Source: an optimization exercise on an open RTL-to-GDS flow (aim: small area). Production flows keep margins and buffers that such runs may drop. Only simulation tests tie the RTL to the original design; equivalence was not proved. Some runs may be left out. An edit can pass the tests and still lose a function that they never use. Power figures rest on the tool's default switching activity, not on a simulated workload.

$ cat design/flow/design.v
`timescale 1ns / 1ps
module ClockDivider(
input in_clk,
input reset,
input[4:0] clk_period,
output reg out_clk,
output out_rise
    );
	reg[4:0] count;
	wire next_out = (count >= (clk_period - 1'b1)/2) ? 1'b1 : 1'b0;
	assign out_rise = next_out & ~out_clk;
	always @ (posedge in_clk) begin
		if (reset) begin
			count <= 0;
			out_clk <= 0;
		end
		else begin
			if (count == clk_period - 1'b1)
				count <= 0;
			else
				count <= count + 1'b1;
			out_clk <= next_out;
		end
	end
endmodule
`timescale 1ns / 1ps
module Debounce(
    input clk,
    input PB,   
    output PB_down   
);
reg PB_state;
reg PB_sync_0;  always @(posedge clk) PB_sync_0 <= PB;  
reg PB_sync_1;  always @(posedge clk) PB_sync_1 <= PB_sync_0;
reg [5:0] PB_cnt;
wire PB_idle = (PB_state==PB_sync_1);
wire PB_cnt_max = &PB_cnt;	 
always @(posedge clk)
if(PB_idle)
    PB_cnt <= 0;   
else
begin
    PB_cnt <= PB_cnt + 6'd1;   
    if(PB_cnt_max) PB_state <= ~PB_state;   
end
assign PB_down = ~PB_idle & PB_cnt_max & ~PB_state;
endmodule
`timescale 1ns / 1ps
module binary_to_segment(
input[3:0] bin,
output reg[6:0] seven  
    );
	always @(bin) begin
		case (bin)
		4'b0000: seven = 7'b1000000;
		4'b0001: seven = 7'b1111001;
		4'b0010: seven = 7'b0100100;
		4'b0011: seven = 7'b0110000;
		4'b0100: seven = 7'b0011001;
		4'b0101: seven = 7'b0010010;
		4'b0110: seven = 7'b0000010;
		4'b0111: seven = 7'b1111000;
		4'b1000: seven = 7'b0000000;
		4'b1001: seven = 7'b0010000;
		4'b1010: seven = 7'b0001000;
		4'b1011: seven = 7'b0000000;
		4'b1100: seven = 7'b1000110;
		4'b1101: seven = 7'b1000000;
		4'b1110: seven = 7'b0000110;
		default: seven = 7'b0001110;
		endcase
	end
endmodule
`timescale 1ns / 1ps
module seven_alternate(
input clk,
input en,
input reset,
input[15:0] big_bin,
output reg[3:0] small_bin,
output reg[3:0] AN
    );
	reg[1:0] count;
	always @ (*) begin
		case (count)
			2'b00: begin
				AN = 4'b1110;
				small_bin = big_bin[3:0];
				end
			2'b01: begin
				AN = 4'b1101;
				small_bin = big_bin[7:4];
				end
			2'b10: begin
				AN = 4'b1011;
				small_bin = big_bin[11:8];
				end
			default: begin
				AN = 4'b0111;
				small_bin = big_bin[15:12];
				end
			endcase
	end
	always @ (posedge clk) begin
		if (reset) begin
			count <= 0;
		end
		else if (en)
			count <= count + 1'b1;
	end
endmodule
`timescale 1ns / 1ps
module KitchenTimer(
input clk, reset, minbtn, secbtn, pause, start, count_up, zippy,
input[5:0] timesetter,
output reg zled,
output [6:0] seven,
output [3:0] AN);
	parameter maxcount = 3600;
	reg[1:0] state;
	reg[11:0] totalseconds;
	reg[10:0] rawcount;
	parameter slow_period = 11'd2000;
	parameter fast_period = 11'd400;
	parameter khz_period =  5'd20;
	reg fast_flag, slow_flag;
	wire clean_reset, clean_minbtn, clean_secbtn, clean_pause, clean_start;
	wire khz_clk, khz_rise;
	ClockDivider CDK(clk, clean_reset, khz_period, khz_clk, khz_rise);
	Debounce DBRST(clk, reset, clean_reset);
	Debounce DBMIN(clk, minbtn, clean_minbtn);
	Debounce DBSEC(clk, secbtn, clean_secbtn);
	Debounce DBPAUSE(clk, pause, clean_pause);
	Debounce DBSTART(clk, start, clean_start);
	reg[15:0] allseconds_bin;
	wire[3:0] current_bin;
	seven_alternate SA(clk, khz_rise, clean_reset, allseconds_bin, current_bin, AN);
	binary_to_segment SEG(current_bin, seven);
	always @ (*) begin
		allseconds_bin[3:0] = (totalseconds % 60) % 10;
		allseconds_bin[7:4] = (totalseconds % 60) / 10;
		allseconds_bin[11:8] = (totalseconds / 60) % 10;
		allseconds_bin[15:12] = (totalseconds / 60) / 10;
		slow_flag = (rawcount % slow_period == slow_period - 1'b1) ? 1 : 0;
		fast_flag = (rawcount % fast_period == fast_period - 1'b1) ? 1 : 0;
	end
	always @ (posedge clk) begin
		if (clean_reset) begin
			zled <= 1'b0;
			totalseconds <= 12'b000000000000;
			rawcount <= 0;
			state <= 2'b00;
		end
		else begin
			case (state)
			2'b00:
				if (clean_start)
					state <= 2'b01;
				else begin
					if (clean_minbtn) begin
						totalseconds <= (totalseconds % 60) + 60 * timesetter;
					end
					if (clean_secbtn) begin
						totalseconds <= totalseconds - (totalseconds % 60) + timesetter;
					end
				end
			2'b01:
				if (clean_pause)
					state <= 2'b10;
				else begin
					if (rawcount == slow_period - 1'b1)
						rawcount <= 0;
					else
						rawcount <= rawcount + 1'b1;
					if (~count_up && totalseconds == 0) begin
						zled <= 1'b1;
						state <= 2'b11;
					end
					else begin
						if (count_up == 1'b1 && totalseconds >= maxcount) begin
							totalseconds <= 12'b000000000000;
						end
						else
							totalseconds <= totalseconds + (((zippy&&fast_flag) || ((~zippy)&&slow_flag))? 1 : 0)*(2 * count_up - 1'b1);
					end
				end
			2'b10:
				if (clean_pause)
					state <= 2'b01;
			default:
				if (count_up) begin
					totalseconds <= 12'b000000000001;
					zled <= 1'b0;
					state <= 2'b01;
				end
			endcase
		end
	end
endmodule
$ cat design/flow/run.sh
#!/bin/bash
# synth_recipe.tcl (not shown) runs the flow's synth.tcl, then flattens the netlist and writes it again
# the make line also repeats each setting of config.mk as NAME=value (left out here)
make -C /OpenROAD-flow-scripts/flow DESIGN_CONFIG=/design/flow/config.mk WORK_HOME=/design/flow/orfs CLKGATE_MAP_FILE= SYNTH_SCRIPT=/design/flow/synth_recipe.tcl finish
$ cat design/flow/config.mk
export PLATFORM = sky130hd
export DESIGN_NAME = KitchenTimer
export DESIGN_NICKNAME = KitchenTimer
export VERILOG_FILES = /design/flow/design.v
export SDC_FILE = /design/flow/constraint.sdc
export NUM_CORES = 4
export LEC_CHECK = 0
export CAP_MARGIN = 20
export CORE_MARGIN = 2
export CORE_UTILIZATION = 40
export SLEW_MARGIN = 20
$ cat design/flow/constraint.sdc
create_clock -name core_clock -period 12.0 [get_ports {clk}]
set_input_delay 2.4000 -clock core_clock [delete_from_list [all_inputs] [get_ports {clk}]]
set_output_delay 2.4000 -clock core_clock [all_outputs]
set_load 0.01 [all_outputs]
### Ports around the boundary, run 1

Drawn at 3 px/um. Pins as bars across the die edge, other pins in grey.
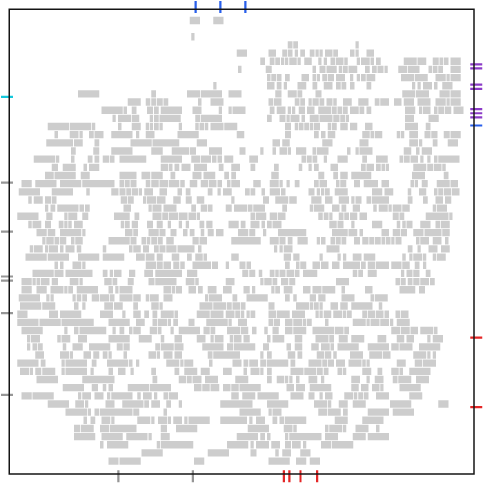
- cyan: `clk` (pins 1; direction input; edge left)
- purple: `seven` (pins 7; direction output; edge right)
- red: `timesetter` (pins 6; direction input; edge 4 bottom, 2 right)
- blue: `AN` (pins 4; direction output; edge 3 top, 1 right)
- all pins by edge: 10 right, 7 left, 6 bottom, 3 top

### Cells coloured by class, run 1

Drawn at 3 px/um.
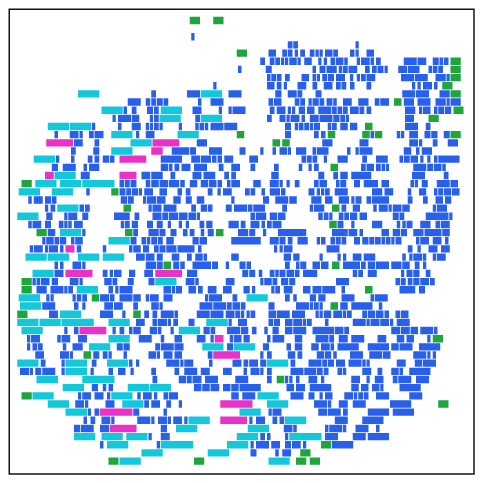
- cyan: flip-flops (cells 79; share of their area 17%)
- magenta: clock drivers and dummy loads (cells 16; share of their area 3.5%)
- green: other buffers and delay cells (cells 48; share of their area 4.4%)
- blue: all other logic (cells 1049; share of their area 75%)

==> impl_results.md, run 1 <==
- Core outline area: 22400 um^2
- Critical path required time: 9600 ps
- GRT Residual Overflow: 0
- Ant. Diodes: 0
- Clock Skews: 6.76 ps
- H-tree Lvls: 3
- Hold depth: 0
- Period utilisation layout: 0.937
- Largest net degree at the start of global routing: 25
- Commonest non-fill, non-tap cell in the layout: nor2_1
- Post-layout min period: 11250 ps
- Die ar.: 23900 um^2
- Hold WS: 326 ps
- Hold Path End: DBSTART.PB_sync_1
- Synth warnings: 5
- Most frequent cells in the layout: nor2_1, a21oi_1, nand2_1, ha_1, dfxtp_1
- Register area share after synthesis: 0.180
- Setup crit start: totalseconds[8]
- Dpl hpwl: 18400 um
- Post-DRT Antenna Nets: 0
- Pwr/cell area: 308 nW/um^2
- Ports: 26
- Reg2reg path depth: 35
- Post-synth top area cell: dfxtp_1
- R2R Path End: totalseconds[11]
- Initial core utilization: 0.404
- Slew margin rel.: 0.384
- Asr flop ratio synth: 0
- CP max-delay cell: clkdlybuf4s50_1
- IO Port Bufs: 25
- # fillers: 2301
- Outcome: timing/DRC/antenna clean
- Net Count, Synth: 1285
- Chip width: 154 um
- Fin cells: 1477
- Final core utilization: 0.445
- Avg Vias per Cell: 5.86
- CP peak stage delay: 570 ps
### Wiring by layer, run 1

Drawn at 3 px/um.
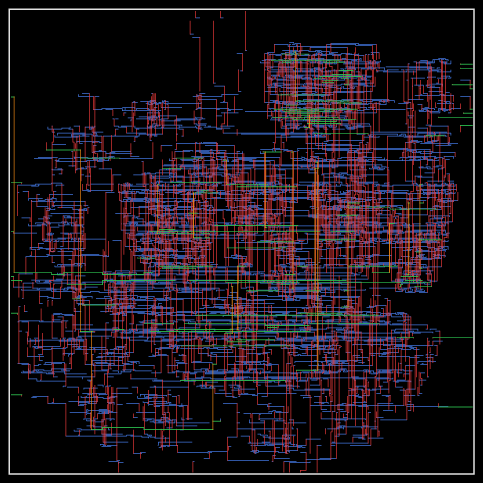
- red: met2 (wire length 10500 um)
- blue: met1 (wire length 11500 um)
- green: met3 (wire length 1370 um)
- orange: met4 (wire length 553 um)

### Congestion heat map, run 1

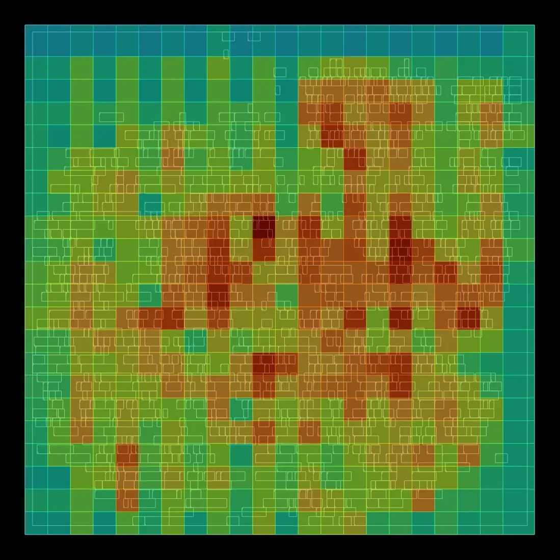
gr busiest metal: met2
met1 Use GR: 0.285
total global-route track usage: 0.200
met2 Resource Use GR: 0.313

## run 1: state kept, by name (all words and copies together) (netlist names), 2 cells and up
name,count
totalseconds,12
rawcount,11
DBMIN.PB_cnt,6
DBPAUSE.PB_cnt,6
DBRST.PB_cnt,6
DBSEC.PB_cnt,6
DBSTART.PB_cnt,6
CDK.count,5
SA.count,2
state,2
## run 1: area by class of cell
cell class,count,share of cell area
multi-input cells,980,0.698
well taps,285,0.0357
flip-flops and latches,79,0.164
inverters,69,0.0265
repair buffers,48,0.0424
clock inverters,7,0.0114
clock buffers,9,0.0226
## run 1: worst max-delay path by stage
| stage | endpoint | depth (start not counted) |
|---|---|---|
| 6_report | seven[1] | 35 |
| 3_3_place_gp | seven[3] | 35 |
| 4_1_cts | seven[1] | 34 |
| 2_1_floorplan | seven[1] | 31 |
| 5_1_grt | seven[1] | 34 |
| 3_5_place_dp | seven[1] | 34 |
## run 1: synth_stat cells, drive strengths merged, types with 12 or more instances
cell type,instances
a211oi,28
a21o,27
a21oi,88
a31oi,16
and2,12
buf,20
clkbuf,32
dfxtp,74
fa,15
ha,76
inv,68
mux2i,18
nand2,79
nand2b,14
nand3,47
nand4,13
nor2,130
nor2b,16
nor3,44
nor4,16
o211ai,15
o21ai,64
o21bai,14
o31ai,12
or3,15
xnor2,47
xor2,31
## run 1: routing by layer
| layer | part of all wire | global-route usage | up-vias |
|---|---|---|---|
| li1 | - | - | 4342 |
| met3 | 0.057 | 0.0261 | 43 |
| met2 | 0.44 | 0.313 | 236 |
| met5 | 0 | 0 | - |
| met4 | 0.023 | 0.0631 | 0 |
| met1 | 0.48 | 0.285 | 4030 |
## run 1: power breakdown
group / total [mW] / switching [mW] / internal (mW) / leakage, nW
logic: 2.39 / 1.36 / 1.03 / 3.21
registers: 0.371 / 0.0613 / 0.310 / 0.656
clock network: 0.307 / 0.120 / 0.187 / 0.165
## run 1: repair_timing
action,CTS,global route
buffers inserted,0,3
endpoints found under the setup margin,0,7
hold buffers,0,0
hold endpoints to repair,0,0
resized for setup,0,5
## run 1: worst max-delay path: cells and delay by family, from the launching register on
| family | cells | cell delay (ps) |
|---|---|---|
| compound gates | 18 | 4440 |
| flops | 1 | 310 |
| simple gates | 5 | 1110 |
| buf+inv | 7 | 1470 |
| fa+ha+maj | 3 | 750 |
| mux | 2 | 370 |
## run 1: per-stage QoR
step	instance area, um^2	setup WS, ps	power [mW]
4_1_cts	9920	477	3.04
5_1_grt	9980	15.8	3.35
6_report	9980	752	3.07
3_3_place_gp	9580	1040	2.71
3_5_place_dp	9580	899	2.71
2_1_floorplan	9050	2380	2.09
## run 1: cell families (layout without fill, tap and decap cells)
group                    Yosys count  count (layout)  share of synthesized area
AND/OR/NAND/NOR                  419             419                      0.227
AO/OA/AOI/OAI                    363             363                      0.291
buffers and inverters            121             133                     0.0553
adder cells (fa/ha/maj)           91              91                      0.138
flip-flops                        79              79                      0.180
XOR/XNOR                          78              78                     0.0755
multiplexers                      27              27                     0.0319
other                              2               2                   0.000829
### Where the registers sit, run 1

Drawn at 3 px/um. Other sequential cells in the stronger grey, the rest of the logic in the fainter grey.
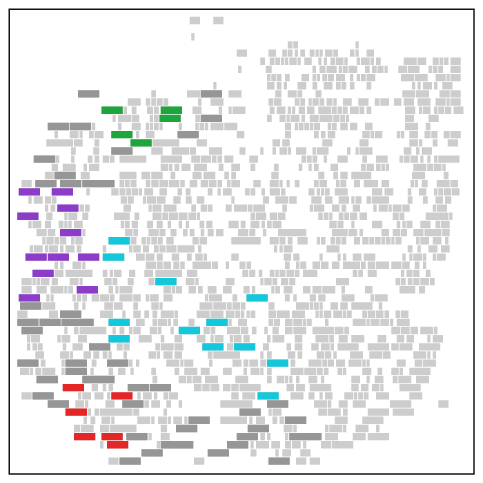

--- run 2 (changed files replaced; the others as in run 1) ---
==> design/flow/design.v <==
module ClockDivider(
input in_clk,
input reset,
output out_rise
    );
	reg[4:0] count;
	assign out_rise = count[4] & count[1] & count[0];
	always @ (posedge in_clk) begin
		if (reset)
			count <= 5'd10;
		else if (out_rise)
			count <= 0;
		else
			count <= count + 1'b1;
	end
endmodule
module Debounce(
    input clk,
    input PB,
    output PB_down
);
reg PB_sync_0;  always @(posedge clk) PB_sync_0 <= PB;
reg PB_sync_1;  always @(posedge clk) PB_sync_1 <= PB_sync_0;
reg PB_state;
reg [5:0] PB_cnt;
wire PB_idle = (PB_state==PB_sync_1);
wire PB_cnt_max = &PB_cnt;
always @(posedge clk)
if(PB_idle)
    PB_cnt <= 0;
else
begin
    PB_cnt <= PB_cnt + 6'd1;
    if(PB_cnt_max) PB_state <= ~PB_state;
end
assign PB_down = ~PB_idle & PB_cnt_max & ~PB_state;
endmodule
module binary_to_segment(
input[3:0] bin,
output reg[6:0] seven
    );
	always @(*) begin
		case (bin)
		4'd0: seven = 7'b1000000;
		4'd1: seven = 7'b1111001;
		4'd2: seven = 7'b0100100;
		4'd3: seven = 7'b0110000;
		4'd4: seven = 7'b0011001;
		4'd5: seven = 7'b0010010;
		4'd6: seven = 7'b0000010;
		4'd7: seven = 7'b1111000;
		4'd8: seven = 7'b0000000;
		4'd9: seven = 7'b0010000;
		default: seven = 7'bxxxxxxx;
		endcase
	end
endmodule
module seven_alternate(
input clk,
input en,
input reset,
input[3:0] s0,
input[2:0] s1,
input[3:0] m0,
input[2:0] m1,
output reg[3:0] small_bin,
output reg[3:0] AN
    );
	reg[1:0] count;
	always @ (*) begin
		case (count)
			2'b00: begin AN = 4'b1110; small_bin = s0; end
			2'b01: begin AN = 4'b1101; small_bin = {1'b0, s1}; end
			2'b10: begin AN = 4'b1011; small_bin = m0; end
			default: begin AN = 4'b0111; small_bin = {1'b0, m1}; end
		endcase
	end
	always @ (posedge clk) begin
		if (reset) count <= 0;
		else if (en) count <= count + 1'b1;
	end
endmodule
module KitchenTimer(
input clk, reset, minbtn, secbtn, pause, start, count_up, zippy,
input[5:0] timesetter,
output zled,
output [6:0] seven,
output [3:0] AN);
	reg[1:0] state;
	assign zled = state[1] & state[0];
	wire clean_reset, clean_minbtn, clean_secbtn, clean_pause, clean_start;
	Debounce DBRST(clk, reset, clean_reset);
	Debounce DBMIN(clk, minbtn, clean_minbtn);
	Debounce DBSEC(clk, secbtn, clean_secbtn);
	Debounce DBPAUSE(clk, pause, clean_pause);
	Debounce DBSTART(clk, start, clean_start);
	wire[2:0] m1; wire[3:0] m0; wire[2:0] s1; wire[3:0] s0;
	wire khz_rise;
	ClockDivider CDK(clk, clean_reset, khz_rise);
	wire[3:0] current_bin;
	seven_alternate SA(clk, khz_rise, clean_reset, s0, s1, m0, m1, current_bin, AN);
	binary_to_segment SEG(current_bin, seven);
	wire setting = state == 2'b00;
	wire running = state == 2'b01;
	wire advance = running & ~clean_pause;
	wire tick, tzero, m6x;
	RateCounter RC(clk, clean_reset, advance, zippy, tick);
	wire down_zero = advance & ~count_up & tzero;
	wire up_wrap = advance & count_up & m6x;
	wire zero_up = zled & count_up;
	wire set_ok = setting & ~clean_start;
	TimeCore TC(clk, clean_reset | up_wrap, zero_up,
		set_ok & clean_secbtn, set_ok & ~clean_secbtn & clean_minbtn,
		advance & ~down_zero & ~up_wrap & tick, count_up, timesetter,
		m1, m0, s1, s0, tzero, m6x);
	always @ (posedge clk) begin
		if (clean_reset)
			state <= 2'b00;
		else case (state)
			2'b00: if (clean_start) state <= 2'b01;
			2'b01: if (clean_pause) state <= 2'b10; else if (down_zero) state <= 2'b11;
			2'b10: if (clean_pause) state <= 2'b01;
			default: if (count_up) state <= 2'b01;
		endcase
	end
endmodule
module RateCounter(input clk, input reset, input en, input zippy, output tick);
	reg[8:0] r400; reg[2:0] r5;
	wire fast_flag = r400 == 9'd399;
	wire slow_flag = fast_flag && r5 == 3'd4;
	assign tick = zippy ? fast_flag : slow_flag;
	always @(posedge clk) begin
		if (reset) begin
			r400 <= 0; r5 <= 0;
		end else if (en) begin
			if (fast_flag) begin
				r400 <= 0;
				r5 <= (r5 == 3'd4) ? 3'd0 : r5 + 1'b1;
			end else
				r400 <= r400 + 1'b1;
		end
	end
endmodule
module TimeCore(input clk, input clear, input one, input set_sec, input set_min,
	input step, input up, input[5:0] ts,
	output reg[2:0] m1, output reg[3:0] m0, output reg[2:0] s1, output reg[3:0] s0,
	output tzero, output m6x);
	assign tzero = m1 == 0 && m0 == 0 && s1 == 0 && s0 == 0;
	assign m6x = m1 == 3'd6;
	wire m68 = m1 == 3'd6 && m0 == 4'd8;
	wire ts_hi = ts[5:2] == 4'b1111;          
	wire wrap = m68 & (ts[5:4] != 2'b00);     
	reg[5:0] cin;
	always @(*) begin
		if (!set_sec) cin = ts;
		else if (wrap) cin = {ts[5:4] - 1'b1, ts[3:0]};
		else if (ts_hi) cin = {4'b0000, ts[1:0]};
		else cin = ts;
	end
	wire[6:0] conv;
	bin2bcd CV(cin, conv);
	wire c0 = step & (up ? s0 == 4'd9 : s0 == 4'd0);
	wire c1 = c0 & (up ? s1 == 3'd5 : s1 == 3'd0);
	wire mstep = c1 | (set_sec & ts_hi & ~wrap);
	wire mup = up | set_sec;
	wire c2 = mstep & (mup ? m0 == 4'd9 : m0 == 4'd0);
	wire mclear = clear | one | (set_sec & wrap);
	always @(posedge clk) begin
		if (clear | one) begin
			s0 <= {3'b000, one & ~clear}; s1 <= 0;
		end else if (set_sec) begin
			{s1, s0} <= conv;
		end else if (step) begin
			s0 <= up ? (s0 == 4'd9 ? 4'd0 : s0 + 1'b1) : (s0 == 4'd0 ? 4'd9 : s0 - 1'b1);
			if (c0) s1 <= up ? (s1 == 3'd5 ? 3'd0 : s1 + 1'b1) : (s1 == 3'd0 ? 3'd5 : s1 - 1'b1);
		end
		if (mclear) begin
			m1 <= 0; m0 <= 0;
		end else if (set_min) begin
			{m1, m0} <= conv;
		end else if (mstep) begin
			m0 <= mup ? (m0 == 4'd9 ? 4'd0 : m0 + 1'b1) : (m0 == 4'd0 ? 4'd9 : m0 - 1'b1);
			if (c2) m1 <= mup ? m1 + 1'b1 : m1 - 1'b1;
		end
	end
endmodule
module bin2bcd(input[5:0] b, output[6:0] d);
	wire[3:0] a1 = {1'b0, b[5:3]};
	wire[3:0] c1 = a1 >= 5 ? a1 + 4'd3 : a1;
	wire[3:0] a2 = {c1[2:0], b[2]};
	wire[3:0] c2 = a2 >= 5 ? a2 + 4'd3 : a2;
	wire[3:0] a3 = {c2[2:0], b[1]};
	wire[3:0] c3 = a3 >= 5 ? a3 + 4'd3 : a3;
	assign d = {c1[3], c2[3], c3[3], c3[2:0], b[0]};
endmodule
### Where the registers sit, run 2

Drawn at 4 px/um. Other sequential cells in the stronger grey, the rest of the logic in the fainter grey.
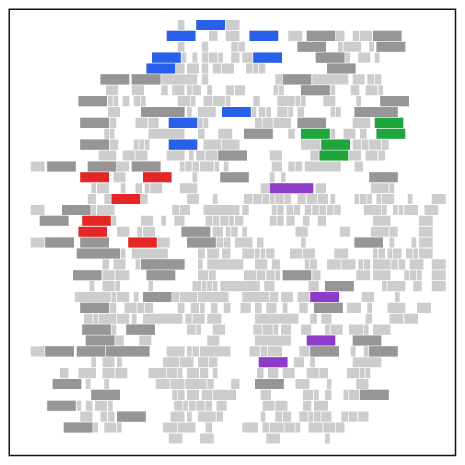
- green: `CDK.count` (sequential cells 5; where upper right)
- purple: `TC.s0` (sequential cells 4)
- red: `DBSTART.PB_cnt` (sequential cells 6; where middle left)
- blue: `RC.r400` (sequential cells 9; where top centre)

### Cells coloured by class, run 2

Drawn at 4 px/um.
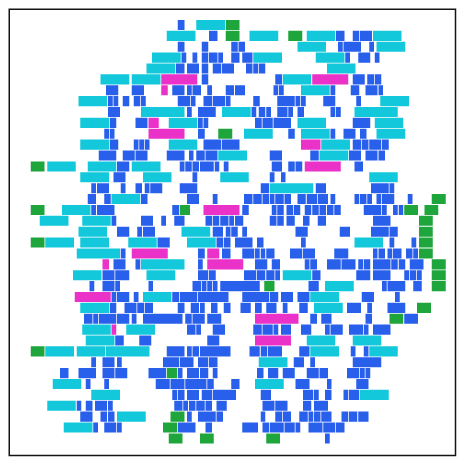
- magenta: clock drivers and dummy loads (cells 16; share of their area 5.9%)
- green: other buffers and delay cells (cells 28; share of their area 5.4%)
- blue: all other logic (cells 429; share of their area 56%)
- cyan: flip-flops (cells 80; share of their area 33%)

### Ports around the boundary, run 2

Drawn at 4 px/um. Pins as bars across the die edge, other pins in grey.
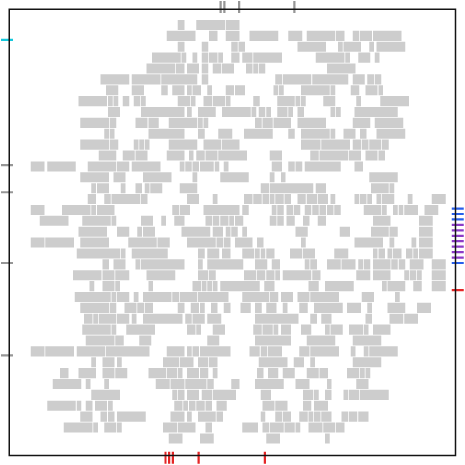
- blue: `AN` (pins 4; direction output; edge right)
- cyan: `clk` (pins 1; direction input; edge left)
- purple: `seven` (pins 7; direction output; edge right)
- red: `timesetter` (pins 6; direction input; edge 5 bottom, 1 right)
- all pins by edge: 12 right, 5 left, 5 bottom, 4 top

==> impl_results.md, run 2 <==
- Net Count, Synth: 575 (-55%)
- Core outline area: 11300 um^2 (-50%)
- Final core utilization: 0.464 (+0.0187)
- Hold Path Class: flip-flop to flip-flop
- Dpl hpwl: 7250 um (-61%)
- CP peak stage delay: 570 ps (about the same)
- Post-CTS sizing: 0 (unchanged)
- Total global-route track usage: 0.164 (-0.0358)
- Most frequent cells in the layout: nor2_1, dfxtp_1, nand3_1, inv_1, ha_1
- Post-layout min period: 6100 ps (-5150 ps)
- Critical path required time: 12210 ps (+2610 ps)
- CP max-delay cell: clkdlybuf4s50_1
- Hold Path End: DBSEC.PB_sync_1
- Pwr/cell area: 156 nW/um^2 (-49%)
- Max IR drop VDD: 87.4 uV
- Commonest non-fill, non-tap cell in the layout: nor2_1
- Final Hold Viols: 0
- Chip width: 111 um (-28%)
- Reg2reg path depth: 14 (-60%)
- Slew margin rel.: 0.347 (-0.0367)
- Most numerous cell in the Yosys netlist: nor2_1
- Initial core utilization: 0.406 (+0.00238)
- Largest Register: RC.r400
- GRT Residual Overflow: 0 (unchanged)
- Synth warnings: 7 (+2)
- Ant. Diodes: 0 (unchanged)
- Met1 wire length: 4660 um (-59%)
- Period utilisation layout: 0.508 (-0.429)
- H-tree Lvls: 3 (unchanged)
- Met2 Wirelength: 4700 um (-55%)
- Avg Vias per Cell: 5.44 (-7.2%)
- Hold-fix buffers, CTS: 0 (unchanged)
- Outcome: timing/DRC/antenna clean
- Hold depth: 0 (unchanged)
- Power Total: 818 uW (-73%)
- Setup Fix Bufs, Post-CTS: 0 (unchanged)
- IO Port Bufs: 25 (unchanged)
- R2R Path End: TC.s1[0]
- Top post-synthesis cells by count: nor2_1, dfxtp_1, nand3_1, inv_1, ha_1
- Top Layer Used: met4
- Largest net degree at the start of global routing: 20 (-20%)
- DR WL met3: 341 um (-75%)
- Post-DRT Antenna Nets: 0 (unchanged)
[run 2: cell count changes in the layout (fill, tap and decap cells not counted), moves of 26 or more]
| cell | previous run | this run |
|---|---|---|
| ha_1 | 75 | 27 |
| inv_1 | 66 | 28 |
| nand2_1 | 78 | 19 |
| nor3_1 | 40 | 11 |
| a21oi_1 | 84 | 26 |
| xnor2_1 | 47 | 21 |
| o21ai_0 | 50 | 22 |
| nor2_1 | 129 | 77 |
[run 2: worst max path at each step]
stage | cells past startpoint | slack (ps) | from | endpoint
final | 17 | 5900 | timesetter[5] | TC.s1[0]
after global routing | 17 | 5740 | timesetter[5] | TC.s1[0]
after floorplan | 16 | 6520 | timesetter[4] | TC.s1[0]
after global placement | 17 | 5790 | timesetter[5] | TC.s1[0]
after CTS | 17 | 5980 | timesetter[5] | TC.s1[0]
after detailed placement | 17 | 5640 | timesetter[5] | TC.s1[0]
[run 2: power by group]
| part | switching [mW] | leakage (nW) | internal (mW) |
|---|---|---|---|
| registers | 0.0277 | 0.662 | 0.298 |
| clock network | 0.105 | 0.145 | 0.166 |
| logic | 0.116 | 1.17 | 0.106 |
| total | 0.249 | 1.98 | 0.570 |
[run 2: per-layer routing]
layer  GRT usage  vias up
li1            -     1934
met1       0.211     1769
met2       0.276       68
met3      0.0301       12
met4      0.0568        0
met5           0        -
[run 2: cell type report]
cell class | count | area, um^2
inverter | 30 | 113
clock buffer | 11 | 243
clock inverter | 5 | 56.3
sequential | 80 | 1660
fill | 1108 | 6070
tap | 143 | 179
timing repair buffer | 28 | 273
multi-input combinational | 399 | 2720
[run 2: logic make-up after synthesis]
family / Yosys count / synth area share
compound gates: 108 / 0.169
xor+xnor: 42 / 0.0841
fa+ha+maj: 28 / 0.0779
buf+inv: 54 / 0.0474
flops: 80 / 0.362
mux: 9 / 0.0199
simple gates: 212 / 0.241
[run 2: worst max-delay path, delay by kind of cell]
family / cells / cell delay, ps
buffers and inverters: 3 / 750
AOI/OAI and AO/OA: 7 / 1480
adders and majority gates: 2 / 460
and+or+nand+nor: 5 / 1210
[run 2: metrics by stage]
stage / instances / hold WS, ps / setup WS (ps) / area [um^2]
floorplan: 533 / 310 / 6520 / 4600
global placement: 680 / 312 / 5790 / 4950
detailed placement: 680 / 313 / 5640 / 4950
CTS: 696 / 327 / 5980 / 5250
global route: 696 / 331 / 5740 / 5250
finish: 696 / 325 / 5900 / 5250
### Wiring by layer, run 2

Drawn at 4 px/um.
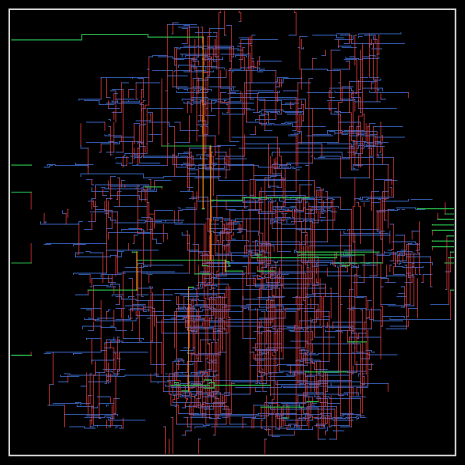

==> inputs of run 3 (changes only) <==
==> design/flow/flow/run.sh (new file) <==
#!/bin/bash
# Own flow: the standard synthesis for reference, the same synthesis with area-oriented ABC
# scripts (best one kept), then the standard layout steps with small port buffers.
set -uo pipefail
W=$PWD
F=$W/flow
make_synth() {  # $1 work home, $2 synth script
  make -C $FLOW_HOME DESIGN_CONFIG=$W/config.mk WORK_HOME=$1 CLKGATE_MAP_FILE= \
    SYNTH_SCRIPT=$2 CAP_MARGIN=20 CORE_MARGIN=2 CORE_UTILIZATION=40 SLEW_MARGIN=20 \
    ADDER_MAP_FILE= synth
}
# reference: the standard synthesis
make -C $FLOW_HOME DESIGN_CONFIG=$W/config.mk WORK_HOME=$W/std CLKGATE_MAP_FILE= \
  SYNTH_SCRIPT=$W/synth_recipe.tcl CAP_MARGIN=20 CORE_MARGIN=2 CORE_UTILIZATION=40 SLEW_MARGIN=20 \
  synth > $W/synth_std.log 2>&1 || exit 1
STD=$W/std/results/$FLOW_PLATFORM/KitchenTimer/base/1_2_yosys.v
best=""; bestarea=""
for i in 1 2 3; do
  sed "s|@ABC@|$F/abc$i.script|" $F/my_synth.tcl.in > $W/my_synth_$i.tcl
  ( make_synth $W/syn$i $W/my_synth_$i.tcl > $W/synth_$i.log 2>&1 ) &
done
wait
for i in 1 2 3; do
  N=$W/syn$i/results/$FLOW_PLATFORM/KitchenTimer/base/1_2_yosys.v
  R=$W/syn$i/reports/$FLOW_PLATFORM/KitchenTimer/base/synth_stat.txt
  [ -f $N ] || continue
  python3 $F/regs.py $STD $N >> $W/regs_check.log 2>&1 || continue
  a=$(grep "Chip area for module" $R | tail -1 | awk '{print $NF}')
  echo "abc$i: $a" >> $W/synth_choice.log
  if [ -z "$best" ] || python3 -c "import sys; sys.exit(0 if $a < $bestarea else 1)"; then best=$N; bestarea=$a; fi
done
[ -n "$best" ] || best=$STD
echo "chosen: $best" >> $W/synth_choice.log
cp $best $W/chosen_netlist.v
bash $W/standard.sh SYNTH_NETLIST_FILES=$W/chosen_netlist.v \
  "BUFFER_PORTS_ARGS=-buffer_cell sky130_fd_sc_hd__buf_1" finish > $W/layout.log 2>&1
==> design/flow/flow/abc1.script (new file) <==
strash
balance -l; resub -K 6 -l; rewrite -l; resub -K 6 -N 2 -l; refactor -l; resub -K 8 -l; balance -l; resub -K 8 -N 2 -l; rewrite -l; resub -K 10 -l; rewrite -z -l; resub -K 10 -N 2 -l; balance -l; resub -K 12 -l; refactor -z -l; resub -K 12 -N 2 -l; rewrite -z -l; balance -l
dch -f
amap
topo
==> design/flow/flow/abc2.script (new file) <==
strash
balance -l; resub -K 6 -l; rewrite -l; resub -K 6 -N 2 -l; refactor -l; resub -K 8 -l; balance -l; resub -K 8 -N 2 -l; rewrite -l; resub -K 10 -l; rewrite -z -l; resub -K 10 -N 2 -l; balance -l; resub -K 12 -l; refactor -z -l; resub -K 12 -N 2 -l; rewrite -z -l; balance -l
dch -f
amap
strash
balance -l; resub -K 6 -l; rewrite -l; resub -K 6 -N 2 -l; refactor -l; resub -K 8 -l; balance -l; resub -K 8 -N 2 -l; rewrite -l; resub -K 10 -l; rewrite -z -l; resub -K 10 -N 2 -l; balance -l; resub -K 12 -l; refactor -z -l; resub -K 12 -N 2 -l; rewrite -z -l; balance -l
dch -f
amap
topo
==> design/flow/flow/abc3.script (new file) <==
strash
dch -f
amap
topo
==> design/flow/flow/my_synth.tcl.in (new file) <==
# The standard synthesis (synth_recipe.tcl), with the ABC step given its own script and
# no adder extraction; the registers are the standard synthesis's.
proc synth {args} { yosys synth -nofsm -noshare {*}$args }
set fd [open $::env(SCRIPTS_DIR)/synth.tcl]
set src [read $fd]
close $fd
set old {log_cmd abc {*}$abc_args}
if { [string first $old $src] < 0 } { error "abc call not found in synth.tcl" }
set src [string map [list $old {log_cmd abc {*}[lreplace $abc_args 1 1 @ABC@]}] $src]
eval $src
# left out here: clear keep_hierarchy, flatten, clean up, hide names made inside functions, write 1_2_yosys.v
==> design/flow/flow/regs.py (new file) <==
# Lists the registers (instance name and cell type) of a Yosys netlist, or compares two netlists' lists.
import re, sys
def regs(path):
    out = {}
    for m in re.finditer(r'^\s*(sky130_fd_sc_hd__\w*df\w*)\s+(\S+|\\\S+)\s*\(', open(path).read(), re.M):
        out[m.group(2)] = re.sub(r'_\d+$', '', m.group(1))
    return out
a, b = regs(sys.argv[1]), regs(sys.argv[2])
if a != b:
    print("register mismatch:", sorted(set(a.items()) ^ set(b.items()))[:20])
    sys.exit(1)
print("registers match:", len(a))
==> design/flow/standard.sh (new file) <==
#!/bin/bash
# synth_recipe.tcl (not shown) runs the flow's synth.tcl, then flattens the netlist and writes it again
# the make line also repeats each setting of config.mk as NAME=value (left out here)
make -C /OpenROAD-flow-scripts/flow DESIGN_CONFIG=/design/flow/config.mk WORK_HOME=/design/flow/orfs CLKGATE_MAP_FILE= SYNTH_SCRIPT=/design/flow/synth_recipe.tcl "${@:-finish}"
removed: design/flow/run.sh
### Wiring by layer, run 3

Drawn at 4 px/um.
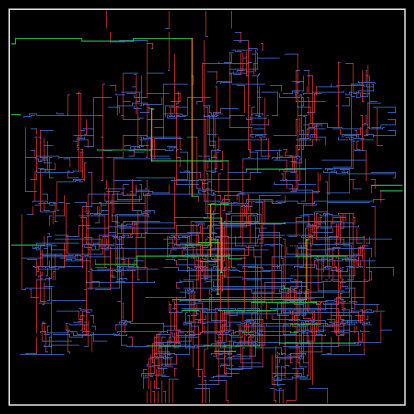
- red: met2 (wire length 3480 um)
- orange: met4 (wire length 107 um)
- blue: met1 (wire length 3640 um)
- green: met3 (wire length 343 um)

### Where the registers sit, run 3

Drawn at 4 px/um. Other sequential cells in the stronger grey, the rest of the logic in the fainter grey.
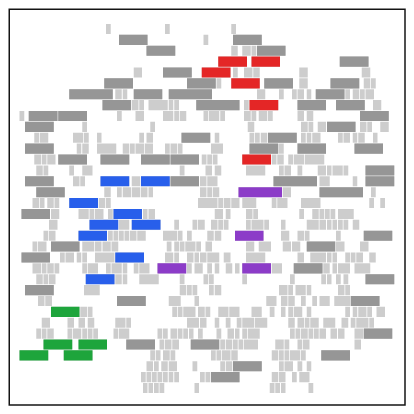
- green: `CDK.count` (sequential cells 5; where lower left)
- red: `DBSTART.PB_cnt` (sequential cells 6; where top centre)
- purple: `TC.s0` (sequential cells 4; where centre)
- blue: `RC.r400` (sequential cells 9; where middle left)
- not coloured: 56

### Ports around the boundary, run 3

Drawn at 4 px/um. Pins as bars across the die edge, other pins in grey.
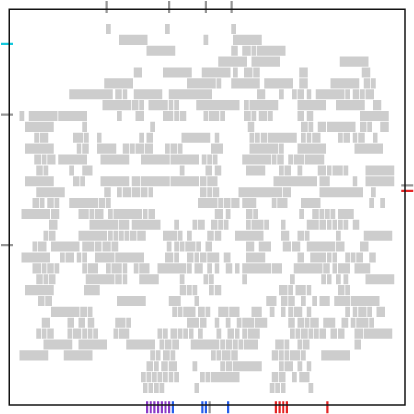
- blue: `AN` (pins 4; direction output; edge bottom)
- red: `timesetter` (pins 6; direction input; edge 5 bottom, 1 right)
- cyan: `clk` (pins 1; direction input; edge left)
- purple: `seven` (pins 7; direction output; edge bottom)
- all pins by edge: 17 bottom, 4 top, 3 left, 2 right

==> impl_results.md, run 3 <==
- Outcome: timing/DRC/antenna clean
- Met2 Wirelength: 3480 um (-26%)
- Initial core utilization: 0.412 (+0.00640)
- R2R Path End: TC.m0[1]
- Placed Area: 3840 um^2 (-22%)
- Most frequent cells in the layout: nor2_1, dfxtp_1, clkinv_1, nor3_1, nand2_1
- Avg Vias per Cell: 5.25 (-3.5%)
- Net Count, Synth: 482 (-16%)
- IO Port Bufs: 25 (unchanged)
- Pwr/cell area: 176 nW/um^2 (+13%)
- Final core utilization: 0.461 (-0.00231)
- DR WL met3: 342 um (+0.29%)
- Setup WS pre-CTS: 6650 ps (+1010 ps)
- Largest Register: RC.r400
- Combinational cell fraction of total power: 0.303 (+0.032)
- Post-CTS sizing: 0 (unchanged)
- Sw Pwr: 252 uW (+1.3%)
- Critical path required time: 12240 ps (+30 ps)
- Setup Fix Bufs, Post-CTS: 0 (unchanged)
- Synth warnings: 0 (-7)
- Reg2reg path depth: 23 (+9)
- Design Area, Final: 4000 um^2 (-24%)
- Clock share of power: 0.239 (-0.093)
- Int Power: 452 uW (-21%)
- Commonest non-fill, non-tap cell in the layout: nor2_1
- Post-layout min period: 5170 ps (-927 ps)
- Dpl hpwl: 5700 um (-21%)
- Met1 wire length: 3640 um (-22%)
- Total global-route track usage: 0.158 (-0.00650)
- Largest net degree at the start of global routing: 15 (-25%)
- Hold Path End: DBSEC.PB_sync_1
==> run 3: cell count changes in the layout (fill, tap and decap cells not counted), moves of 9 or more <==
cell | before | now
clkinv_1 | 1 | 53
clkdlybuf4s50_1 | 25 | 0
clkbuf_16 | 9 | 0
nand3_1 | 30 | 4
ha_1 | 27 | 0
inv_1 | 28 | 0
xor2_1 | 20 | 0
o21ai_0 | 22 | 32
buf_1 | 0 | 25
and2_0 | 0 | 13
nor3_1 | 11 | 41
nand2_1 | 19 | 40
nor2_1 | 77 | 101
xnor2_1 | 21 | 0
==> run 3: per-layer routing <==
| metal | vias to the layer above | track usage |
|---|---|---|
| met3 | 13 | 0.0426 |
| met2 | 57 | 0.259 |
| li1 | 1740 | - |
| met1 | 1454 | 0.206 |
| met4 | 0 | 0.0443 |
| met5 | - | 0 |
==> run 3: layout make-up <==
class / count / area [um^2]
multi-input cells: 335 / 1720
flip-flops and latches: 80 / 1660
inverters: 53 / 199
well taps: 108 / 135
fillers: 857 / 4680
clock buffers: 13 / 139
repair buffers: 30 / 131
clock inverters: 3 / 18.8
==> run 3: per-stage QoR <==
step                      std cells  total power [mW]
after floorplan                 468             0.478
after global placement          606             0.537
after detailed placement        606             0.542
after CTS                       622             0.713
after global routing            622             0.754
final                           622             0.704
==> run 3: how the worst max path moves through the flow <==
| stage | start | end | slack [ps] |
|---|---|---|---|
| final | DBSTART.PB_cnt[0] | TC.m0[1] | 6830 |
| after global placement | timesetter[5] | TC.m0[1] | 6910 |
| after CTS | DBSTART.PB_cnt[0] | TC.m0[1] | 6810 |
| after detailed placement | timesetter[5] | TC.m0[1] | 6650 |
| after global routing | DBSTART.PB_cnt[0] | TC.m0[1] | 6100 |
| after floorplan | DBSTART.PB_cnt[0] | TC.m0[1] | 7070 |
==> run 3: power groups by stage <==
stage	logic, mW	registers, mW	clock network [mW]
after floorplan	0.155	0.323	0
after global placement	0.210	0.327	0
after detailed placement	0.214	0.329	0
after CTS	0.215	0.322	0.176
after global routing	0.243	0.326	0.184
final	0.213	0.322	0.168
==> run 3: critical path, cell delays in order (launching register included) <==
cell and delay [ps]:
dfxtp_1 330, and3_1 200, and3_1 190, nand2_1 100, o311ai_0 230, nor4_1 250
buf_4 220, clkinv_1 250, nor4_1 410, o21ai_0 230, o21ai_0 350, a22oi_1 180
o21ai_0 140, clkinv_1 90, o21ai_0 300, clkinv_1 190, a21oi_1 200, nor2b_1 230
nor2_1 100, nor2_1 260, nor2_1 100, a21oi_1 210, a21oi_1 100, o221a_1 210
### Cells coloured by class, run 3

Drawn at 4 px/um.
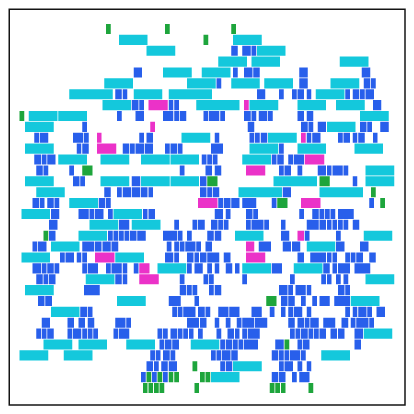

==> inputs of run 4 (changes only) <==
--- a/design/flow/config.mk
+++ b/design/flow/config.mk
@@ -9,3 +9,6 @@
 export CORE_MARGIN = 2
 export CORE_UTILIZATION = 40
+export CTS_BUF_LIST = sky130_fd_sc_hd__clkbuf_16
+export CTS_CLUSTER_DIAMETER = 500
+export CTS_CLUSTER_SIZE = 100
 export SLEW_MARGIN = 20
### Cells coloured by class, run 4

Drawn at 4 px/um.
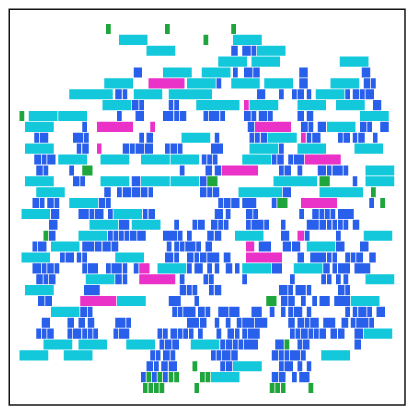
- magenta: clock drivers and dummy loads (cells 16; share of their area 6.5%)
- blue: all other logic (cells 388; share of their area 48%)
- cyan: flip-flops (cells 80; share of their area 42%)
- green: other buffers and delay cells (cells 30; share of their area 3.3%)

### Ports around the boundary, run 4

Drawn at 4 px/um. Pins as bars across the die edge, other pins in grey.
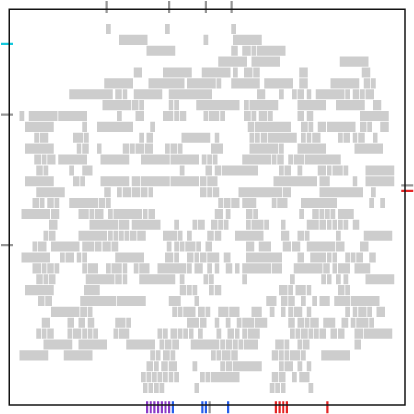
- red: `timesetter` (pins 6; direction input; edge 5 bottom, 1 right)
- cyan: `clk` (pins 1; direction input; edge left)
- blue: `AN` (pins 4; direction output; edge bottom)
- purple: `seven` (pins 7; direction output; edge bottom)
- all pins by edge: 17 bottom, 4 top, 3 left, 2 right

==> impl_results.md, run 4 <==
- Outcome: timing/DRC/antenna clean
- Ports: 26
- Post-layout min period: 5170 ps (-0.330 ps)
- Largest register FFs: 9
- Fin cells: 622 (unchanged)
- Cells along the critical path: and3_1 -> and3_1 -> nand2_1 -> o311ai_0 -> nor4_1 -> buf_4 -> clkinv_1 -> nor4_1 -> o21ai_0 -> o21ai_0 -> a22oi_1 -> o21ai_0 -> clkinv_1 -> o21ai_0 -> clkinv_1 -> a21oi_1 -> nor2b_1 -> nor2_1 -> nor2_1 -> nor2_1 -> a21oi_1 -> a21oi_1 -> o221a_1
- Largest net degree at the start of global routing: 15 (unchanged)
- Critical Path Most Common Cell: o21ai_0
- Drt pass-1 iters: 4
- Synth warnings: 0 (unchanged)
- Placed Area: 3840 um^2 (unchanged)
- Grt met3 use: 0.0468 (+0.00426)
- Synth Instances: 468
- Met2 Resource Use GR: 0.259 (unchanged)
- Dpl hpwl: 5700 um (unchanged)
- Avg Vias per Cell: 5.24 (-0.21%)
- Met1 Use GR: 0.206 (+0.000445)
- H-tree Lvls: 3
- Gr busiest metal: met2
- Most frequent cells in the layout: nor2_1, dfxtp_1, clkinv_1, nor3_1, nand2_1
- Largest Register: RC.r400
- Design Area, Final: 4100 um^2 (+2.5%)
- Setup Fix Bufs, Post-CTS: 0 (unchanged)
- CP peak stage delay: 410 ps (about the same)
- Pwr/cell area: 189 nW/um^2 (+7.5%)
- Post-CTS sizing: 0 (unchanged)
- Net Count, Synth: 482 (unchanged)
- Reg2reg path depth: 23 (unchanged)
- Crit path max fanout: 11
- R2R Path End: TC.m0[1]
- Dpl cells: 606 (unchanged)
- Total global-route track usage: 0.159 (+0.00149)
- Commonest non-fill, non-tap cell in the layout: nor2_1
- IO Port Bufs: 25 (unchanged)
- Hold Path End: DBSEC.PB_sync_1
- DRC viols: 0
- CP max-delay cell: nor4_1
- Initial core utilization: 0.412 (unchanged)
### Wiring by layer, run 4

Drawn at 4 px/um.
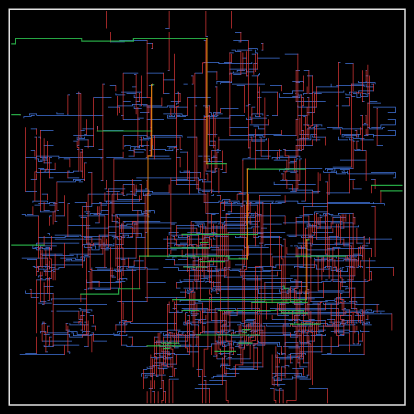
- red: met2 (wire length 3510 um)
- orange: met4 (wire length 112 um)
- blue: met1 (wire length 3660 um)
- green: met3 (wire length 334 um)

## run 4: metal layers
layer,up-vias,part of all wire
li1,1742,-
met1,1443,0.48
met2,63,0.46
met3,9,0.044
met4,0,0.015
met5,-,0
## run 4: layout make-up
| class | count | area (um^2) |
|---|---|---|
| fillers | 851 | 4570 |
| multi-input cells | 335 | 1720 |
| clock buffers | 9 | 225 |
| clock inverters | 7 | 33.8 |
| repair buffers | 30 | 131 |
| well taps | 108 | 135 |
| flip-flops and latches | 80 | 1660 |
| inverters | 53 | 199 |
## run 4: worst max-delay path, delay by kind of cell (launching register included)
kind / cells / cell delay (ps)
AOI/OAI and AO/OA: 10 / 2150
and+or+nand+nor: 9 / 1850
buffers and inverters: 4 / 750
DFF: 1 / 330
## run 4: worst max path at each step
| stage | from | end | slack, ps | cells past startpoint |
|---|---|---|---|---|
| floorplan | DBSTART.PB_cnt[0] | TC.m0[1] | 7070 | 22 |
| global placement | timesetter[5] | TC.m0[1] | 6910 | 17 |
| detailed placement | timesetter[5] | TC.m0[1] | 6650 | 17 |
| CTS | DBSTART.PB_cnt[0] | TC.m0[1] | 6820 | 23 |
| global route | DBSTART.PB_cnt[0] | TC.m0[1] | 6100 | 23 |
| finish | DBSTART.PB_cnt[0] | TC.m0[1] | 6830 | 23 |
## run 4: power breakdown
group	leakage, nW	switching (mW)	internal (mW)
Combinational	0.705	0.138	0.0752
Clock	0.141	0.103	0.137
Sequential	0.675	0.0212	0.301
Total	1.52	0.262	0.513
## run 4: metrics by stage
| stage | hold slack [ps] | utilization |
|---|---|---|
| final | 326 | 0.473 |
| after global routing | 332 | 0.473 |
| after detailed placement | 312 | 0.443 |
| after floorplan | 310 | - |
| after global placement | 312 | 0.443 |
| after CTS | 326 | 0.473 |
### Where the registers sit, run 4

Drawn at 4 px/um. Other sequential cells in the stronger grey, the rest of the logic in the fainter grey.
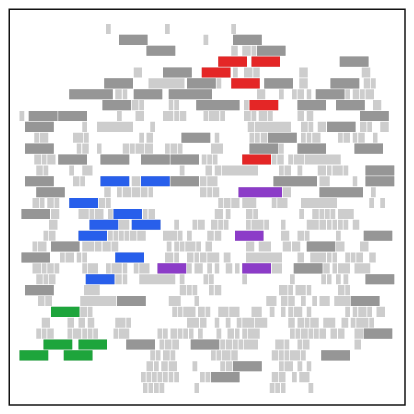

==> inputs of run 5 (changes only) <==
--- a/design/flow/design.v
+++ b/design/flow/design.v
@@ -15,9 +15,5 @@
 	end
 endmodule
-module Debounce(
-    input clk,
-    input PB,
-    output PB_down
-);
+module Debounce(input clk, input PB, output PB_down);
 reg PB_sync_0;  always @(posedge clk) PB_sync_0 <= PB;
 reg PB_sync_1;  always @(posedge clk) PB_sync_1 <= PB_sync_0;
@@ -26,13 +22,10 @@
 wire PB_idle = (PB_state==PB_sync_1);
 wire PB_cnt_max = &PB_cnt;
-always @(posedge clk)
-if(PB_idle)
-    PB_cnt <= 0;
-else
-begin
-    PB_cnt <= PB_cnt + 6'd1;
-    if(PB_cnt_max) PB_state <= ~PB_state;
+wire fb = PB_cnt[5] ^ PB_cnt[4] ^ (PB_cnt[4:0] == 5'b10101);
+always @(posedge clk) begin
+    PB_cnt <= PB_idle ? 6'd0 : {~PB_cnt[4:0], fb};
+    if (PB_cnt_max) PB_state <= PB_sync_1;
 end
-assign PB_down = ~PB_idle & PB_cnt_max & ~PB_state;
+assign PB_down = PB_cnt_max & PB_sync_1 & ~PB_state;
 endmodule
 module binary_to_segment(
@@ -110,7 +103,7 @@
 	wire zero_up = zled & count_up;
 	wire set_ok = setting & ~clean_start;
-	TimeCore TC(clk, clean_reset | up_wrap, zero_up,
+	TimeCore TC(clk, clean_reset | up_wrap,
 		set_ok & clean_secbtn, set_ok & ~clean_secbtn & clean_minbtn,
-		advance & ~down_zero & ~up_wrap & tick, count_up, timesetter,
+		(advance & ~down_zero & tick) | zero_up, count_up, timesetter,
 		m1, m0, s1, s0, tzero, m6x);
 	always @ (posedge clk) begin
@@ -130,57 +123,55 @@
 	wire slow_flag = fast_flag && r5 == 3'd4;
 	assign tick = zippy ? fast_flag : slow_flag;
+	wire[8:0] t400;
+	assign t400[0] = en;
+	genvar i;
+	generate for (i = 1; i < 9; i = i + 1) begin : g
+		assign t400[i] = t400[i-1] & r400[i-1];
+	end endgenerate
 	always @(posedge clk) begin
-		if (reset) begin
-			r400 <= 0; r5 <= 0;
-		end else if (en) begin
-			if (fast_flag) begin
-				r400 <= 0;
-				r5 <= (r5 == 3'd4) ? 3'd0 : r5 + 1'b1;
-			end else
-				r400 <= r400 + 1'b1;
-		end
+		if (reset | (en & fast_flag)) r400 <= 0;
+		else r400 <= r400 ^ t400;
+		if (reset | (en & slow_flag)) r5 <= 0;
+		else r5 <= r5 ^ {en & fast_flag & r5[1] & r5[0], en & fast_flag & r5[0], en & fast_flag};
 	end
 endmodule
-module TimeCore(input clk, input clear, input one, input set_sec, input set_min,
+module TimeCore(input clk, input clear, input set_sec, input set_min,
 	input step, input up, input[5:0] ts,
 	output reg[2:0] m1, output reg[3:0] m0, output reg[2:0] s1, output reg[3:0] s0,
 	output tzero, output m6x);
 	assign tzero = m1 == 0 && m0 == 0 && s1 == 0 && s0 == 0;
-	assign m6x = m1 == 3'd6;
-	wire m68 = m1 == 3'd6 && m0 == 4'd8;
+	assign m6x = m1[2] & m1[1];
+	wire m68 = m6x && m0[3];
 	wire ts_hi = ts[5:2] == 4'b1111;          
-	wire wrap = m68 & (ts[5:4] != 2'b00);     
-	reg[5:0] cin;
-	always @(*) begin
-		if (!set_sec) cin = ts;
-		else if (wrap) cin = {ts[5:4] - 1'b1, ts[3:0]};
-		else if (ts_hi) cin = {4'b0000, ts[1:0]};
-		else cin = ts;
-	end
+	wire wrap = m68 & (ts[5] | ts[4]);        
+	wire[5:0] cin = {set_sec & wrap ? {ts[5] & ts[4], ~ts[4]} : set_sec & ts_hi ? 2'b00 : ts[5:4],
+	                 set_sec & ts_hi & ~wrap ? 2'b00 : ts[3:2], ts[1:0]};
 	wire[6:0] conv;
 	bin2bcd CV(cin, conv);
-	wire c0 = step & (up ? s0 == 4'd9 : s0 == 4'd0);
-	wire c1 = c0 & (up ? s1 == 3'd5 : s1 == 3'd0);
+	function [3:0] tog10(input [3:0] q, input u);
+		tog10 = u ? {q[0] & (q[3] | q[1] & q[2]), q[0] & q[1], q[0] & ~q[3], 1'b1}
+		          : {~q[0] & ~q[1] & ~q[2], ~q[0] & ~q[1] & (q[2] | q[3]), ~q[0] & (q[1] | q[2] | q[3]), 1'b1};
+	endfunction
+	function [2:0] tog6(input [2:0] q, input u);
+		tog6 = u ? {q[0] & (q[1] | q[2]), q[0] & ~q[2], 1'b1}
+		         : {~q[0] & ~q[1], ~q[0] & (q[1] | q[2]), 1'b1};
+	endfunction
+	function [2:0] tog7(input [2:0] q, input u);
+		tog7 = u ? {q[0] & q[1], q[0], 1'b1} : {~q[0] & ~q[1], ~q[0], 1'b1};
+	endfunction
+	wire s0t = up ? s0 == 4'd9 : s0 == 4'd0;
+	wire s1t = up ? s1 == 3'd5 : s1 == 3'd0;
+	wire c0 = step & s0t;
+	wire c1 = c0 & s1t;
 	wire mstep = c1 | (set_sec & ts_hi & ~wrap);
 	wire mup = up | set_sec;
-	wire c2 = mstep & (mup ? m0 == 4'd9 : m0 == 4'd0);
-	wire mclear = clear | one | (set_sec & wrap);
+	wire m0t = mup ? m0 == 4'd9 : m0 == 4'd0;
+	wire c2 = mstep & m0t;
+	wire mclear = clear | (set_sec & wrap);
 	always @(posedge clk) begin
-		if (clear | one) begin
-			s0 <= {3'b000, one & ~clear}; s1 <= 0;
-		end else if (set_sec) begin
-			{s1, s0} <= conv;
-		end else if (step) begin
-			s0 <= up ? (s0 == 4'd9 ? 4'd0 : s0 + 1'b1) : (s0 == 4'd0 ? 4'd9 : s0 - 1'b1);
-			if (c0) s1 <= up ? (s1 == 3'd5 ? 3'd0 : s1 + 1'b1) : (s1 == 3'd0 ? 3'd5 : s1 - 1'b1);
-		end
-		if (mclear) begin
-			m1 <= 0; m0 <= 0;
-		end else if (set_min) begin
-			{m1, m0} <= conv;
-		end else if (mstep) begin
-			m0 <= mup ? (m0 == 4'd9 ? 4'd0 : m0 + 1'b1) : (m0 == 4'd0 ? 4'd9 : m0 - 1'b1);
-			if (c2) m1 <= mup ? m1 + 1'b1 : m1 - 1'b1;
-		end
+		s0 <= clear ? 4'd0 : set_sec ? conv[3:0] : s0 ^ ({4{step}} & tog10(s0, up));
+		s1 <= clear ? 3'd0 : set_sec ? conv[6:4] : s1 ^ ({3{c0}} & tog6(s1, up));
+		m0 <= mclear ? 4'd0 : set_min ? conv[3:0] : m0 ^ ({4{mstep}} & tog10(m0, mup));
+		m1 <= mclear ? 3'd0 : set_min ? conv[6:4] : m1 ^ ({3{c2}} & tog7(m1, mup));
 	end
 endmodule
--- a/design/flow/config.mk
+++ b/design/flow/config.mk
@@ -8,7 +8,5 @@
 export CAP_MARGIN = 20
 export CORE_MARGIN = 2
-export CORE_UTILIZATION = 40
-export CTS_BUF_LIST = sky130_fd_sc_hd__clkbuf_16
-export CTS_CLUSTER_DIAMETER = 500
-export CTS_CLUSTER_SIZE = 100
+export CORE_UTILIZATION = 60
+export CTS_BUF_LIST = sky130_fd_sc_hd__clkbuf_4
 export SLEW_MARGIN = 20
### Where the registers sit, run 5

Drawn at 6 px/um. Other sequential cells in the stronger grey, the rest of the logic in the fainter grey.
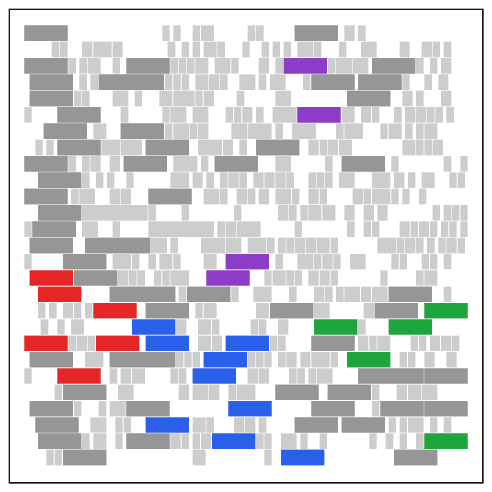
- blue: `RC.r400` (sequential cells 9; where bottom centre)
- red: `DBSTART.PB_cnt` (sequential cells 6)
- purple: `TC.s0` (sequential cells 4)
- green: `CDK.count` (sequential cells 5)
- not coloured: 56

### Wiring by layer, run 5

Drawn at 6 px/um.
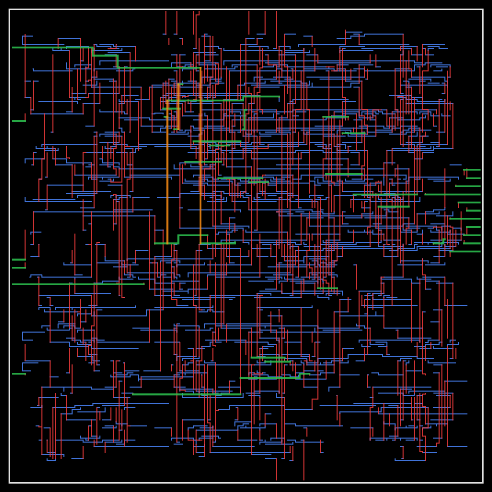
- red: met2 (wire length 3010 um)
- green: met3 (wire length 251 um)
- orange: met4 (wire length 60.5 um)
- blue: met1 (wire length 3330 um)

==> impl_results.md, run 5 <==
- Final setup vio count: 0
- # fillers: 480 (-44%)
- Most frequent cells in the layout: nor2_1, dfxtp_1, clkinv_1, nand2_1, o21ai_0
- Placed Area: 3530 um^2 (-8.2%)
- Avg Vias per Cell: 5.52 (+5.4%)
- Largest Register: RC.r400
- Register area: 1650 um^2 (-0.60%)
- Net Count, Synth: 443 (-8.1%)
- Initial core utilization: 0.615 (+0.203)
- Largest register FFs: 9 (unchanged)
- Area of the multi-input gates: 1500 um^2 (-13%)
- Largest net degree at the start of global routing: 14 (-1)
- Post-CTS sizing: 0 (unchanged)
- Outcome: timing/DRC/antenna clean
- IO Port Bufs: 25 (unchanged)
- Final core utilization: 0.679 (+0.206)
- Dpl cells: 526 (-13%)
- Dpl hpwl: 5040 um (-12%)
- Pwr/cell area: 229 nW/um^2 (+21%)
- First-pass GRT wire length: 11300 um
- Synth warnings: 0 (unchanged)
- Post-layout min period: 5660 ps (+486 ps)
- Setup Fix Bufs, Post-CTS: 0 (unchanged)
- Ports: 26 (unchanged)
- H-tree Lvls: 3 (unchanged)
- Synth Instances: 429 (-8.3%)
- Critical path required time: 12340 ps
- Drt pass-1 iters: 4 (unchanged)
- Commonest non-fill, non-tap cell in the layout: nor2_1
- DRC viols: 0 (unchanged)
- Ant. Diodes: 0
- Crit path max fanout: 6 (-5)
- Reg clk slew, reported paths: 110 ps
- Total wire length after detailed routing: 6650 um
- Fin cells: 542 (-13%)
- Total global-route track usage: 0.232 (+0.0726)
- Post-DRT Antenna Nets: 0
### Ports around the boundary, run 5

Drawn at 6 px/um. Pins as bars across the die edge, other pins in grey.
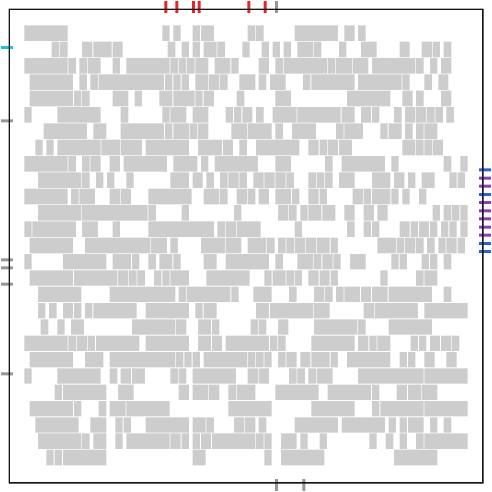
- red: `timesetter` (pins 6; direction input; edge top)
- blue: `AN` (pins 4; direction output; edge right)
- cyan: `clk` (pins 1; direction input; edge left)
- purple: `seven` (pins 7; direction output; edge right)
- all pins by edge: 11 right, 7 top, 6 left, 2 bottom

## run 5: per-layer routing
metal	vias up	track usage	wire (um)
li1	1569	-	-
met1	1357	0.302	3330
met2	59	0.369	3010
met3	7	0.0736	251
met4	0	0.0684	60
met5	-	0	0
## run 5: report_power, final
part           leakage, nW  internal, mW  total [mW]  switching (mW)
clock               0.0851        0.0894       0.177          0.0874
sequential           0.672         0.325       0.376          0.0516
combinational        0.614         0.110       0.293           0.183
total                 1.37         0.525       0.847           0.322
## run 5: final timing paths
check / from / endpoint / slack, ps / cells after the start
worst max-delay path: count_up / TC.m1[2] / 6340 / 19
worst min-delay path: DBSTART.PB_sync_0 / DBSTART.PB_sync_1 / 340 / 0
worst max register to register: DBSEC.PB_cnt[4] / TC.s0[2] / 6870 / 23
worst min register to register: DBSTART.PB_sync_0 / DBSTART.PB_sync_1 / 340 / 0
## run 5: critical path, cell delays in order
cell      delay (ps)
buf_1            240
clkinv_1         260
nand4_1          170
nor4_1            90
o32ai_1          480
clkinv_1         170
nor2_1           170
clkinv_1          90
nor2_1           160
o21a_1           160
o21ai_0          130
nor3_1           190
nor2_1           100
clkinv_1         100
o21ai_0          110
nor2_1           210
o221ai_1         210
or3_1            390
a31oi_1          160
## run 5: final cells by class
cell class,instances,share of cell area
sequential,80,0.447
multi-input combinational,297,0.406
inverter,52,0.0529
timing repair buffer,25,0.0254
tap,72,0.0244
clock buffer,11,0.0224
clock inverter,5,0.0217
## run 5: through the flow
step	total power [mW]	hold slack (ps)
after floorplan	0.588	310
final	0.847	338
after CTS	0.849	341
after detailed placement	0.672	314
after global placement	0.663	310
after global routing	0.913	345
### Congestion heat map, run 5

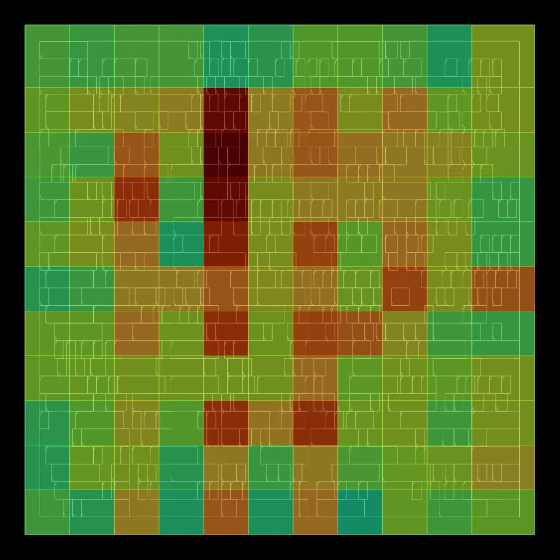

==> inputs of run 6 (changes only) <==
--- a/design/flow/config.mk
+++ b/design/flow/config.mk
@@ -8,5 +8,4 @@
 export CAP_MARGIN = 20
 export CORE_MARGIN = 2
-export CORE_UTILIZATION = 60
-export CTS_BUF_LIST = sky130_fd_sc_hd__clkbuf_4
+export CORE_UTILIZATION = 40
 export SLEW_MARGIN = 20
### Congestion heat map, run 6

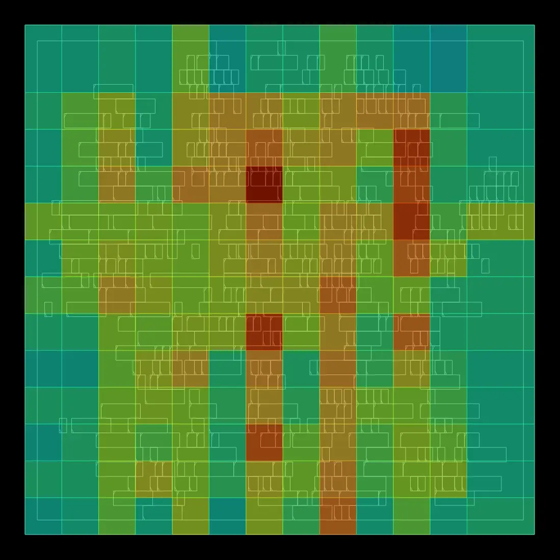
final core utilization: 0.459
grt met3 use: 0.0316

### Ports around the boundary, run 6

Drawn at 4 px/um. Pins as bars across the die edge, other pins in grey.
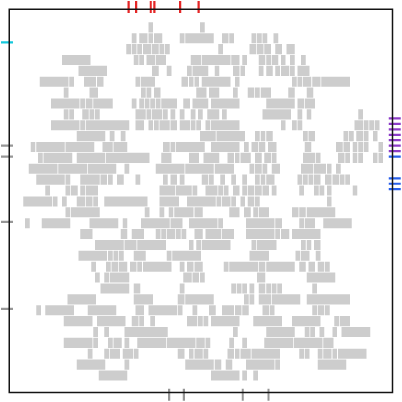
- cyan: `clk` (pins 1; direction input; edge left)
- blue: `AN` (pins 4; direction output; edge right)
- purple: `seven` (pins 7; direction output; edge right)
- red: `timesetter` (pins 6; direction input; edge top)
- all pins by edge: 11 right, 6 top, 5 left, 4 bottom

### Where the registers sit, run 6

Drawn at 4 px/um. Other sequential cells in the stronger grey, the rest of the logic in the fainter grey.
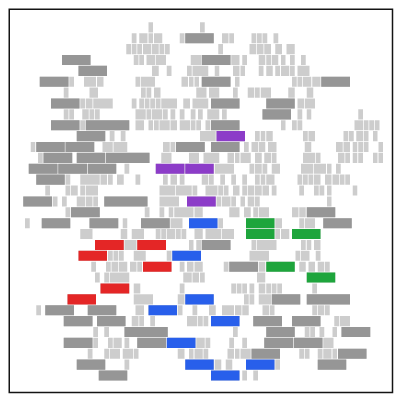
- green: `CDK.count` (sequential cells 5)
- blue: `RC.r400` (sequential cells 9; where bottom centre)
- purple: `TC.s0` (sequential cells 4; where centre)
- red: `DBSTART.PB_cnt` (sequential cells 6)
- not coloured: 56

==> impl_results.md, run 6 <==
- Final setup vio count: 0 (unchanged)
- Setup WS pre-CTS: 6030 ps
- Most frequent cells in the layout: nor2_1, dfxtp_1, clkinv_1, nand2_1, o21ai_0
- DRC viols: 0 (unchanged)
- Setup crit start: count_up
- Dpl hpwl: 5170 um (+2.6%)
- Avg Vias per Cell: 5.08 (-7.9%)
- Critical path class: input port to flip-flop
- Largest Register: RC.r400
- Hold WS: 331 ps (-7.11 ps)
- Post-layout min period: 5620 ps (-32.1 ps)
- Total global-route track usage: 0.156 (-0.0762)
- Largest register FFs: 9 (unchanged)
- Power Total: 844 uW (-0.28%)
- Hold-fix buffers, CTS: 0
- Initial core utilization: 0.409 (-0.206)
- H-tree Lvls: 3 (unchanged)
- Post-Syn Area: 3350 um^2
- Largest net degree at the start of global routing: 16 (+2)
- Synth Instances: 429 (unchanged)
- Ant. Diodes: 0 (unchanged)
- Reg clk slew, reported paths: 80 ps (-30 ps)
- Net Count, Synth: 443 (unchanged)
- Setup Fix Bufs, Post-CTS: 0 (unchanged)
- Post-DRT Antenna Nets: 0 (unchanged)
- Commonest non-fill, non-tap cell in the layout: nor2_1
- RR Startpoint: DBSEC.PB_cnt[4]
- Overall die height: 95.5 um
- CTS Buffer Depth: 2
- Post-CTS sizing: 0 (unchanged)
- Crit path max fanout: 6 (unchanged)
- Final Hold Viols: 0
- Fin cells: 575 (+6.1%)
- Pwr/cell area: 225 nW/um^2 (-1.8%)
- Critical path required time: 12270 ps (-70 ps)
- Total wire length after detailed routing: 6660 um (about the same)
- Outcome: timing/DRC/antenna clean
- Drt pass-1 iters: 4 (unchanged)
- Drt initial violations: 168
- Vias post-DR: 2923
- Avg Inst Size Synth: 7.80 um^2
- First-pass GRT wire length: 11200 um (-0.98%)
- IO Port Bufs: 25 (unchanged)
- Synth warnings: 0 (unchanged)
- HP Start: DBMIN.PB_sync_0
- Ports: 26 (unchanged)
- Dpl cells: 559 (+6.3%)
-- run 6: cell types whose count changed in the layout (fill, tap and decap cells not counted) --
cell       previous run  this run
inv_8                 0         1
bufinv_16             2         0
clkinv_4              0         2
clkinv_1             53        52
clkbuf_8              0         9
clkbuf_4             11         0
clkinv_2              0         2
-- run 6: layout make-up --
cell class / instances / area, um^2
clock buffer: 9 / 124
clock inverter: 7 / 55.1
fill: 811 / 4430
inverter: 52 / 195
multi-input combinational: 297 / 1500
sequential: 80 / 1650
tap: 105 / 131
timing repair buffer: 25 / 93.8
-- run 6: routing by layer --
| layer | vias up | wire length, um | track usage |
|---|---|---|---|
| li1 | 1559 | - | - |
| met1 | 1306 | 3350 | 0.207 |
| met5 | - | 0 | 0 |
| met3 | 7 | 304 | 0.0316 |
| met2 | 51 | 2930 | 0.245 |
| met4 | 0 | 76 | 0.0655 |
-- run 6: report_power, final --
part           switching, mW  total, mW  internal (mW)  leakage (nW)
Clock                  0.101      0.178         0.0772        0.0915
Sequential            0.0494      0.374          0.325         0.672
Combinational          0.182      0.292          0.110         0.614
Total                  0.332      0.844          0.512          1.38
-- run 6: through the flow --
stage,util,instance area (um^2)
5_1_grt,0.459,3750
4_1_cts,0.459,3750
3_3_place_gp,0.437,3570
2_1_floorplan,-,3350
6_report,0.459,3750
3_5_place_dp,0.437,3570
-- run 6: worst max-delay path, stage by stage --
cell and delay [ps]:
buf_1 220, clkinv_1 240, nand4_1 160, nor4_1 80, o32ai_1 470, clkinv_1 160
nor2_1 170, clkinv_1 100, nor2_1 150, o21a_1 150, o21ai_0 130, nor3_1 210
nor2_1 90, clkinv_1 100, o21ai_0 130, nor2_1 190, o221ai_1 200, or3_1 380
a31oi_1 150
-- run 6: path summary, 6_finish.rpt --
kind	slack, ps	depth (start not counted)	end
setup reg to reg	6950	23	TC.s0[2]
hold / removal	330	0	DBMIN.PB_sync_1
setup / recovery	6380	19	TC.m1[2]
hold reg to reg	330	0	DBMIN.PB_sync_1
### Cells coloured by class, run 6

Drawn at 4 px/um.
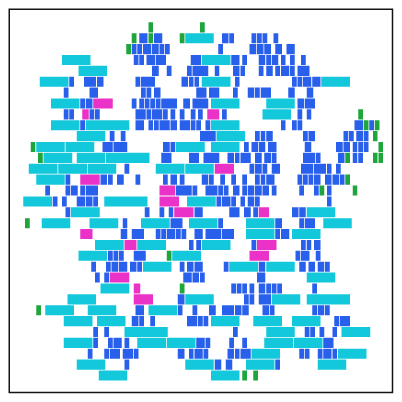

==> inputs of run 7 (changes only) <==
--- a/design/flow/design.v
+++ b/design/flow/design.v
@@ -120,6 +120,6 @@
 module RateCounter(input clk, input reset, input en, input zippy, output tick);
 	reg[8:0] r400; reg[2:0] r5;
-	wire fast_flag = r400 == 9'd399;
-	wire slow_flag = fast_flag && r5 == 3'd4;
+	wire fast_flag = &r400;
+	wire slow_flag = fast_flag & r5[2] & ~r5[0];
 	assign tick = zippy ? fast_flag : slow_flag;
 	wire[8:0] t400;
@@ -129,9 +129,10 @@
 		assign t400[i] = t400[i-1] & r400[i-1];
 	end endgenerate
+	wire wrap = en & fast_flag;
 	always @(posedge clk) begin
-		if (reset | (en & fast_flag)) r400 <= 0;
-		else r400 <= r400 ^ t400;
-		if (reset | (en & slow_flag)) r5 <= 0;
-		else r5 <= r5 ^ {en & fast_flag & r5[1] & r5[0], en & fast_flag & r5[0], en & fast_flag};
+		if (reset) r400 <= 9'd112;
+		else r400 <= (r400 ^ t400) | {2'b00, {3{wrap}}, 4'b0000};
+		if (reset) r5 <= 0;
+		else if (wrap) r5 <= {r5[1] & r5[0], r5[0], ~r5[2]};
 	end
 endmodule
--- a/design/flow/flow/run.sh
+++ b/design/flow/flow/run.sh
@@ -7,19 +7,19 @@
 make_synth() {  # $1 work home, $2 synth script
   make -C $FLOW_HOME DESIGN_CONFIG=$W/config.mk WORK_HOME=$1 CLKGATE_MAP_FILE= \
-    SYNTH_SCRIPT=$2 CAP_MARGIN=20 CORE_MARGIN=2 CORE_UTILIZATION=40 SLEW_MARGIN=20 \
+    SYNTH_SCRIPT=$2 CAP_MARGIN=20 CORE_MARGIN=2 CORE_UTILIZATION=75 SLEW_MARGIN=20 \
     ADDER_MAP_FILE= synth
 }
 # reference: the standard synthesis
 make -C $FLOW_HOME DESIGN_CONFIG=$W/config.mk WORK_HOME=$W/std CLKGATE_MAP_FILE= \
-  SYNTH_SCRIPT=$W/synth_recipe.tcl CAP_MARGIN=20 CORE_MARGIN=2 CORE_UTILIZATION=40 SLEW_MARGIN=20 \
+  SYNTH_SCRIPT=$W/synth_recipe.tcl CAP_MARGIN=20 CORE_MARGIN=2 CORE_UTILIZATION=75 SLEW_MARGIN=20 \
   synth > $W/synth_std.log 2>&1 || exit 1
 STD=$W/std/results/$FLOW_PLATFORM/KitchenTimer/base/1_2_yosys.v
 best=""; bestarea=""
-for i in 1 2 3; do
+for i in 1 2 3 4 5 6; do
   sed "s|@ABC@|$F/abc$i.script|" $F/my_synth.tcl.in > $W/my_synth_$i.tcl
   ( make_synth $W/syn$i $W/my_synth_$i.tcl > $W/synth_$i.log 2>&1 ) &
 done
 wait
-for i in 1 2 3; do
+for i in 1 2 3 4 5 6; do
   N=$W/syn$i/results/$FLOW_PLATFORM/KitchenTimer/base/1_2_yosys.v
   R=$W/syn$i/reports/$FLOW_PLATFORM/KitchenTimer/base/synth_stat.txt
@@ -34,3 +34,4 @@
 cp $best $W/chosen_netlist.v
 bash $W/standard.sh SYNTH_NETLIST_FILES=$W/chosen_netlist.v \
-  "BUFFER_PORTS_ARGS=-buffer_cell sky130_fd_sc_hd__buf_1" finish > $W/layout.log 2>&1
+  "BUFFER_PORTS_ARGS=-buffer_cell sky130_fd_sc_hd__buf_1" \
+  "CTS_ARGS=-sink_clustering_enable -repair_clock_nets -dont_use_dummy_load -buf_list sky130_fd_sc_hd__clkbuf_4" finish > $W/layout.log 2>&1
==> design/flow/flow/abc3.script (replaced) <==
strash
balance -l; resub -K 6 -l; rewrite -l; resub -K 6 -N 2 -l; refactor -l; resub -K 8 -l; balance -l; resub -K 8 -N 2 -l; rewrite -l; resub -K 10 -l; rewrite -z -l; resub -K 10 -N 2 -l; balance -l; resub -K 12 -l; refactor -z -l; resub -K 12 -N 2 -l; rewrite -z -l; balance -l
&get -n
&dch -f
&nf -a -R 1000
&put
topo
==> design/flow/flow/abc4.script (new file) <==
strash
balance -l; resub -K 6 -l; rewrite -l; resub -K 6 -N 2 -l; refactor -l; resub -K 8 -l; balance -l; resub -K 8 -N 2 -l; rewrite -l; resub -K 10 -l; rewrite -z -l; resub -K 10 -N 2 -l; balance -l; resub -K 12 -l; refactor -z -l; resub -K 12 -N 2 -l; rewrite -z -l; balance -l
&get -n
&dch -f
&nf -a -R 1000
&put
strash
balance -l; resub -K 6 -l; rewrite -l; resub -K 6 -N 2 -l; refactor -l; resub -K 8 -l; balance -l; resub -K 8 -N 2 -l; rewrite -l; resub -K 10 -l; rewrite -z -l; resub -K 10 -N 2 -l; balance -l; resub -K 12 -l; refactor -z -l; resub -K 12 -N 2 -l; rewrite -z -l; balance -l
&get -n
&dch -f
&nf -a -R 1000
&put
topo
==> design/flow/flow/abc5.script (new file) <==
strash
balance -l; resub -K 6 -l; rewrite -l; resub -K 6 -N 2 -l; refactor -l; resub -K 8 -l; balance -l; resub -K 8 -N 2 -l; rewrite -l; resub -K 10 -l; rewrite -z -l; resub -K 10 -N 2 -l; balance -l; resub -K 12 -l; refactor -z -l; resub -K 12 -N 2 -l; rewrite -z -l; balance -l
&get -n
&dch -f
&nf -a -R 1000 -F 10 -A 10
&put
topo
==> design/flow/flow/abc6.script (new file) <==
strash
balance -l; resub -K 6 -l; rewrite -l; resub -K 6 -N 2 -l; refactor -l; resub -K 8 -l; balance -l; resub -K 8 -N 2 -l; rewrite -l; resub -K 10 -l; rewrite -z -l; resub -K 10 -N 2 -l; balance -l; resub -K 12 -l; refactor -z -l; resub -K 12 -N 2 -l; rewrite -z -l; balance -l
dch -f
amap
strash
balance -l; resub -K 6 -l; rewrite -l; resub -K 6 -N 2 -l; refactor -l; resub -K 8 -l; balance -l; resub -K 8 -N 2 -l; rewrite -l; resub -K 10 -l; rewrite -z -l; resub -K 10 -N 2 -l; balance -l; resub -K 12 -l; refactor -z -l; resub -K 12 -N 2 -l; rewrite -z -l; balance -l
dch -f
amap
strash
balance -l; resub -K 6 -l; rewrite -l; resub -K 6 -N 2 -l; refactor -l; resub -K 8 -l; balance -l; resub -K 8 -N 2 -l; rewrite -l; resub -K 10 -l; rewrite -z -l; resub -K 10 -N 2 -l; balance -l; resub -K 12 -l; refactor -z -l; resub -K 12 -N 2 -l; rewrite -z -l; balance -l
dch -f
amap
topo
--- a/design/flow/config.mk
+++ b/design/flow/config.mk
@@ -8,4 +8,4 @@
 export CAP_MARGIN = 20
 export CORE_MARGIN = 2
-export CORE_UTILIZATION = 40
+export CORE_UTILIZATION = 75
 export SLEW_MARGIN = 20
### Cells coloured by class, run 7

Drawn at 6 px/um.
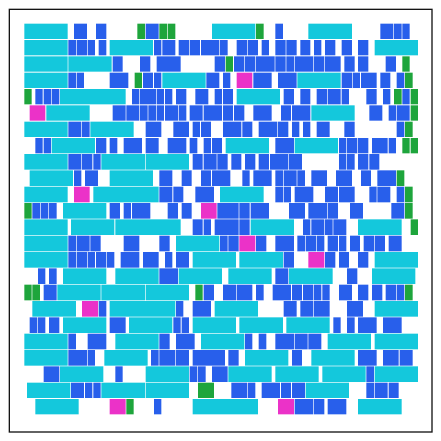
- cyan: flip-flops (cells 80; share of their area 48%)
- green: other buffers and delay cells (cells 26; share of their area 2.9%)
- magenta: cells driving clock nets (cells 9; share of their area 2.0%)
- blue: all other logic (cells 297; share of their area 47%)

### Wiring by layer, run 7

Drawn at 6 px/um.
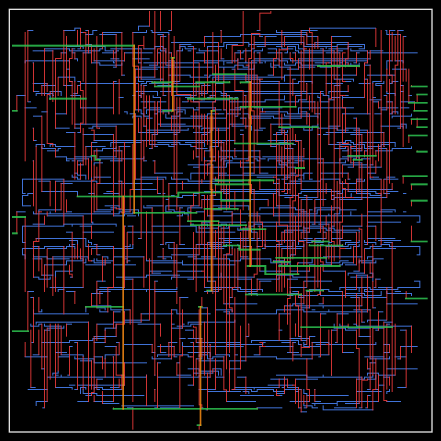
- green: met3 (wire length 325 um)
- red: met2 (wire length 3150 um)
- blue: met1 (wire length 2920 um)
- orange: met4 (wire length 152 um)

### Where the registers sit, run 7

Drawn at 6 px/um. Other sequential cells in the stronger grey, the rest of the logic in the fainter grey.
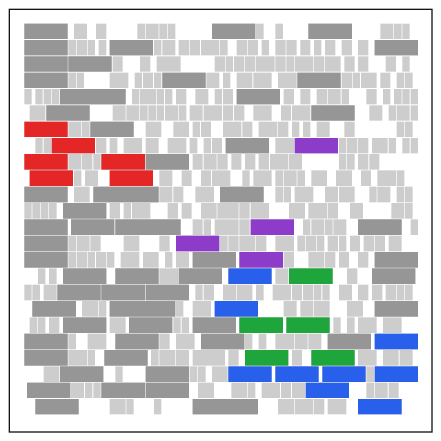
- purple: `TC.s0` (sequential cells 4; where centre)
- red: `DBSTART.PB_cnt` (sequential cells 6)
- blue: `RC.r400` (sequential cells 9)
- green: `CDK.count` (sequential cells 5)
- not coloured: 56

==> impl_results.md, run 7 <==
- Hold depth: 0 (unchanged)
- Total wire length after detailed routing: 6550 um (-1.7%)
- Post-layout min period: 5290 ps (-335 ps)
- Cells along the critical path: buf_1 -> or2_0 -> nor3_1 -> and3_1 -> nor2_1 -> nand2_1 -> nand2_1 -> o311ai_0 -> nor3b_1 -> o21ai_0 -> nand2b_1 -> o31a_1 -> nor3_1 -> nand2_1 -> xor2_1 -> a21oi_1
- Final core utilization: 0.821 (+0.363)
- Initial core utilization: 0.765 (+0.356)
- CTS Buffer Depth: 2 (unchanged)
- Reg2Reg Setup Slack: 7520 ps (+570 ps)
- Final Hold Viols: 0 (unchanged)
- Dpl cells: 455 (-19%)
- Hold-fix buffers, CTS: 0 (unchanged)
- Post-CTS sizing: 0 (unchanged)
- Overall die height: 70.2 um (-26%)
- HP Start: DBSTART.PB_sync_0
- DRC viols: 0 (unchanged)
- Gr busiest metal: met2
- Grt met3 use: 0.0750 (+0.0434)
- Met1 Use GR: 0.356 (+0.149)
- Ports: 26 (unchanged)
- Ant. Diodes: 0 (unchanged)
- Avg Vias per Cell: 6.16 (+21%)
- Drt initial violations: 271 (+61%)
- Setup Fix Bufs, Post-CTS: 0 (unchanged)
- Post-DRT Antenna Nets: 0 (unchanged)
- CP max-delay cell: nor3b_1
- Outcome: timing/DRC/antenna clean
-- run 7: changes by cell type in the layout (fill, tap and decap cells not counted), sizes merged, moves of 4 or more --
cell,delta
clkinv,-48
nor2,-44
xnor2,+18
a21oi,+15
nand2,-12
nand2b,+9
a211oi,-8
o221a,-6
xor2,+6
nand3b,+4
-- run 7: worst max-delay path by stage --
stage | startpoint | depth (start not counted) | slack [ps] | to
after detailed placement | count_up | 16 | 6440 | TC.m1[2]
after global placement | count_up | 16 | 6680 | TC.m1[2]
after global routing | count_up | 16 | 6430 | TC.m1[2]
final | count_up | 16 | 6710 | TC.m1[2]
after floorplan | count_up | 15 | 7080 | TC.m1[2]
after CTS | SA.count[0] | 10 | 6750 | seven[2]
-- run 7: power by group --
part	total (mW)	internal (mW)	switching (mW)
Clock	0.110	0.0349	0.0754
Combinational	0.275	0.120	0.155
Sequential	0.406	0.328	0.0777
Total	0.791	0.483	0.309
-- run 7: layout make-up --
cell class              instances  area, um^2  share of cell area
flip-flops and latches         80        1650               0.468
multi-input cells             289        1610               0.457
repair buffers                 26         101              0.0287
clock buffers                   9        67.6              0.0192
well taps                      52        65.1              0.0184
inverters                       8        30.0             0.00851
-- run 7: per-layer routing --
metal	part of all wire	up-vias
met4	0.023	0
li1	-	1438
met5	0	-
met1	0.45	1308
met2	0.48	96
met3	0.049	14
-- run 7: through the flow --
step	instance area (um^2)	hold WS, ps	power, mW
final	3530	335	0.791
after global routing	3530	343	0.848
after CTS	3530	337	0.791
after detailed placement	3460	315	0.682
after global placement	3460	311	0.667
after floorplan	3290	310	0.600
==> inputs of run 8 (changes only) <==
--- a/design/flow/flow/run.sh
+++ b/design/flow/flow/run.sh
@@ -7,10 +7,10 @@
 make_synth() {  # $1 work home, $2 synth script
   make -C $FLOW_HOME DESIGN_CONFIG=$W/config.mk WORK_HOME=$1 CLKGATE_MAP_FILE= \
-    SYNTH_SCRIPT=$2 CAP_MARGIN=20 CORE_MARGIN=2 CORE_UTILIZATION=75 SLEW_MARGIN=20 \
+    SYNTH_SCRIPT=$2 CAP_MARGIN=20 CORE_MARGIN=2 CORE_UTILIZATION=85 SLEW_MARGIN=20 \
     ADDER_MAP_FILE= synth
 }
 # reference: the standard synthesis
 make -C $FLOW_HOME DESIGN_CONFIG=$W/config.mk WORK_HOME=$W/std CLKGATE_MAP_FILE= \
-  SYNTH_SCRIPT=$W/synth_recipe.tcl CAP_MARGIN=20 CORE_MARGIN=2 CORE_UTILIZATION=75 SLEW_MARGIN=20 \
+  SYNTH_SCRIPT=$W/synth_recipe.tcl CAP_MARGIN=20 CORE_MARGIN=2 CORE_UTILIZATION=85 SLEW_MARGIN=20 \
   synth > $W/synth_std.log 2>&1 || exit 1
 STD=$W/std/results/$FLOW_PLATFORM/KitchenTimer/base/1_2_yosys.v
--- a/design/flow/config.mk
+++ b/design/flow/config.mk
@@ -8,4 +8,4 @@
 export CAP_MARGIN = 20
 export CORE_MARGIN = 2
-export CORE_UTILIZATION = 75
+export CORE_UTILIZATION = 85
 export SLEW_MARGIN = 20
==> impl_results.md, run 8 <==
- Outcome: aborted with a tool error
- Stop Error: [ERROR GPL-0301] Utilization 101.092 % exceeds 100%.
- Chip width: 66.2 um
- Failing step: global placement without I/O
- Synth warnings: 0
- Avg Inst Size Synth: 8.72 um^2
- Post-Syn Area: 3290 um^2
- FP Rows: 22
- Overall die height: 66.2 um (-5.7%)
- Synth Instances: 377
- Net Count, Synth: 391
- Initial core utilization: 0.891 (+0.126)
==> inputs of run 9 (changes only) <==
--- a/design/flow/flow/run.sh
+++ b/design/flow/flow/run.sh
@@ -7,10 +7,10 @@
 make_synth() {  # $1 work home, $2 synth script
   make -C $FLOW_HOME DESIGN_CONFIG=$W/config.mk WORK_HOME=$1 CLKGATE_MAP_FILE= \
-    SYNTH_SCRIPT=$2 CAP_MARGIN=20 CORE_MARGIN=2 CORE_UTILIZATION=85 SLEW_MARGIN=20 \
+    SYNTH_SCRIPT=$2 CAP_MARGIN=20 CORE_MARGIN=2 CORE_UTILIZATION=40 SLEW_MARGIN=20 \
     ADDER_MAP_FILE= synth
 }
 # reference: the standard synthesis
 make -C $FLOW_HOME DESIGN_CONFIG=$W/config.mk WORK_HOME=$W/std CLKGATE_MAP_FILE= \
-  SYNTH_SCRIPT=$W/synth_recipe.tcl CAP_MARGIN=20 CORE_MARGIN=2 CORE_UTILIZATION=85 SLEW_MARGIN=20 \
+  SYNTH_SCRIPT=$W/synth_recipe.tcl CAP_MARGIN=20 CORE_MARGIN=2 CORE_UTILIZATION=40 SLEW_MARGIN=20 \
   synth > $W/synth_std.log 2>&1 || exit 1
 STD=$W/std/results/$FLOW_PLATFORM/KitchenTimer/base/1_2_yosys.v
@@ -35,3 +35,3 @@
 bash $W/standard.sh SYNTH_NETLIST_FILES=$W/chosen_netlist.v \
   "BUFFER_PORTS_ARGS=-buffer_cell sky130_fd_sc_hd__buf_1" \
-  "CTS_ARGS=-sink_clustering_enable -repair_clock_nets -dont_use_dummy_load -buf_list sky130_fd_sc_hd__clkbuf_4" finish > $W/layout.log 2>&1
+  "CTS_ARGS=-sink_clustering_enable -repair_clock_nets -dont_use_dummy_load" finish > $W/layout.log 2>&1
--- a/design/flow/config.mk
+++ b/design/flow/config.mk
@@ -8,4 +8,4 @@
 export CAP_MARGIN = 20
 export CORE_MARGIN = 2
-export CORE_UTILIZATION = 85
+export CORE_UTILIZATION = 40
 export SLEW_MARGIN = 20
### Cells coloured by class, run 9

Drawn at 4 px/um.
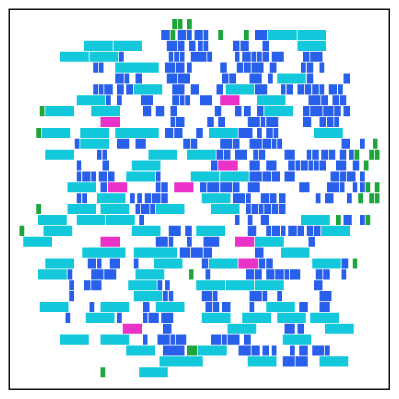
- magenta: cells driving clock nets (cells 9; share of their area 3.5%)
- blue: all other logic (cells 297; share of their area 47%)
- green: other buffers and delay cells (cells 26; share of their area 2.9%)
- cyan: flip-flops (cells 80; share of their area 47%)

### Congestion heat map, run 9

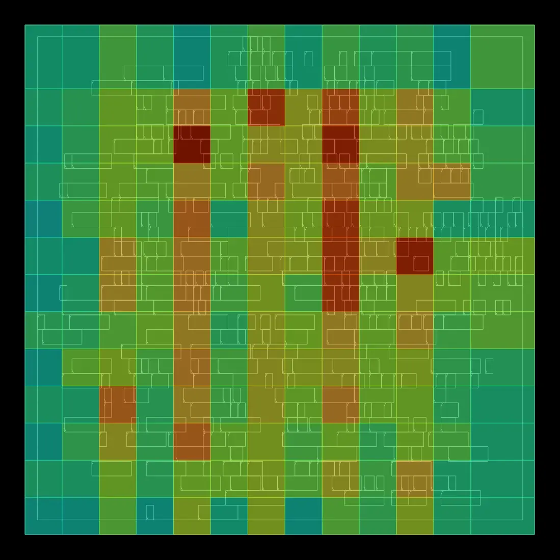
final core utilization: 0.451
met2 Resource Use GR: 0.239
grt met3 use: 0.0327
total global-route track usage: 0.151

==> impl_results.md, run 9 <==
- Initial core utilization: 0.406 (-0.485)
- Critical Path AT: 5480 ps
- Overall die height: 94.7 um (+43%)
- CP startpoint kind: input port
- CTS sink cnt: 80
- Max IR drop VDD: 69.9 uV
- Synth Instances: 377 (unchanged)
- Post-CTS sizing: 0
- Max-cap violations: 0
- Total CTS buffers: 9
- Sw frac: 0.372
- Synth warnings: 0 (unchanged)
- GRT Residual Overflow: 0
- Clock share of power: 0.179
- Outcome: timing/DRC/antenna clean
- IO Port Bufs: 25
- Chip width: 94.7 um (+43%)
- Ports: 26
- Initial antenna violation count: 0
- Clock Skews: 28.6 ps
- Int Power: 515 uW
- Post-Syn Area: 3290 um^2 (unchanged)
- Avg Inst Size Synth: 8.72 um^2 (unchanged)
- Net Count, Synth: 391 (unchanged)
- Drt pass-1 iters: 4
- FP Rows: 33 (+50%)
- Slew margin rel.: 0.616
### Wiring by layer, run 9

Drawn at 4 px/um.
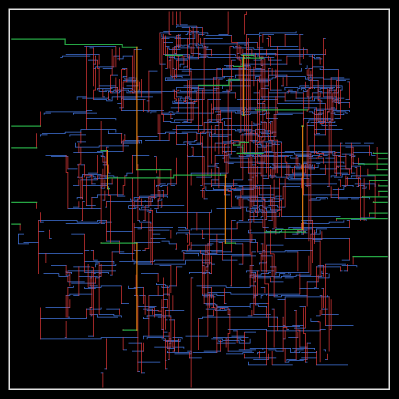
- green: met3 (wire length 245 um)
- red: met2 (wire length 2810 um)
- blue: met1 (wire length 3160 um)
- orange: met4 (wire length 120 um)

run 9: worst max-delay path: stages:
cell and delay [ps]:
buf_1 190, or2_0 290, nor3_1 190, and3_1 200, nor2_1 40, nand2_1 70, nand2_1 110, o311ai_0 160
nor3b_1 380, o21ai_0 180, nand2b_1 210, o31a_1 340, nor3_1 310, nand2_1 110, xor2_1 150, a21oi_1 140
run 9: metrics by stage:
stage / power [mW] / instances / setup slack (ps) / hold WS [ps]
finish: 0.820 / 517 / 6770 / 327
global route: 0.889 / 517 / 6420 / 333
CTS: 0.828 / 517 / 6810 / 331
detailed placement: 0.679 / 508 / 6480 / 315
global placement: 0.673 / 508 / 6620 / 311
floorplan: 0.600 / 377 / 7080 / 310
run 9: power by group through the flow:
stage               logic, mW  clock network [mW]  registers, mW
floorplan               0.211                   0          0.389
global placement        0.265                   0          0.407
detailed placement      0.271                   0          0.408
CTS                     0.273               0.153          0.402
global route            0.310               0.164          0.415
finish                  0.271               0.147          0.403
run 9: per-layer routing:
metal / up-vias / track usage / wire length, um
met5: - / 0 / 0
met4: 0 / 0.0749 / 119
met3: 13 / 0.0327 / 244
met2: 47 / 0.239 / 2810
met1: 1223 / 0.195 / 3160
li1: 1430 / - / -
run 9: cell type report:
cell class,instances,area [um^2],share of cell area
repair buffers,26,101,0.0278
inverters,8,30.0,0.00823
multi-input cells,289,1610,0.442
well taps,105,131,0.0360
clock buffers,9,124,0.0339
flip-flops and latches,80,1650,0.453
run 9: how the worst max path moves through the flow:
stage                     cells after the start  slack, ps        to
after floorplan                              15       7080  TC.m1[2]
after detailed placement                     16       6480  TC.m1[2]
after global routing                         16       6420  TC.m1[2]
final                                        16       6770  TC.m1[2]
after global placement                       16       6620  TC.m1[2]
after CTS                                    16       6810  TC.m1[2]
### Where the registers sit, run 9

Drawn at 4 px/um. Other sequential cells in the stronger grey, the rest of the logic in the fainter grey.
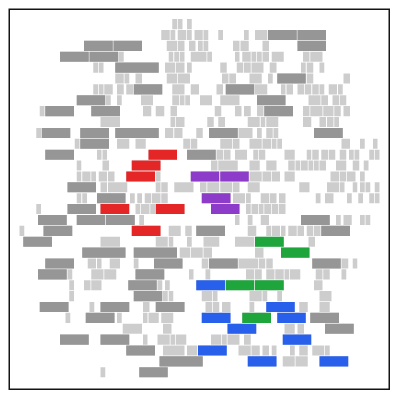

==> inputs of run 10 (changes only) <==
==> design/flow/flow/run.sh (replaced) <==
#!/bin/bash
set -uo pipefail
W=$PWD
F=$W/flow
export W F
# reference: the standard synthesis
make -C $FLOW_HOME DESIGN_CONFIG=$W/config.mk WORK_HOME=$W/std CLKGATE_MAP_FILE= \
  SYNTH_SCRIPT=$W/synth_recipe.tcl synth > $W/synth_std.log 2>&1 || exit 1
STD=$W/std/results/$FLOW_PLATFORM/KitchenTimer/base/1_2_yosys.v
synth_one() {  # $1 ABC script name
  sed "s|@ABC@|$F/$1.script|" $F/my_synth.tcl.in > $W/my_synth_$1.tcl
  make -C $FLOW_HOME DESIGN_CONFIG=$W/config.mk WORK_HOME=$W/syn_$1 CLKGATE_MAP_FILE= \
    SYNTH_SCRIPT=$W/my_synth_$1.tcl ADDER_MAP_FILE= synth > $W/synth_$1.log 2>&1
}
export -f synth_one
SCRIPTS=$(cd $F && ls *.script | sed 's/\.script$//')
printf '%s\n' $SCRIPTS | xargs -P ${NUM_CORES:-4} -I{} bash -c 'synth_one {}'
best=""; bestarea=""
for s in $SCRIPTS; do
  N=$W/syn_$s/results/$FLOW_PLATFORM/KitchenTimer/base/1_2_yosys.v
  R=$W/syn_$s/reports/$FLOW_PLATFORM/KitchenTimer/base/synth_stat.txt
  [ -f $N ] || continue
  python3 $F/regs.py $STD $N >> $W/regs_check.log 2>&1 || continue
  a=$(grep "Chip area for module" $R | tail -1 | awk '{print $NF}')
  echo "$s: $a" >> $W/synth_choice.log
  if [ -z "$best" ] || python3 -c "import sys; sys.exit(0 if $a < $bestarea else 1)"; then best=$N; bestarea=$a; fi
done
[ -n "$best" ] || best=$STD
echo "chosen: $best" >> $W/synth_choice.log
cp $best $W/chosen_netlist.v
bash $W/standard.sh SYNTH_NETLIST_FILES=$W/chosen_netlist.v \
  "BUFFER_PORTS_ARGS=-buffer_cell sky130_fd_sc_hd__buf_1" \
  "CTS_ARGS=-sink_clustering_enable -repair_clock_nets -dont_use_dummy_load $(cat $F/cts_bufs.txt)" \
  finish > $W/layout.log 2>&1
==> design/flow/flow/a1.script (new file) <==
strash
balance -l; resub -K 6 -l; rewrite -l; resub -K 6 -N 2 -l; refactor -l; resub -K 8 -l; balance -l; resub -K 8 -N 2 -l; rewrite -l; resub -K 10 -l; rewrite -z -l; resub -K 10 -N 2 -l; balance -l; resub -K 12 -l; refactor -z -l; resub -K 12 -N 2 -l; rewrite -z -l; balance -l
dch -f
amap
topo
==> design/flow/flow/a2.script (new file) <==
strash
balance -l; resub -K 6 -l; rewrite -l; resub -K 6 -N 2 -l; refactor -l; resub -K 8 -l; balance -l; resub -K 8 -N 2 -l; rewrite -l; resub -K 10 -l; rewrite -z -l; resub -K 10 -N 2 -l; balance -l; resub -K 12 -l; refactor -z -l; resub -K 12 -N 2 -l; rewrite -z -l; balance -l
dch -f
amap
strash
balance -l; resub -K 6 -l; rewrite -l; resub -K 6 -N 2 -l; refactor -l; resub -K 8 -l; balance -l; resub -K 8 -N 2 -l; rewrite -l; resub -K 10 -l; rewrite -z -l; resub -K 10 -N 2 -l; balance -l; resub -K 12 -l; refactor -z -l; resub -K 12 -N 2 -l; rewrite -z -l; balance -l
dch -f
amap
topo
==> design/flow/flow/a3.script (new file) <==
strash
balance -l; resub -K 6 -l; rewrite -l; resub -K 6 -N 2 -l; refactor -l; resub -K 8 -l; balance -l; resub -K 8 -N 2 -l; rewrite -l; resub -K 10 -l; rewrite -z -l; resub -K 10 -N 2 -l; balance -l; resub -K 12 -l; refactor -z -l; resub -K 12 -N 2 -l; rewrite -z -l; balance -l
&get -n
&dch -f
&nf -a -R 1000
&put
topo
==> design/flow/flow/a4.script (new file) <==
strash
balance -l; resub -K 6 -l; rewrite -l; resub -K 6 -N 2 -l; refactor -l; resub -K 8 -l; balance -l; resub -K 8 -N 2 -l; rewrite -l; resub -K 10 -l; rewrite -z -l; resub -K 10 -N 2 -l; balance -l; resub -K 12 -l; refactor -z -l; resub -K 12 -N 2 -l; rewrite -z -l; balance -l
&get -n
&dch -f
&nf -a -R 1000
&put
strash
balance -l; resub -K 6 -l; rewrite -l; resub -K 6 -N 2 -l; refactor -l; resub -K 8 -l; balance -l; resub -K 8 -N 2 -l; rewrite -l; resub -K 10 -l; rewrite -z -l; resub -K 10 -N 2 -l; balance -l; resub -K 12 -l; refactor -z -l; resub -K 12 -N 2 -l; rewrite -z -l; balance -l
&get -n
&dch -f
&nf -a -R 1000
&put
topo
==> design/flow/flow/a5.script (new file) <==
strash
balance -l; resub -K 6 -l; rewrite -l; resub -K 6 -N 2 -l; refactor -l; resub -K 8 -l; balance -l; resub -K 8 -N 2 -l; rewrite -l; resub -K 10 -l; rewrite -z -l; resub -K 10 -N 2 -l; balance -l; resub -K 12 -l; refactor -z -l; resub -K 12 -N 2 -l; rewrite -z -l; balance -l
&get -n
&dch -f
&nf -a -R 1000 -F 10 -A 10
&put
topo
==> design/flow/flow/a6.script (new file) <==
strash
balance -l; resub -K 6 -l; rewrite -l; resub -K 6 -N 2 -l; refactor -l; resub -K 8 -l; balance -l; resub -K 8 -N 2 -l; rewrite -l; resub -K 10 -l; rewrite -z -l; resub -K 10 -N 2 -l; balance -l; resub -K 12 -l; refactor -z -l; resub -K 12 -N 2 -l; rewrite -z -l; balance -l
dch -f
amap
strash
balance -l; resub -K 6 -l; rewrite -l; resub -K 6 -N 2 -l; refactor -l; resub -K 8 -l; balance -l; resub -K 8 -N 2 -l; rewrite -l; resub -K 10 -l; rewrite -z -l; resub -K 10 -N 2 -l; balance -l; resub -K 12 -l; refactor -z -l; resub -K 12 -N 2 -l; rewrite -z -l; balance -l
dch -f
amap
strash
balance -l; resub -K 6 -l; rewrite -l; resub -K 6 -N 2 -l; refactor -l; resub -K 8 -l; balance -l; resub -K 8 -N 2 -l; rewrite -l; resub -K 10 -l; rewrite -z -l; resub -K 10 -N 2 -l; balance -l; resub -K 12 -l; refactor -z -l; resub -K 12 -N 2 -l; rewrite -z -l; balance -l
dch -f
amap
topo
==> design/flow/flow/cts_bufs.txt (new file) <==
-buf_list sky130_fd_sc_hd__clkbuf_4
==> design/flow/flow/d1.script (new file) <==
strash
&get -n
&deepsyn -J 500 -T 60 -S 1
&put
balance -l; resub -K 6 -l; rewrite -l; resub -K 6 -N 2 -l; refactor -l; resub -K 8 -l; balance -l; resub -K 8 -N 2 -l; rewrite -l; resub -K 10 -l; rewrite -z -l; resub -K 10 -N 2 -l; balance -l; resub -K 12 -l; refactor -z -l; resub -K 12 -N 2 -l; rewrite -z -l; balance -l
&get -n
&dch -f
&nf -a -R 1000
&put
topo
==> design/flow/flow/d2.script (new file) <==
strash
&get -n
&deepsyn -J 500 -T 60 -S 2
&put
balance -l; resub -K 6 -l; rewrite -l; resub -K 6 -N 2 -l; refactor -l; resub -K 8 -l; balance -l; resub -K 8 -N 2 -l; rewrite -l; resub -K 10 -l; rewrite -z -l; resub -K 10 -N 2 -l; balance -l; resub -K 12 -l; refactor -z -l; resub -K 12 -N 2 -l; rewrite -z -l; balance -l
&get -n
&dch -f
&nf -a -R 1000
&put
topo
==> design/flow/flow/d3.script (new file) <==
strash
&get -n
&deepsyn -J 500 -T 60 -S 3
&put
balance -l; resub -K 6 -l; rewrite -l; resub -K 6 -N 2 -l; refactor -l; resub -K 8 -l; balance -l; resub -K 8 -N 2 -l; rewrite -l; resub -K 10 -l; rewrite -z -l; resub -K 10 -N 2 -l; balance -l; resub -K 12 -l; refactor -z -l; resub -K 12 -N 2 -l; rewrite -z -l; balance -l
&get -n
&dch -f
&nf -a -R 1000
&put
topo
==> design/flow/flow/d4.script (new file) <==
strash
&get -n
&deepsyn -J 500 -T 60 -S 4
&put
balance -l; resub -K 6 -l; rewrite -l; resub -K 6 -N 2 -l; refactor -l; resub -K 8 -l; balance -l; resub -K 8 -N 2 -l; rewrite -l; resub -K 10 -l; rewrite -z -l; resub -K 10 -N 2 -l; balance -l; resub -K 12 -l; refactor -z -l; resub -K 12 -N 2 -l; rewrite -z -l; balance -l
&get -n
&dch -f
&nf -a -R 1000
&put
topo
==> design/flow/flow/d5.script (new file) <==
strash
&get -n
&deepsyn -J 500 -T 60 -S 5
&put
balance -l; resub -K 6 -l; rewrite -l; resub -K 6 -N 2 -l; refactor -l; resub -K 8 -l; balance -l; resub -K 8 -N 2 -l; rewrite -l; resub -K 10 -l; rewrite -z -l; resub -K 10 -N 2 -l; balance -l; resub -K 12 -l; refactor -z -l; resub -K 12 -N 2 -l; rewrite -z -l; balance -l
&get -n
&dch -f
&nf -a -R 1000
&put
topo
==> design/flow/flow/d6.script (new file) <==
strash
&get -n
&deepsyn -J 500 -T 60 -S 6
&put
balance -l; resub -K 6 -l; rewrite -l; resub -K 6 -N 2 -l; refactor -l; resub -K 8 -l; balance -l; resub -K 8 -N 2 -l; rewrite -l; resub -K 10 -l; rewrite -z -l; resub -K 10 -N 2 -l; balance -l; resub -K 12 -l; refactor -z -l; resub -K 12 -N 2 -l; rewrite -z -l; balance -l
&get -n
&dch -f
&nf -a -R 1000
&put
topo
--- a/design/flow/config.mk
+++ b/design/flow/config.mk
@@ -8,4 +8,4 @@
 export CAP_MARGIN = 20
 export CORE_MARGIN = 2
-export CORE_UTILIZATION = 40
+export CORE_UTILIZATION = 80
 export SLEW_MARGIN = 20
removed: design/flow/flow/abc1.script
removed: design/flow/flow/abc2.script
removed: design/flow/flow/abc3.script
removed: design/flow/flow/abc4.script
removed: design/flow/flow/abc5.script
removed: design/flow/flow/abc6.script
### Where the registers sit, run 10

Drawn at 8 px/um. Other sequential cells in the stronger grey, the rest of the logic in the fainter grey.
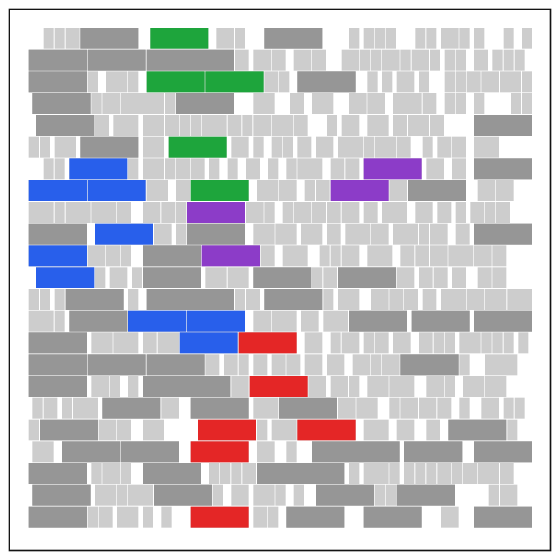
- purple: `TC.s0` (sequential cells 4)
- green: `CDK.count` (sequential cells 5)
- blue: `RC.r400` (sequential cells 9; where middle left)
- red: `DBSTART.PB_cnt` (sequential cells 6; where bottom centre)
- not coloured: 56

### Cells coloured by class, run 10

Drawn at 8 px/um.
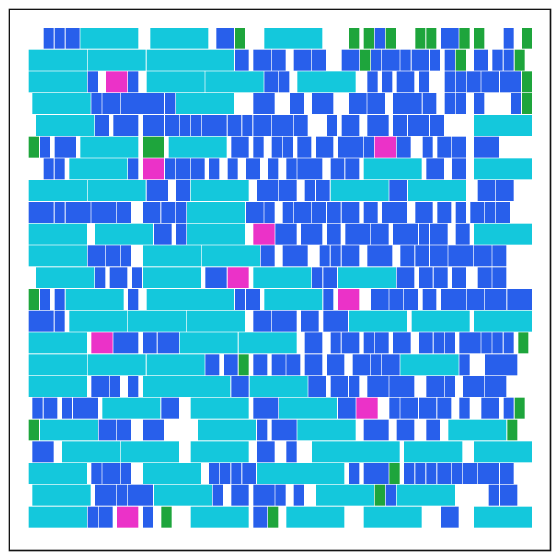
- blue: all other logic (cells 288; share of their area 46%)
- green: other buffers and delay cells (cells 26; share of their area 3.0%)
- cyan: flip-flops (cells 80; share of their area 49%)
- magenta: cells driving clock nets (cells 9; share of their area 2.0%)

==> impl_results.md, run 10 <==
- Outcome: timing/DRC/antenna clean
- Critical Path Most Common Cell: o21ai_0
- Crit. End Element: flip-flop
- Initial core utilization: 0.817 (+0.411)
- Max IR drop VDD: 134 uV (+93%)
- RSZ-0062 raised after global routing: no
- Drt pass-1 iters: 5 (+1)
- Ant. Diodes: 0
- Critical path class: input port to flip-flop
- GRT Residual Overflow: 0 (unchanged)
- Initial antenna violation count: 0 (unchanged)
- Vias in the first global route: 2525
- Total global-route track usage: 0.310 (+0.159)
- Synth warnings: 0 (unchanged)
- CP peak stage delay: 490 ps (+110 ps)
- Critical path required time: 12280 ps
- Die ar.: 4550 um^2
- Clock Skews: 25.5 ps (-3.16 ps)
- DRC viols: 0
- Avg Inst Size Synth: 8.76 um^2 (+0.42%)
- Post-Syn Area: 3220 um^2 (-2.0%)
- Layout Area Growth over Synthesis: 7.38%
- Max-cap violations: 0 (unchanged)
- RR Startpoint: DBPAUSE.PB_cnt[3]
- Leak: 1.31 nW
- Post-DRT Antenna Nets: 0
- Total CTS buffers: 9 (unchanged)
- Int Power: 454 uW (-12%)
- CTS Buffer Depth: 2
- Critical Path AT: 5830 ps (+350 ps)
- Combinational cell fraction of total power: 0.312
- Chip width: 67.5 um (-29%)
- Hold-fix buffers, CTS: 0
- Crit path to: TC.m1[2]
- Drt initial violations: 245
- Overall die height: 67.5 um (-29%)
- Synth Instances: 368 (-2.4%)
- IO Port Bufs: 25 (unchanged)
- Hold WS: 332 ps (+4.38 ps)
- Power Total: 720 uW (-12%)
- Commonest non-fill, non-tap cell in the layout: dfxtp_1
- Ports: 26 (unchanged)
- Crit path max fanout: 11
- Vias post-DR: 2805
- CTS sink cnt: 80 (unchanged)
- Cells along the critical path: buf_1 -> or4_1 -> nor2_1 -> and4_1 -> nor2_1 -> a22oi_1 -> a211oi_1 -> nor4_1 -> o21ai_0 -> o31a_1 -> nand2b_1 -> a21oi_1 -> a21oi_1 -> o21ai_0 -> o21ai_0
- Net Count, Synth: 382 (-2.3%)
- Post-CTS sizing: 0 (unchanged)
- R2R Path End: TC.m1[2]
- Layout cell share with drive strength beyond 1: 0.0273
- Clock share of power: 0.153 (-0.026)
- Routed len/inst: 14.6 um
- Hold Path Class: flip-flop to flip-flop
- FP Rows: 23 (-30%)
- Sw frac: 0.370 (-0.00207)
- CP startpoint kind: input port
- Slew margin rel.: 0.645 (+0.0284)
- CP max-delay cell: nor4_1
### Ports around the boundary, run 10

Drawn at 8 px/um. Pins as bars across the die edge, other pins in grey.
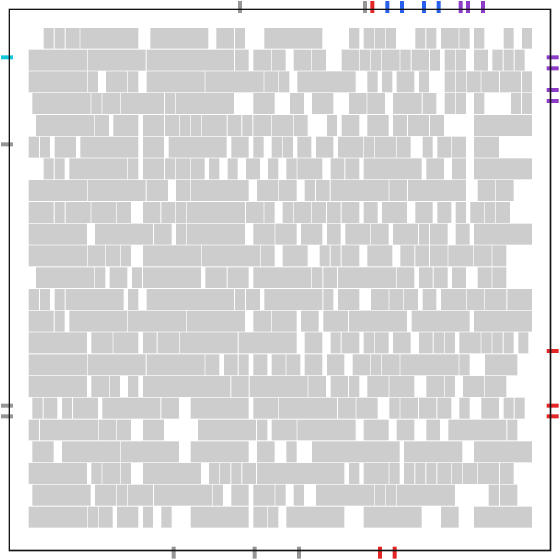
- purple: `seven` (pins 7; direction output; edge 4 right, 3 top)
- red: `timesetter` (pins 6; direction input; edge 3 right, 2 bottom, 1 top)
- cyan: `clk` (pins 1; direction input; edge left)
- blue: `AN` (pins 4; direction output; edge top)
- all pins by edge: 10 top, 7 right, 5 bottom, 4 left

## run 10: cell types whose count changed in the layout (fill, tap and decap cells not counted), moves of 8 or more
cell	previous run	this run
a21oi_1	40	29
clkbuf_4	0	9
clkbuf_8	9	0
nand2_1	23	31
nor2_1	68	60
o21ai_0	29	21
o22ai_1	3	11
## run 10: stage by stage
stage	cell area, um^2	worst slack, ps	utilization	std cells
2_1_floorplan	3220	6780	-	368
3_3_place_gp	3390	6350	0.860	444
3_5_place_dp	3390	6150	0.860	444
4_1_cts	3460	6540	0.877	453
5_1_grt	3460	6160	0.877	453
6_report	3460	6450	0.877	453
## run 10: worst min-delay path by stage
stage | from | endpoint | slack [ps] | depth (start not counted)
after floorplan | DBMIN.PB_sync_0 | DBMIN.PB_sync_1 | 310 | 0
after global placement | DBSEC.PB_sync_0 | DBSEC.PB_sync_1 | 310 | 0
after detailed placement | DBMIN.PB_sync_0 | DBMIN.PB_sync_1 | 320 | 0
after CTS | DBRST.PB_sync_0 | DBRST.PB_sync_1 | 330 | 0
after global routing | DBRST.PB_sync_0 | DBRST.PB_sync_1 | 330 | 0
final | DBRST.PB_sync_0 | DBRST.PB_sync_1 | 330 | 0
## run 10: power by group through the flow
stage          sequential, mW  clock, mW  combinational, mW
2_1_floorplan           0.371          0              0.171
3_3_place_gp            0.384          0              0.213
3_5_place_dp            0.389          0              0.223
4_1_cts                 0.383      0.111              0.224
5_1_grt                 0.393      0.120              0.258
6_report                0.385      0.110              0.225
## run 10: metal layers
| metal | vias up | track usage | part of all wire |
|---|---|---|---|
| met3 | 22 | 0.0700 | 0.055 |
| li1 | 1387 | - | - |
| met4 | 0 | 0.176 | 0.021 |
| met2 | 123 | 0.525 | 0.49 |
| met1 | 1273 | 0.359 | 0.44 |
| met5 | - | 0 | 0 |
## run 10: critical path, delay by kind of cell
| kind | cells | cell delay, ps |
|---|---|---|
| buf+inv | 1 | 210 |
| compound gates | 8 | 1610 |
| simple gates | 6 | 1610 |
## run 10: cell type report
type | count | area (um^2)
well taps | 50 | 62.6
multi-input cells | 278 | 1540
fillers | 215 | 483
inverters | 10 | 37.5
clock buffers | 9 | 67.6
flip-flops and latches | 80 | 1650
repair buffers | 26 | 101
### Congestion heat map, run 10

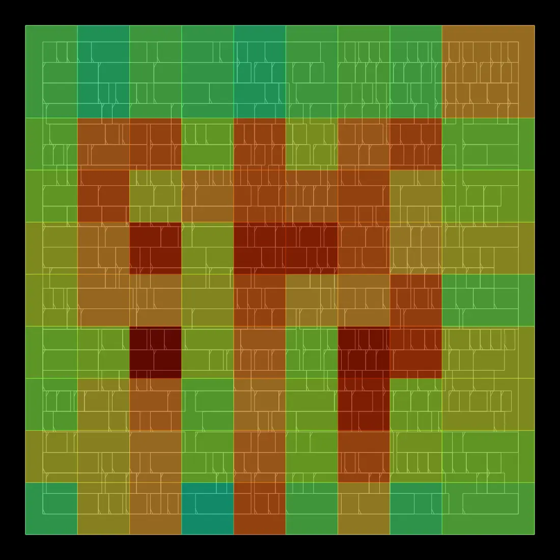

==> inputs of run 11 (changes only) <==
--- a/design/flow/flow/run.sh
+++ b/design/flow/flow/run.sh
@@ -31,4 +31,4 @@
 bash $W/standard.sh SYNTH_NETLIST_FILES=$W/chosen_netlist.v \
   "BUFFER_PORTS_ARGS=-buffer_cell sky130_fd_sc_hd__buf_1" \
-  "CTS_ARGS=-sink_clustering_enable -repair_clock_nets -dont_use_dummy_load $(cat $F/cts_bufs.txt)" \
+  "CTS_ARGS=-sink_clustering_enable -repair_clock_nets -dont_use_dummy_load" \
   finish > $W/layout.log 2>&1
--- a/design/flow/config.mk
+++ b/design/flow/config.mk
@@ -8,4 +8,4 @@
 export CAP_MARGIN = 20
 export CORE_MARGIN = 2
-export CORE_UTILIZATION = 80
+export CORE_UTILIZATION = 40
 export SLEW_MARGIN = 20
removed: design/flow/flow/cts_bufs.txt
### Congestion heat map, run 11

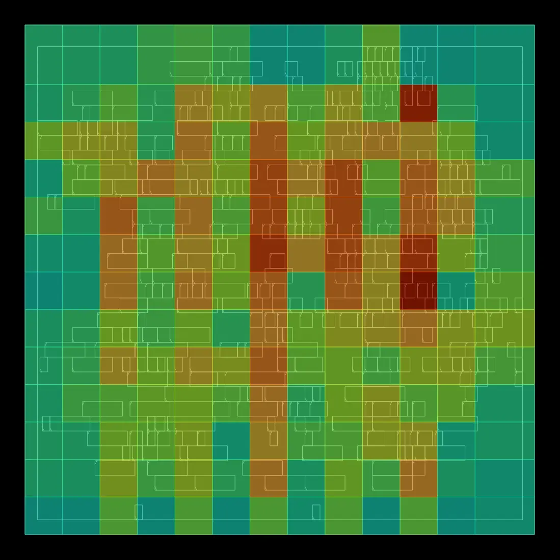
routed len/inst: 12.7 um
total global-route track usage: 0.158
met1 Use GR: 0.198

### Wiring by layer, run 11

Drawn at 4 px/um.
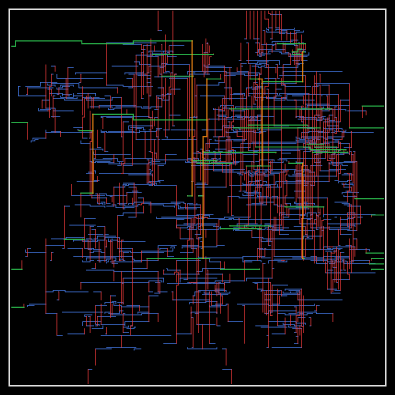
- red: met2 (wire length 2890 um)
- blue: met1 (wire length 2980 um)
- orange: met4 (wire length 158 um)
- green: met3 (wire length 391 um)

### Ports around the boundary, run 11

Drawn at 4 px/um. Pins as bars across the die edge, other pins in grey.
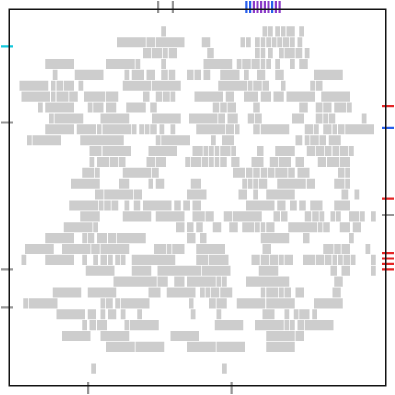
- blue: `AN` (pins 4; direction output; edge 3 top, 1 right)
- purple: `seven` (pins 7; direction output; edge top)
- cyan: `clk` (pins 1; direction input; edge left)
- red: `timesetter` (pins 6; direction input; edge right)
- all pins by edge: 12 top, 8 right, 4 left, 2 bottom

==> impl_results.md, run 11 <==
- Outcome: timing/DRC/antenna clean
- Design Area, Final: 3580 um^2 (+3.5%)
- CP peak stage delay: 480 ps (about the same)
- Drt pass-1 iters: 4 (-1)
- Crit path to: TC.m1[2]
- Net Count, Synth: 382 (unchanged)
- Placed Area: 3460 um^2 (+1.9%)
- Met2 Wirelength: 2890 um (-10%)
- Synth Instances: 368 (unchanged)
- Dpl cells: 496 (+12%)
- Synth warnings: 0 (unchanged)
- IO Port Bufs: 25 (unchanged)
- R2R Path End: TC.m1[2]
- Vias in the first global route: 2414 (-4.4%)
- RR Startpoint: DBPAUSE.PB_cnt[1]
- Layout Area Growth over Synthesis: 11.1%
- Crit. End Element: flip-flop
- Hold-fix buffers, CTS: 0 (unchanged)
- Die ar.: 8790 um^2 (+93%)
- Total CTS buffers: 9 (unchanged)
- DR WL met3: 390 um (+7.1%)
- DRC viols: 0 (unchanged)
- CP max-delay cell: or4_1
- Critical Path AT: 5870 ps (+40 ps)
- Overall die height: 93.7 um (+39%)
- Chip width: 93.7 um (+39%)
- Ant. Diodes: 0 (unchanged)
- Clock Skews: 20.3 ps (-5.14 ps)
- Slew margin rel.: 0.657 (+0.0118)
- Layout cell share with drive strength beyond 1: 0.0273 (unchanged)
- Ports: 26 (unchanged)
- Critical path required time: 12210 ps (-70 ps)
- GRT Residual Overflow: 0 (unchanged)
- Max IR drop VDD: 92.4 uV (-31%)
- Final core utilization: 0.461 (-0.416)
- Critical Path Most Common Cell: o21ai_0
- Post-CTS sizing: 0 (unchanged)
- CP startpoint kind: input port
- Initial core utilization: 0.415 (-0.402)
- Area of the multi-input gates: 1540 um^2 (unchanged)
- Max-cap violations: 0 (unchanged)
- RSZ-0062 raised after global routing: no
- Crit path max fanout: 11 (unchanged)
- Register area: 1650 um^2 (unchanged)
- CTS sink cnt: 80 (unchanged)
- Hold WS: 321 ps (-11.1 ps)
==> run 11: how the worst min path moves through the flow <==
stage                            startpoint                end  cells past startpoint  slack (ps)
after floorplan             DBMIN.PB_sync_0    DBMIN.PB_sync_1                      0         310
after global placement    DBSTART.PB_sync_0  DBSTART.PB_sync_1                      0         310
after detailed placement  DBPAUSE.PB_sync_0  DBPAUSE.PB_sync_1                      0         310
after CTS                   DBMIN.PB_sync_0    DBMIN.PB_sync_1                      0         330
after global routing        DBMIN.PB_sync_0    DBMIN.PB_sync_1                      0         330
final                       DBMIN.PB_sync_0    DBMIN.PB_sync_1                      0         320
==> run 11: routing by layer <==
metal  global-route usage  vias to the layer above
li1                     -                     1373
met1                0.198                     1175
met2                0.248                       68
met3               0.0465                       16
met4               0.0725                        0
met5                    0                        -
==> run 11: worst max-delay path, delay by kind of cell <==
family                 cells  cell delay [ps]
AOI/OAI and AO/OA          8             1650
and+or+nand+nor            6             1600
buffers and inverters      1              210
==> run 11: per-stage QoR <==
step | worst slack [ps] | total power [mW]
global placement | 6250 | 0.607
detailed placement | 6050 | 0.613
CTS | 6430 | 0.764
finish | 6330 | 0.756
floorplan | 6780 | 0.543
global route | 5880 | 0.817
==> run 11: cell type report <==
class,count,area share
well taps,102,0.0356
clock buffers,9,0.0346
inverters,10,0.0105
repair buffers,26,0.0283
multi-input cells,278,0.430
flip-flops and latches,80,0.461
==> run 11: power by group <==
part	leakage [nW]	total [mW]	switching, mW	internal, mW
sequential	0.671	0.383	0.0583	0.325
combinational	0.598	0.225	0.130	0.0946
clock	0.0647	0.148	0.0807	0.0670
### Where the registers sit, run 11

Drawn at 4 px/um. Other sequential cells in the stronger grey, the rest of the logic in the fainter grey.
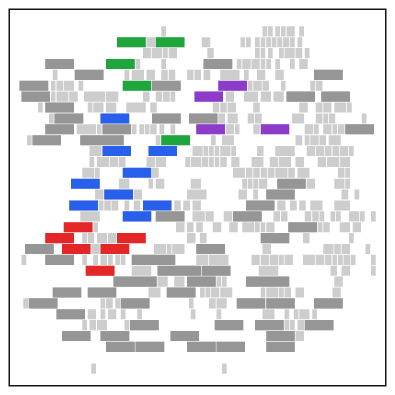

==> inputs of run 12 (changes only) <==
==> design/flow/flow/d10.script (new file) <==
strash
&get -n
&deepsyn -J 500 -T 60 -S 10
&put
balance -l; resub -K 6 -l; rewrite -l; resub -K 6 -N 2 -l; refactor -l; resub -K 8 -l; balance -l; resub -K 8 -N 2 -l; rewrite -l; resub -K 10 -l; rewrite -z -l; resub -K 10 -N 2 -l; balance -l; resub -K 12 -l; refactor -z -l; resub -K 12 -N 2 -l; rewrite -z -l; balance -l
&get -n
&dch -f
&nf -a -R 1000
&put
topo
==> design/flow/flow/d11.script (new file) <==
strash
&get -n
&deepsyn -J 500 -T 60 -S 11
&put
balance -l; resub -K 6 -l; rewrite -l; resub -K 6 -N 2 -l; refactor -l; resub -K 8 -l; balance -l; resub -K 8 -N 2 -l; rewrite -l; resub -K 10 -l; rewrite -z -l; resub -K 10 -N 2 -l; balance -l; resub -K 12 -l; refactor -z -l; resub -K 12 -N 2 -l; rewrite -z -l; balance -l
&get -n
&dch -f
&nf -a -R 1000
&put
topo
==> design/flow/flow/d12.script (new file) <==
strash
&get -n
&deepsyn -J 500 -T 60 -S 12
&put
balance -l; resub -K 6 -l; rewrite -l; resub -K 6 -N 2 -l; refactor -l; resub -K 8 -l; balance -l; resub -K 8 -N 2 -l; rewrite -l; resub -K 10 -l; rewrite -z -l; resub -K 10 -N 2 -l; balance -l; resub -K 12 -l; refactor -z -l; resub -K 12 -N 2 -l; rewrite -z -l; balance -l
&get -n
&dch -f
&nf -a -R 1000
&put
topo
==> design/flow/flow/d7.script (new file) <==
strash
&get -n
&deepsyn -J 500 -T 60 -S 7
&put
balance -l; resub -K 6 -l; rewrite -l; resub -K 6 -N 2 -l; refactor -l; resub -K 8 -l; balance -l; resub -K 8 -N 2 -l; rewrite -l; resub -K 10 -l; rewrite -z -l; resub -K 10 -N 2 -l; balance -l; resub -K 12 -l; refactor -z -l; resub -K 12 -N 2 -l; rewrite -z -l; balance -l
&get -n
&dch -f
&nf -a -R 1000
&put
topo
==> design/flow/flow/d8.script (new file) <==
strash
&get -n
&deepsyn -J 500 -T 60 -S 8
&put
balance -l; resub -K 6 -l; rewrite -l; resub -K 6 -N 2 -l; refactor -l; resub -K 8 -l; balance -l; resub -K 8 -N 2 -l; rewrite -l; resub -K 10 -l; rewrite -z -l; resub -K 10 -N 2 -l; balance -l; resub -K 12 -l; refactor -z -l; resub -K 12 -N 2 -l; rewrite -z -l; balance -l
&get -n
&dch -f
&nf -a -R 1000
&put
topo
==> design/flow/flow/d9.script (new file) <==
strash
&get -n
&deepsyn -J 500 -T 60 -S 9
&put
balance -l; resub -K 6 -l; rewrite -l; resub -K 6 -N 2 -l; refactor -l; resub -K 8 -l; balance -l; resub -K 8 -N 2 -l; rewrite -l; resub -K 10 -l; rewrite -z -l; resub -K 10 -N 2 -l; balance -l; resub -K 12 -l; refactor -z -l; resub -K 12 -N 2 -l; rewrite -z -l; balance -l
&get -n
&dch -f
&nf -a -R 1000
&put
topo
removed: design/flow/flow/a1.script
removed: design/flow/flow/a2.script
removed: design/flow/flow/a3.script
removed: design/flow/flow/a5.script
### Where the registers sit, run 12

Drawn at 4 px/um. Other sequential cells in the stronger grey, the rest of the logic in the fainter grey.
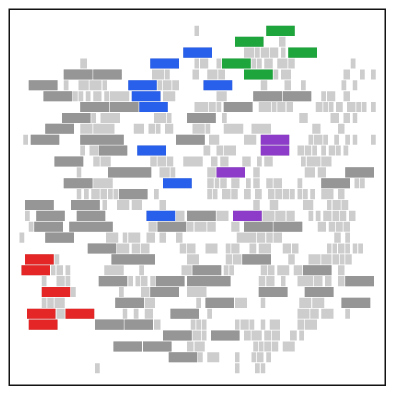
- purple: `TC.s0` (sequential cells 4)
- red: `DBSTART.PB_cnt` (sequential cells 6; where lower left)
- green: `CDK.count` (sequential cells 5)
- blue: `RC.r400` (sequential cells 9; where top centre)

### Ports around the boundary, run 12

Drawn at 4 px/um. Pins as bars across the die edge, other pins in grey.
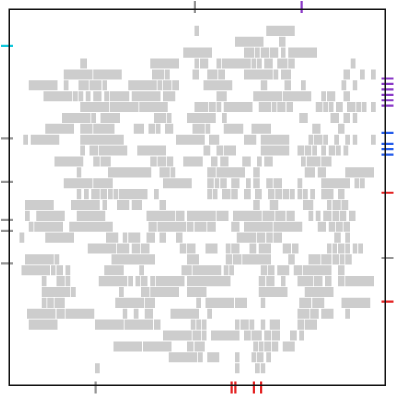
- purple: `seven` (pins 7; direction output; edge 6 right, 1 top)
- cyan: `clk` (pins 1; direction input; edge left)
- red: `timesetter` (pins 6; direction input; edge 4 bottom, 2 right)
- blue: `AN` (pins 4; direction output; edge right)

### Wiring by layer, run 12

Drawn at 4 px/um.
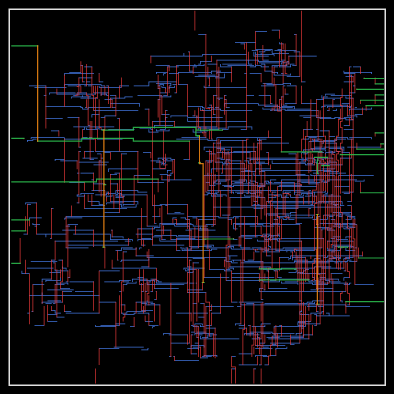
- red: met2 (wire length 2790 um)
- blue: met1 (wire length 3130 um)
- orange: met4 (wire length 113 um)
- green: met3 (wire length 249 um)

==> impl_results.md, run 12 <==
- Area of the multi-input gates: 1520 um^2 (-1.1%)
- Slew margin rel.: 0.534 (-0.123)
- Crit path max fanout: 14 (+3)
- Chip width: 93.6 um (-0.13%)
- Synth warnings: 0 (unchanged)
- CP peak stage delay: 410 ps (-70 ps)
- CTS sink cnt: 80 (unchanged)
- Ports: 26 (unchanged)
- Drt pass-1 iters: 4 (unchanged)
- RR Startpoint: DBPAUSE.PB_cnt[1]
- Max-cap violations: 0 (unchanged)
- DRC viols: 0 (unchanged)
- GRT Residual Overflow: 0 (unchanged)
- Crit. End Element: flip-flop
- Post-CTS sizing: 0 (unchanged)
- Crit path to: TC.m1[1]
- Initial core utilization: 0.414 (-0.00113)
- Layout Area Growth over Synthesis: 11.2% (about the same)
- Outcome: timing/DRC/antenna clean
- Hold WS: 318 ps (-2.67 ps)
- Hold-fix buffers, CTS: 0 (unchanged)
- Combinational cell fraction of total power: 0.313 (+0.015)
- Clock Skews: 12.8 ps (-7.52 ps)
- Sw frac: 0.364 (+0.00763)
- Die ar.: 8770 um^2 (-0.26%)
- Sw Pwr: 283 uW (+4.9%)
- Int Power: 494 uW (+1.5%)
- Register area: 1650 um^2 (unchanged)
- Ant. Diodes: 0 (unchanged)
- HP Start: DBRST.PB_sync_0
==> run 12: cell types whose count changed in the layout (fill, tap and decap cells not counted), moves of 3 or more <==
cell,delta
o22ai_1,-3
or2_0,+4
nand3_1,+5
o21ai_0,+5
nor2_1,-5
xnor2_1,+3
nand2b_1,-4
and3_1,-4
xor2_1,-4
==> run 12: worst max-delay path: cells and delay by family <==
| kind | cells | cell delay (ps) |
|---|---|---|
| AOI/OAI and AO/OA | 5 | 910 |
| xor gates and xnor gates | 1 | 130 |
| buffers and inverters | 1 | 250 |
| and+or+nand+nor | 11 | 2270 |
==> run 12: how the worst min path moves through the flow <==
| stage | end | slack [ps] | cells after the start |
|---|---|---|---|
| after global placement | DBRST.PB_sync_1 | 310 | 0 |
| after detailed placement | DBPAUSE.PB_sync_1 | 310 | 0 |
| after CTS | DBRST.PB_sync_1 | 320 | 0 |
| after global routing | DBRST.PB_sync_1 | 330 | 0 |
| after floorplan | DBMIN.PB_sync_1 | 310 | 0 |
| final | DBRST.PB_sync_1 | 320 | 0 |
==> run 12: through the flow <==
stage / instance area (um^2) / setup WS [ps] / total power, mW
finish: 3570 / 6220 / 0.776
global route: 3570 / 5790 / 0.840
CTS: 3570 / 6290 / 0.784
detailed placement: 3450 / 5950 / 0.634
global placement: 3450 / 6210 / 0.628
floorplan: 3210 / 6930 / 0.558
==> run 12: power by group through the flow <==
stage / clock, mW / combinational [mW] / sequential [mW]
2_1_floorplan: 0 / 0.185 / 0.373
3_3_place_gp: 0 / 0.237 / 0.391
3_5_place_dp: 0 / 0.244 / 0.390
4_1_cts: 0.154 / 0.245 / 0.385
5_1_grt: 0.164 / 0.281 / 0.396
6_report: 0.147 / 0.243 / 0.386
==> run 12: layout make-up <==
| class | instances | area share |
|---|---|---|
| sequential | 80 | 0.462 |
| multi-input combinational | 274 | 0.426 |
| tap | 102 | 0.0357 |
| clock buffer | 9 | 0.0347 |
| timing repair buffer | 26 | 0.0284 |
| inverter | 12 | 0.0126 |
==> run 12: metal layers <==
layer	share of wire	vias to the layer above	track usage	wire length, um
met4	0.018	0	0.0652	113
met1	0.50	1226	0.203	3130
li1	-	1380	-	-
met2	0.44	42	0.251	2790
met3	0.039	11	0.0363	248
met5	0	-	0	0

static timing again, ports no longer ideal:
The flow's constraints put no driver on any port. The routed layouts listed below were extracted and timed again, unchanged, in two steps. Step 1, drivers: a clkbuf_16 drives clk and a buf_2 each remaining input, both assumed. Step 2 also shifts input and output timing later by t, the mid clock arrival at the registers, as if the neighbouring blocks saw the same clock. Three values: ideal, step 1, step 2; two values: the first two.
| run | t, ns | setup WS [ns] | worst setup path at the end | worst register clock-pin slew, ns | worst slew at a driven data input, ns |
|---|---|---|---|---|---|
| run 1 | 0.383 | 0.752 / 0.716 / 1.098 | register to output | 0.07 / 0.07 | 0.03 |
| run 2 | 0.367 | 5.901 / 5.916 / 5.549 | input to register | 0.06 / 0.06 | 0.04 |
| run 3 | 0.368 | 6.829 / 6.829 / 6.541 | input to register | 0.08 / 0.08 | 0.04 |
| run 4 | 0.361 | 6.829 / 6.829 / 6.533 | input to register | 0.06 / 0.06 | 0.04 |
| run 5 | 0.433 | 6.343 / 6.349 / 5.915 | input to register | 0.12 / 0.12 | 0.03 |
| run 6 | 0.369 | 6.375 / 6.369 / 6.000 | input to register | 0.09 / 0.09 | 0.04 |
| run 7 | 0.427 | 6.710 / 6.715 / 6.288 | input to register | 0.12 / 0.12 | 0.03 |
| run 9 | 0.356 | 6.773 / 6.776 / 6.420 | input to register | 0.08 / 0.08 | 0.03 |
| run 10 | 0.423 | 6.449 / 6.451 / 6.027 | input to register | 0.12 / 0.12 | 0.03 |
| run 11 | 0.366 | 6.335 / 6.346 / 5.980 | input to register | 0.08 / 0.08 | 0.03 |
| run 12 | 0.354 | 6.222 / 6.227 / 5.873 | input to register | 0.07 / 0.07 | 0.03 |
After both steps setup and hold are still met in every run listed. The setup slack of run 5, which loses most, moves by +0.006 ns with the drivers and by -0.428 ns with both steps.
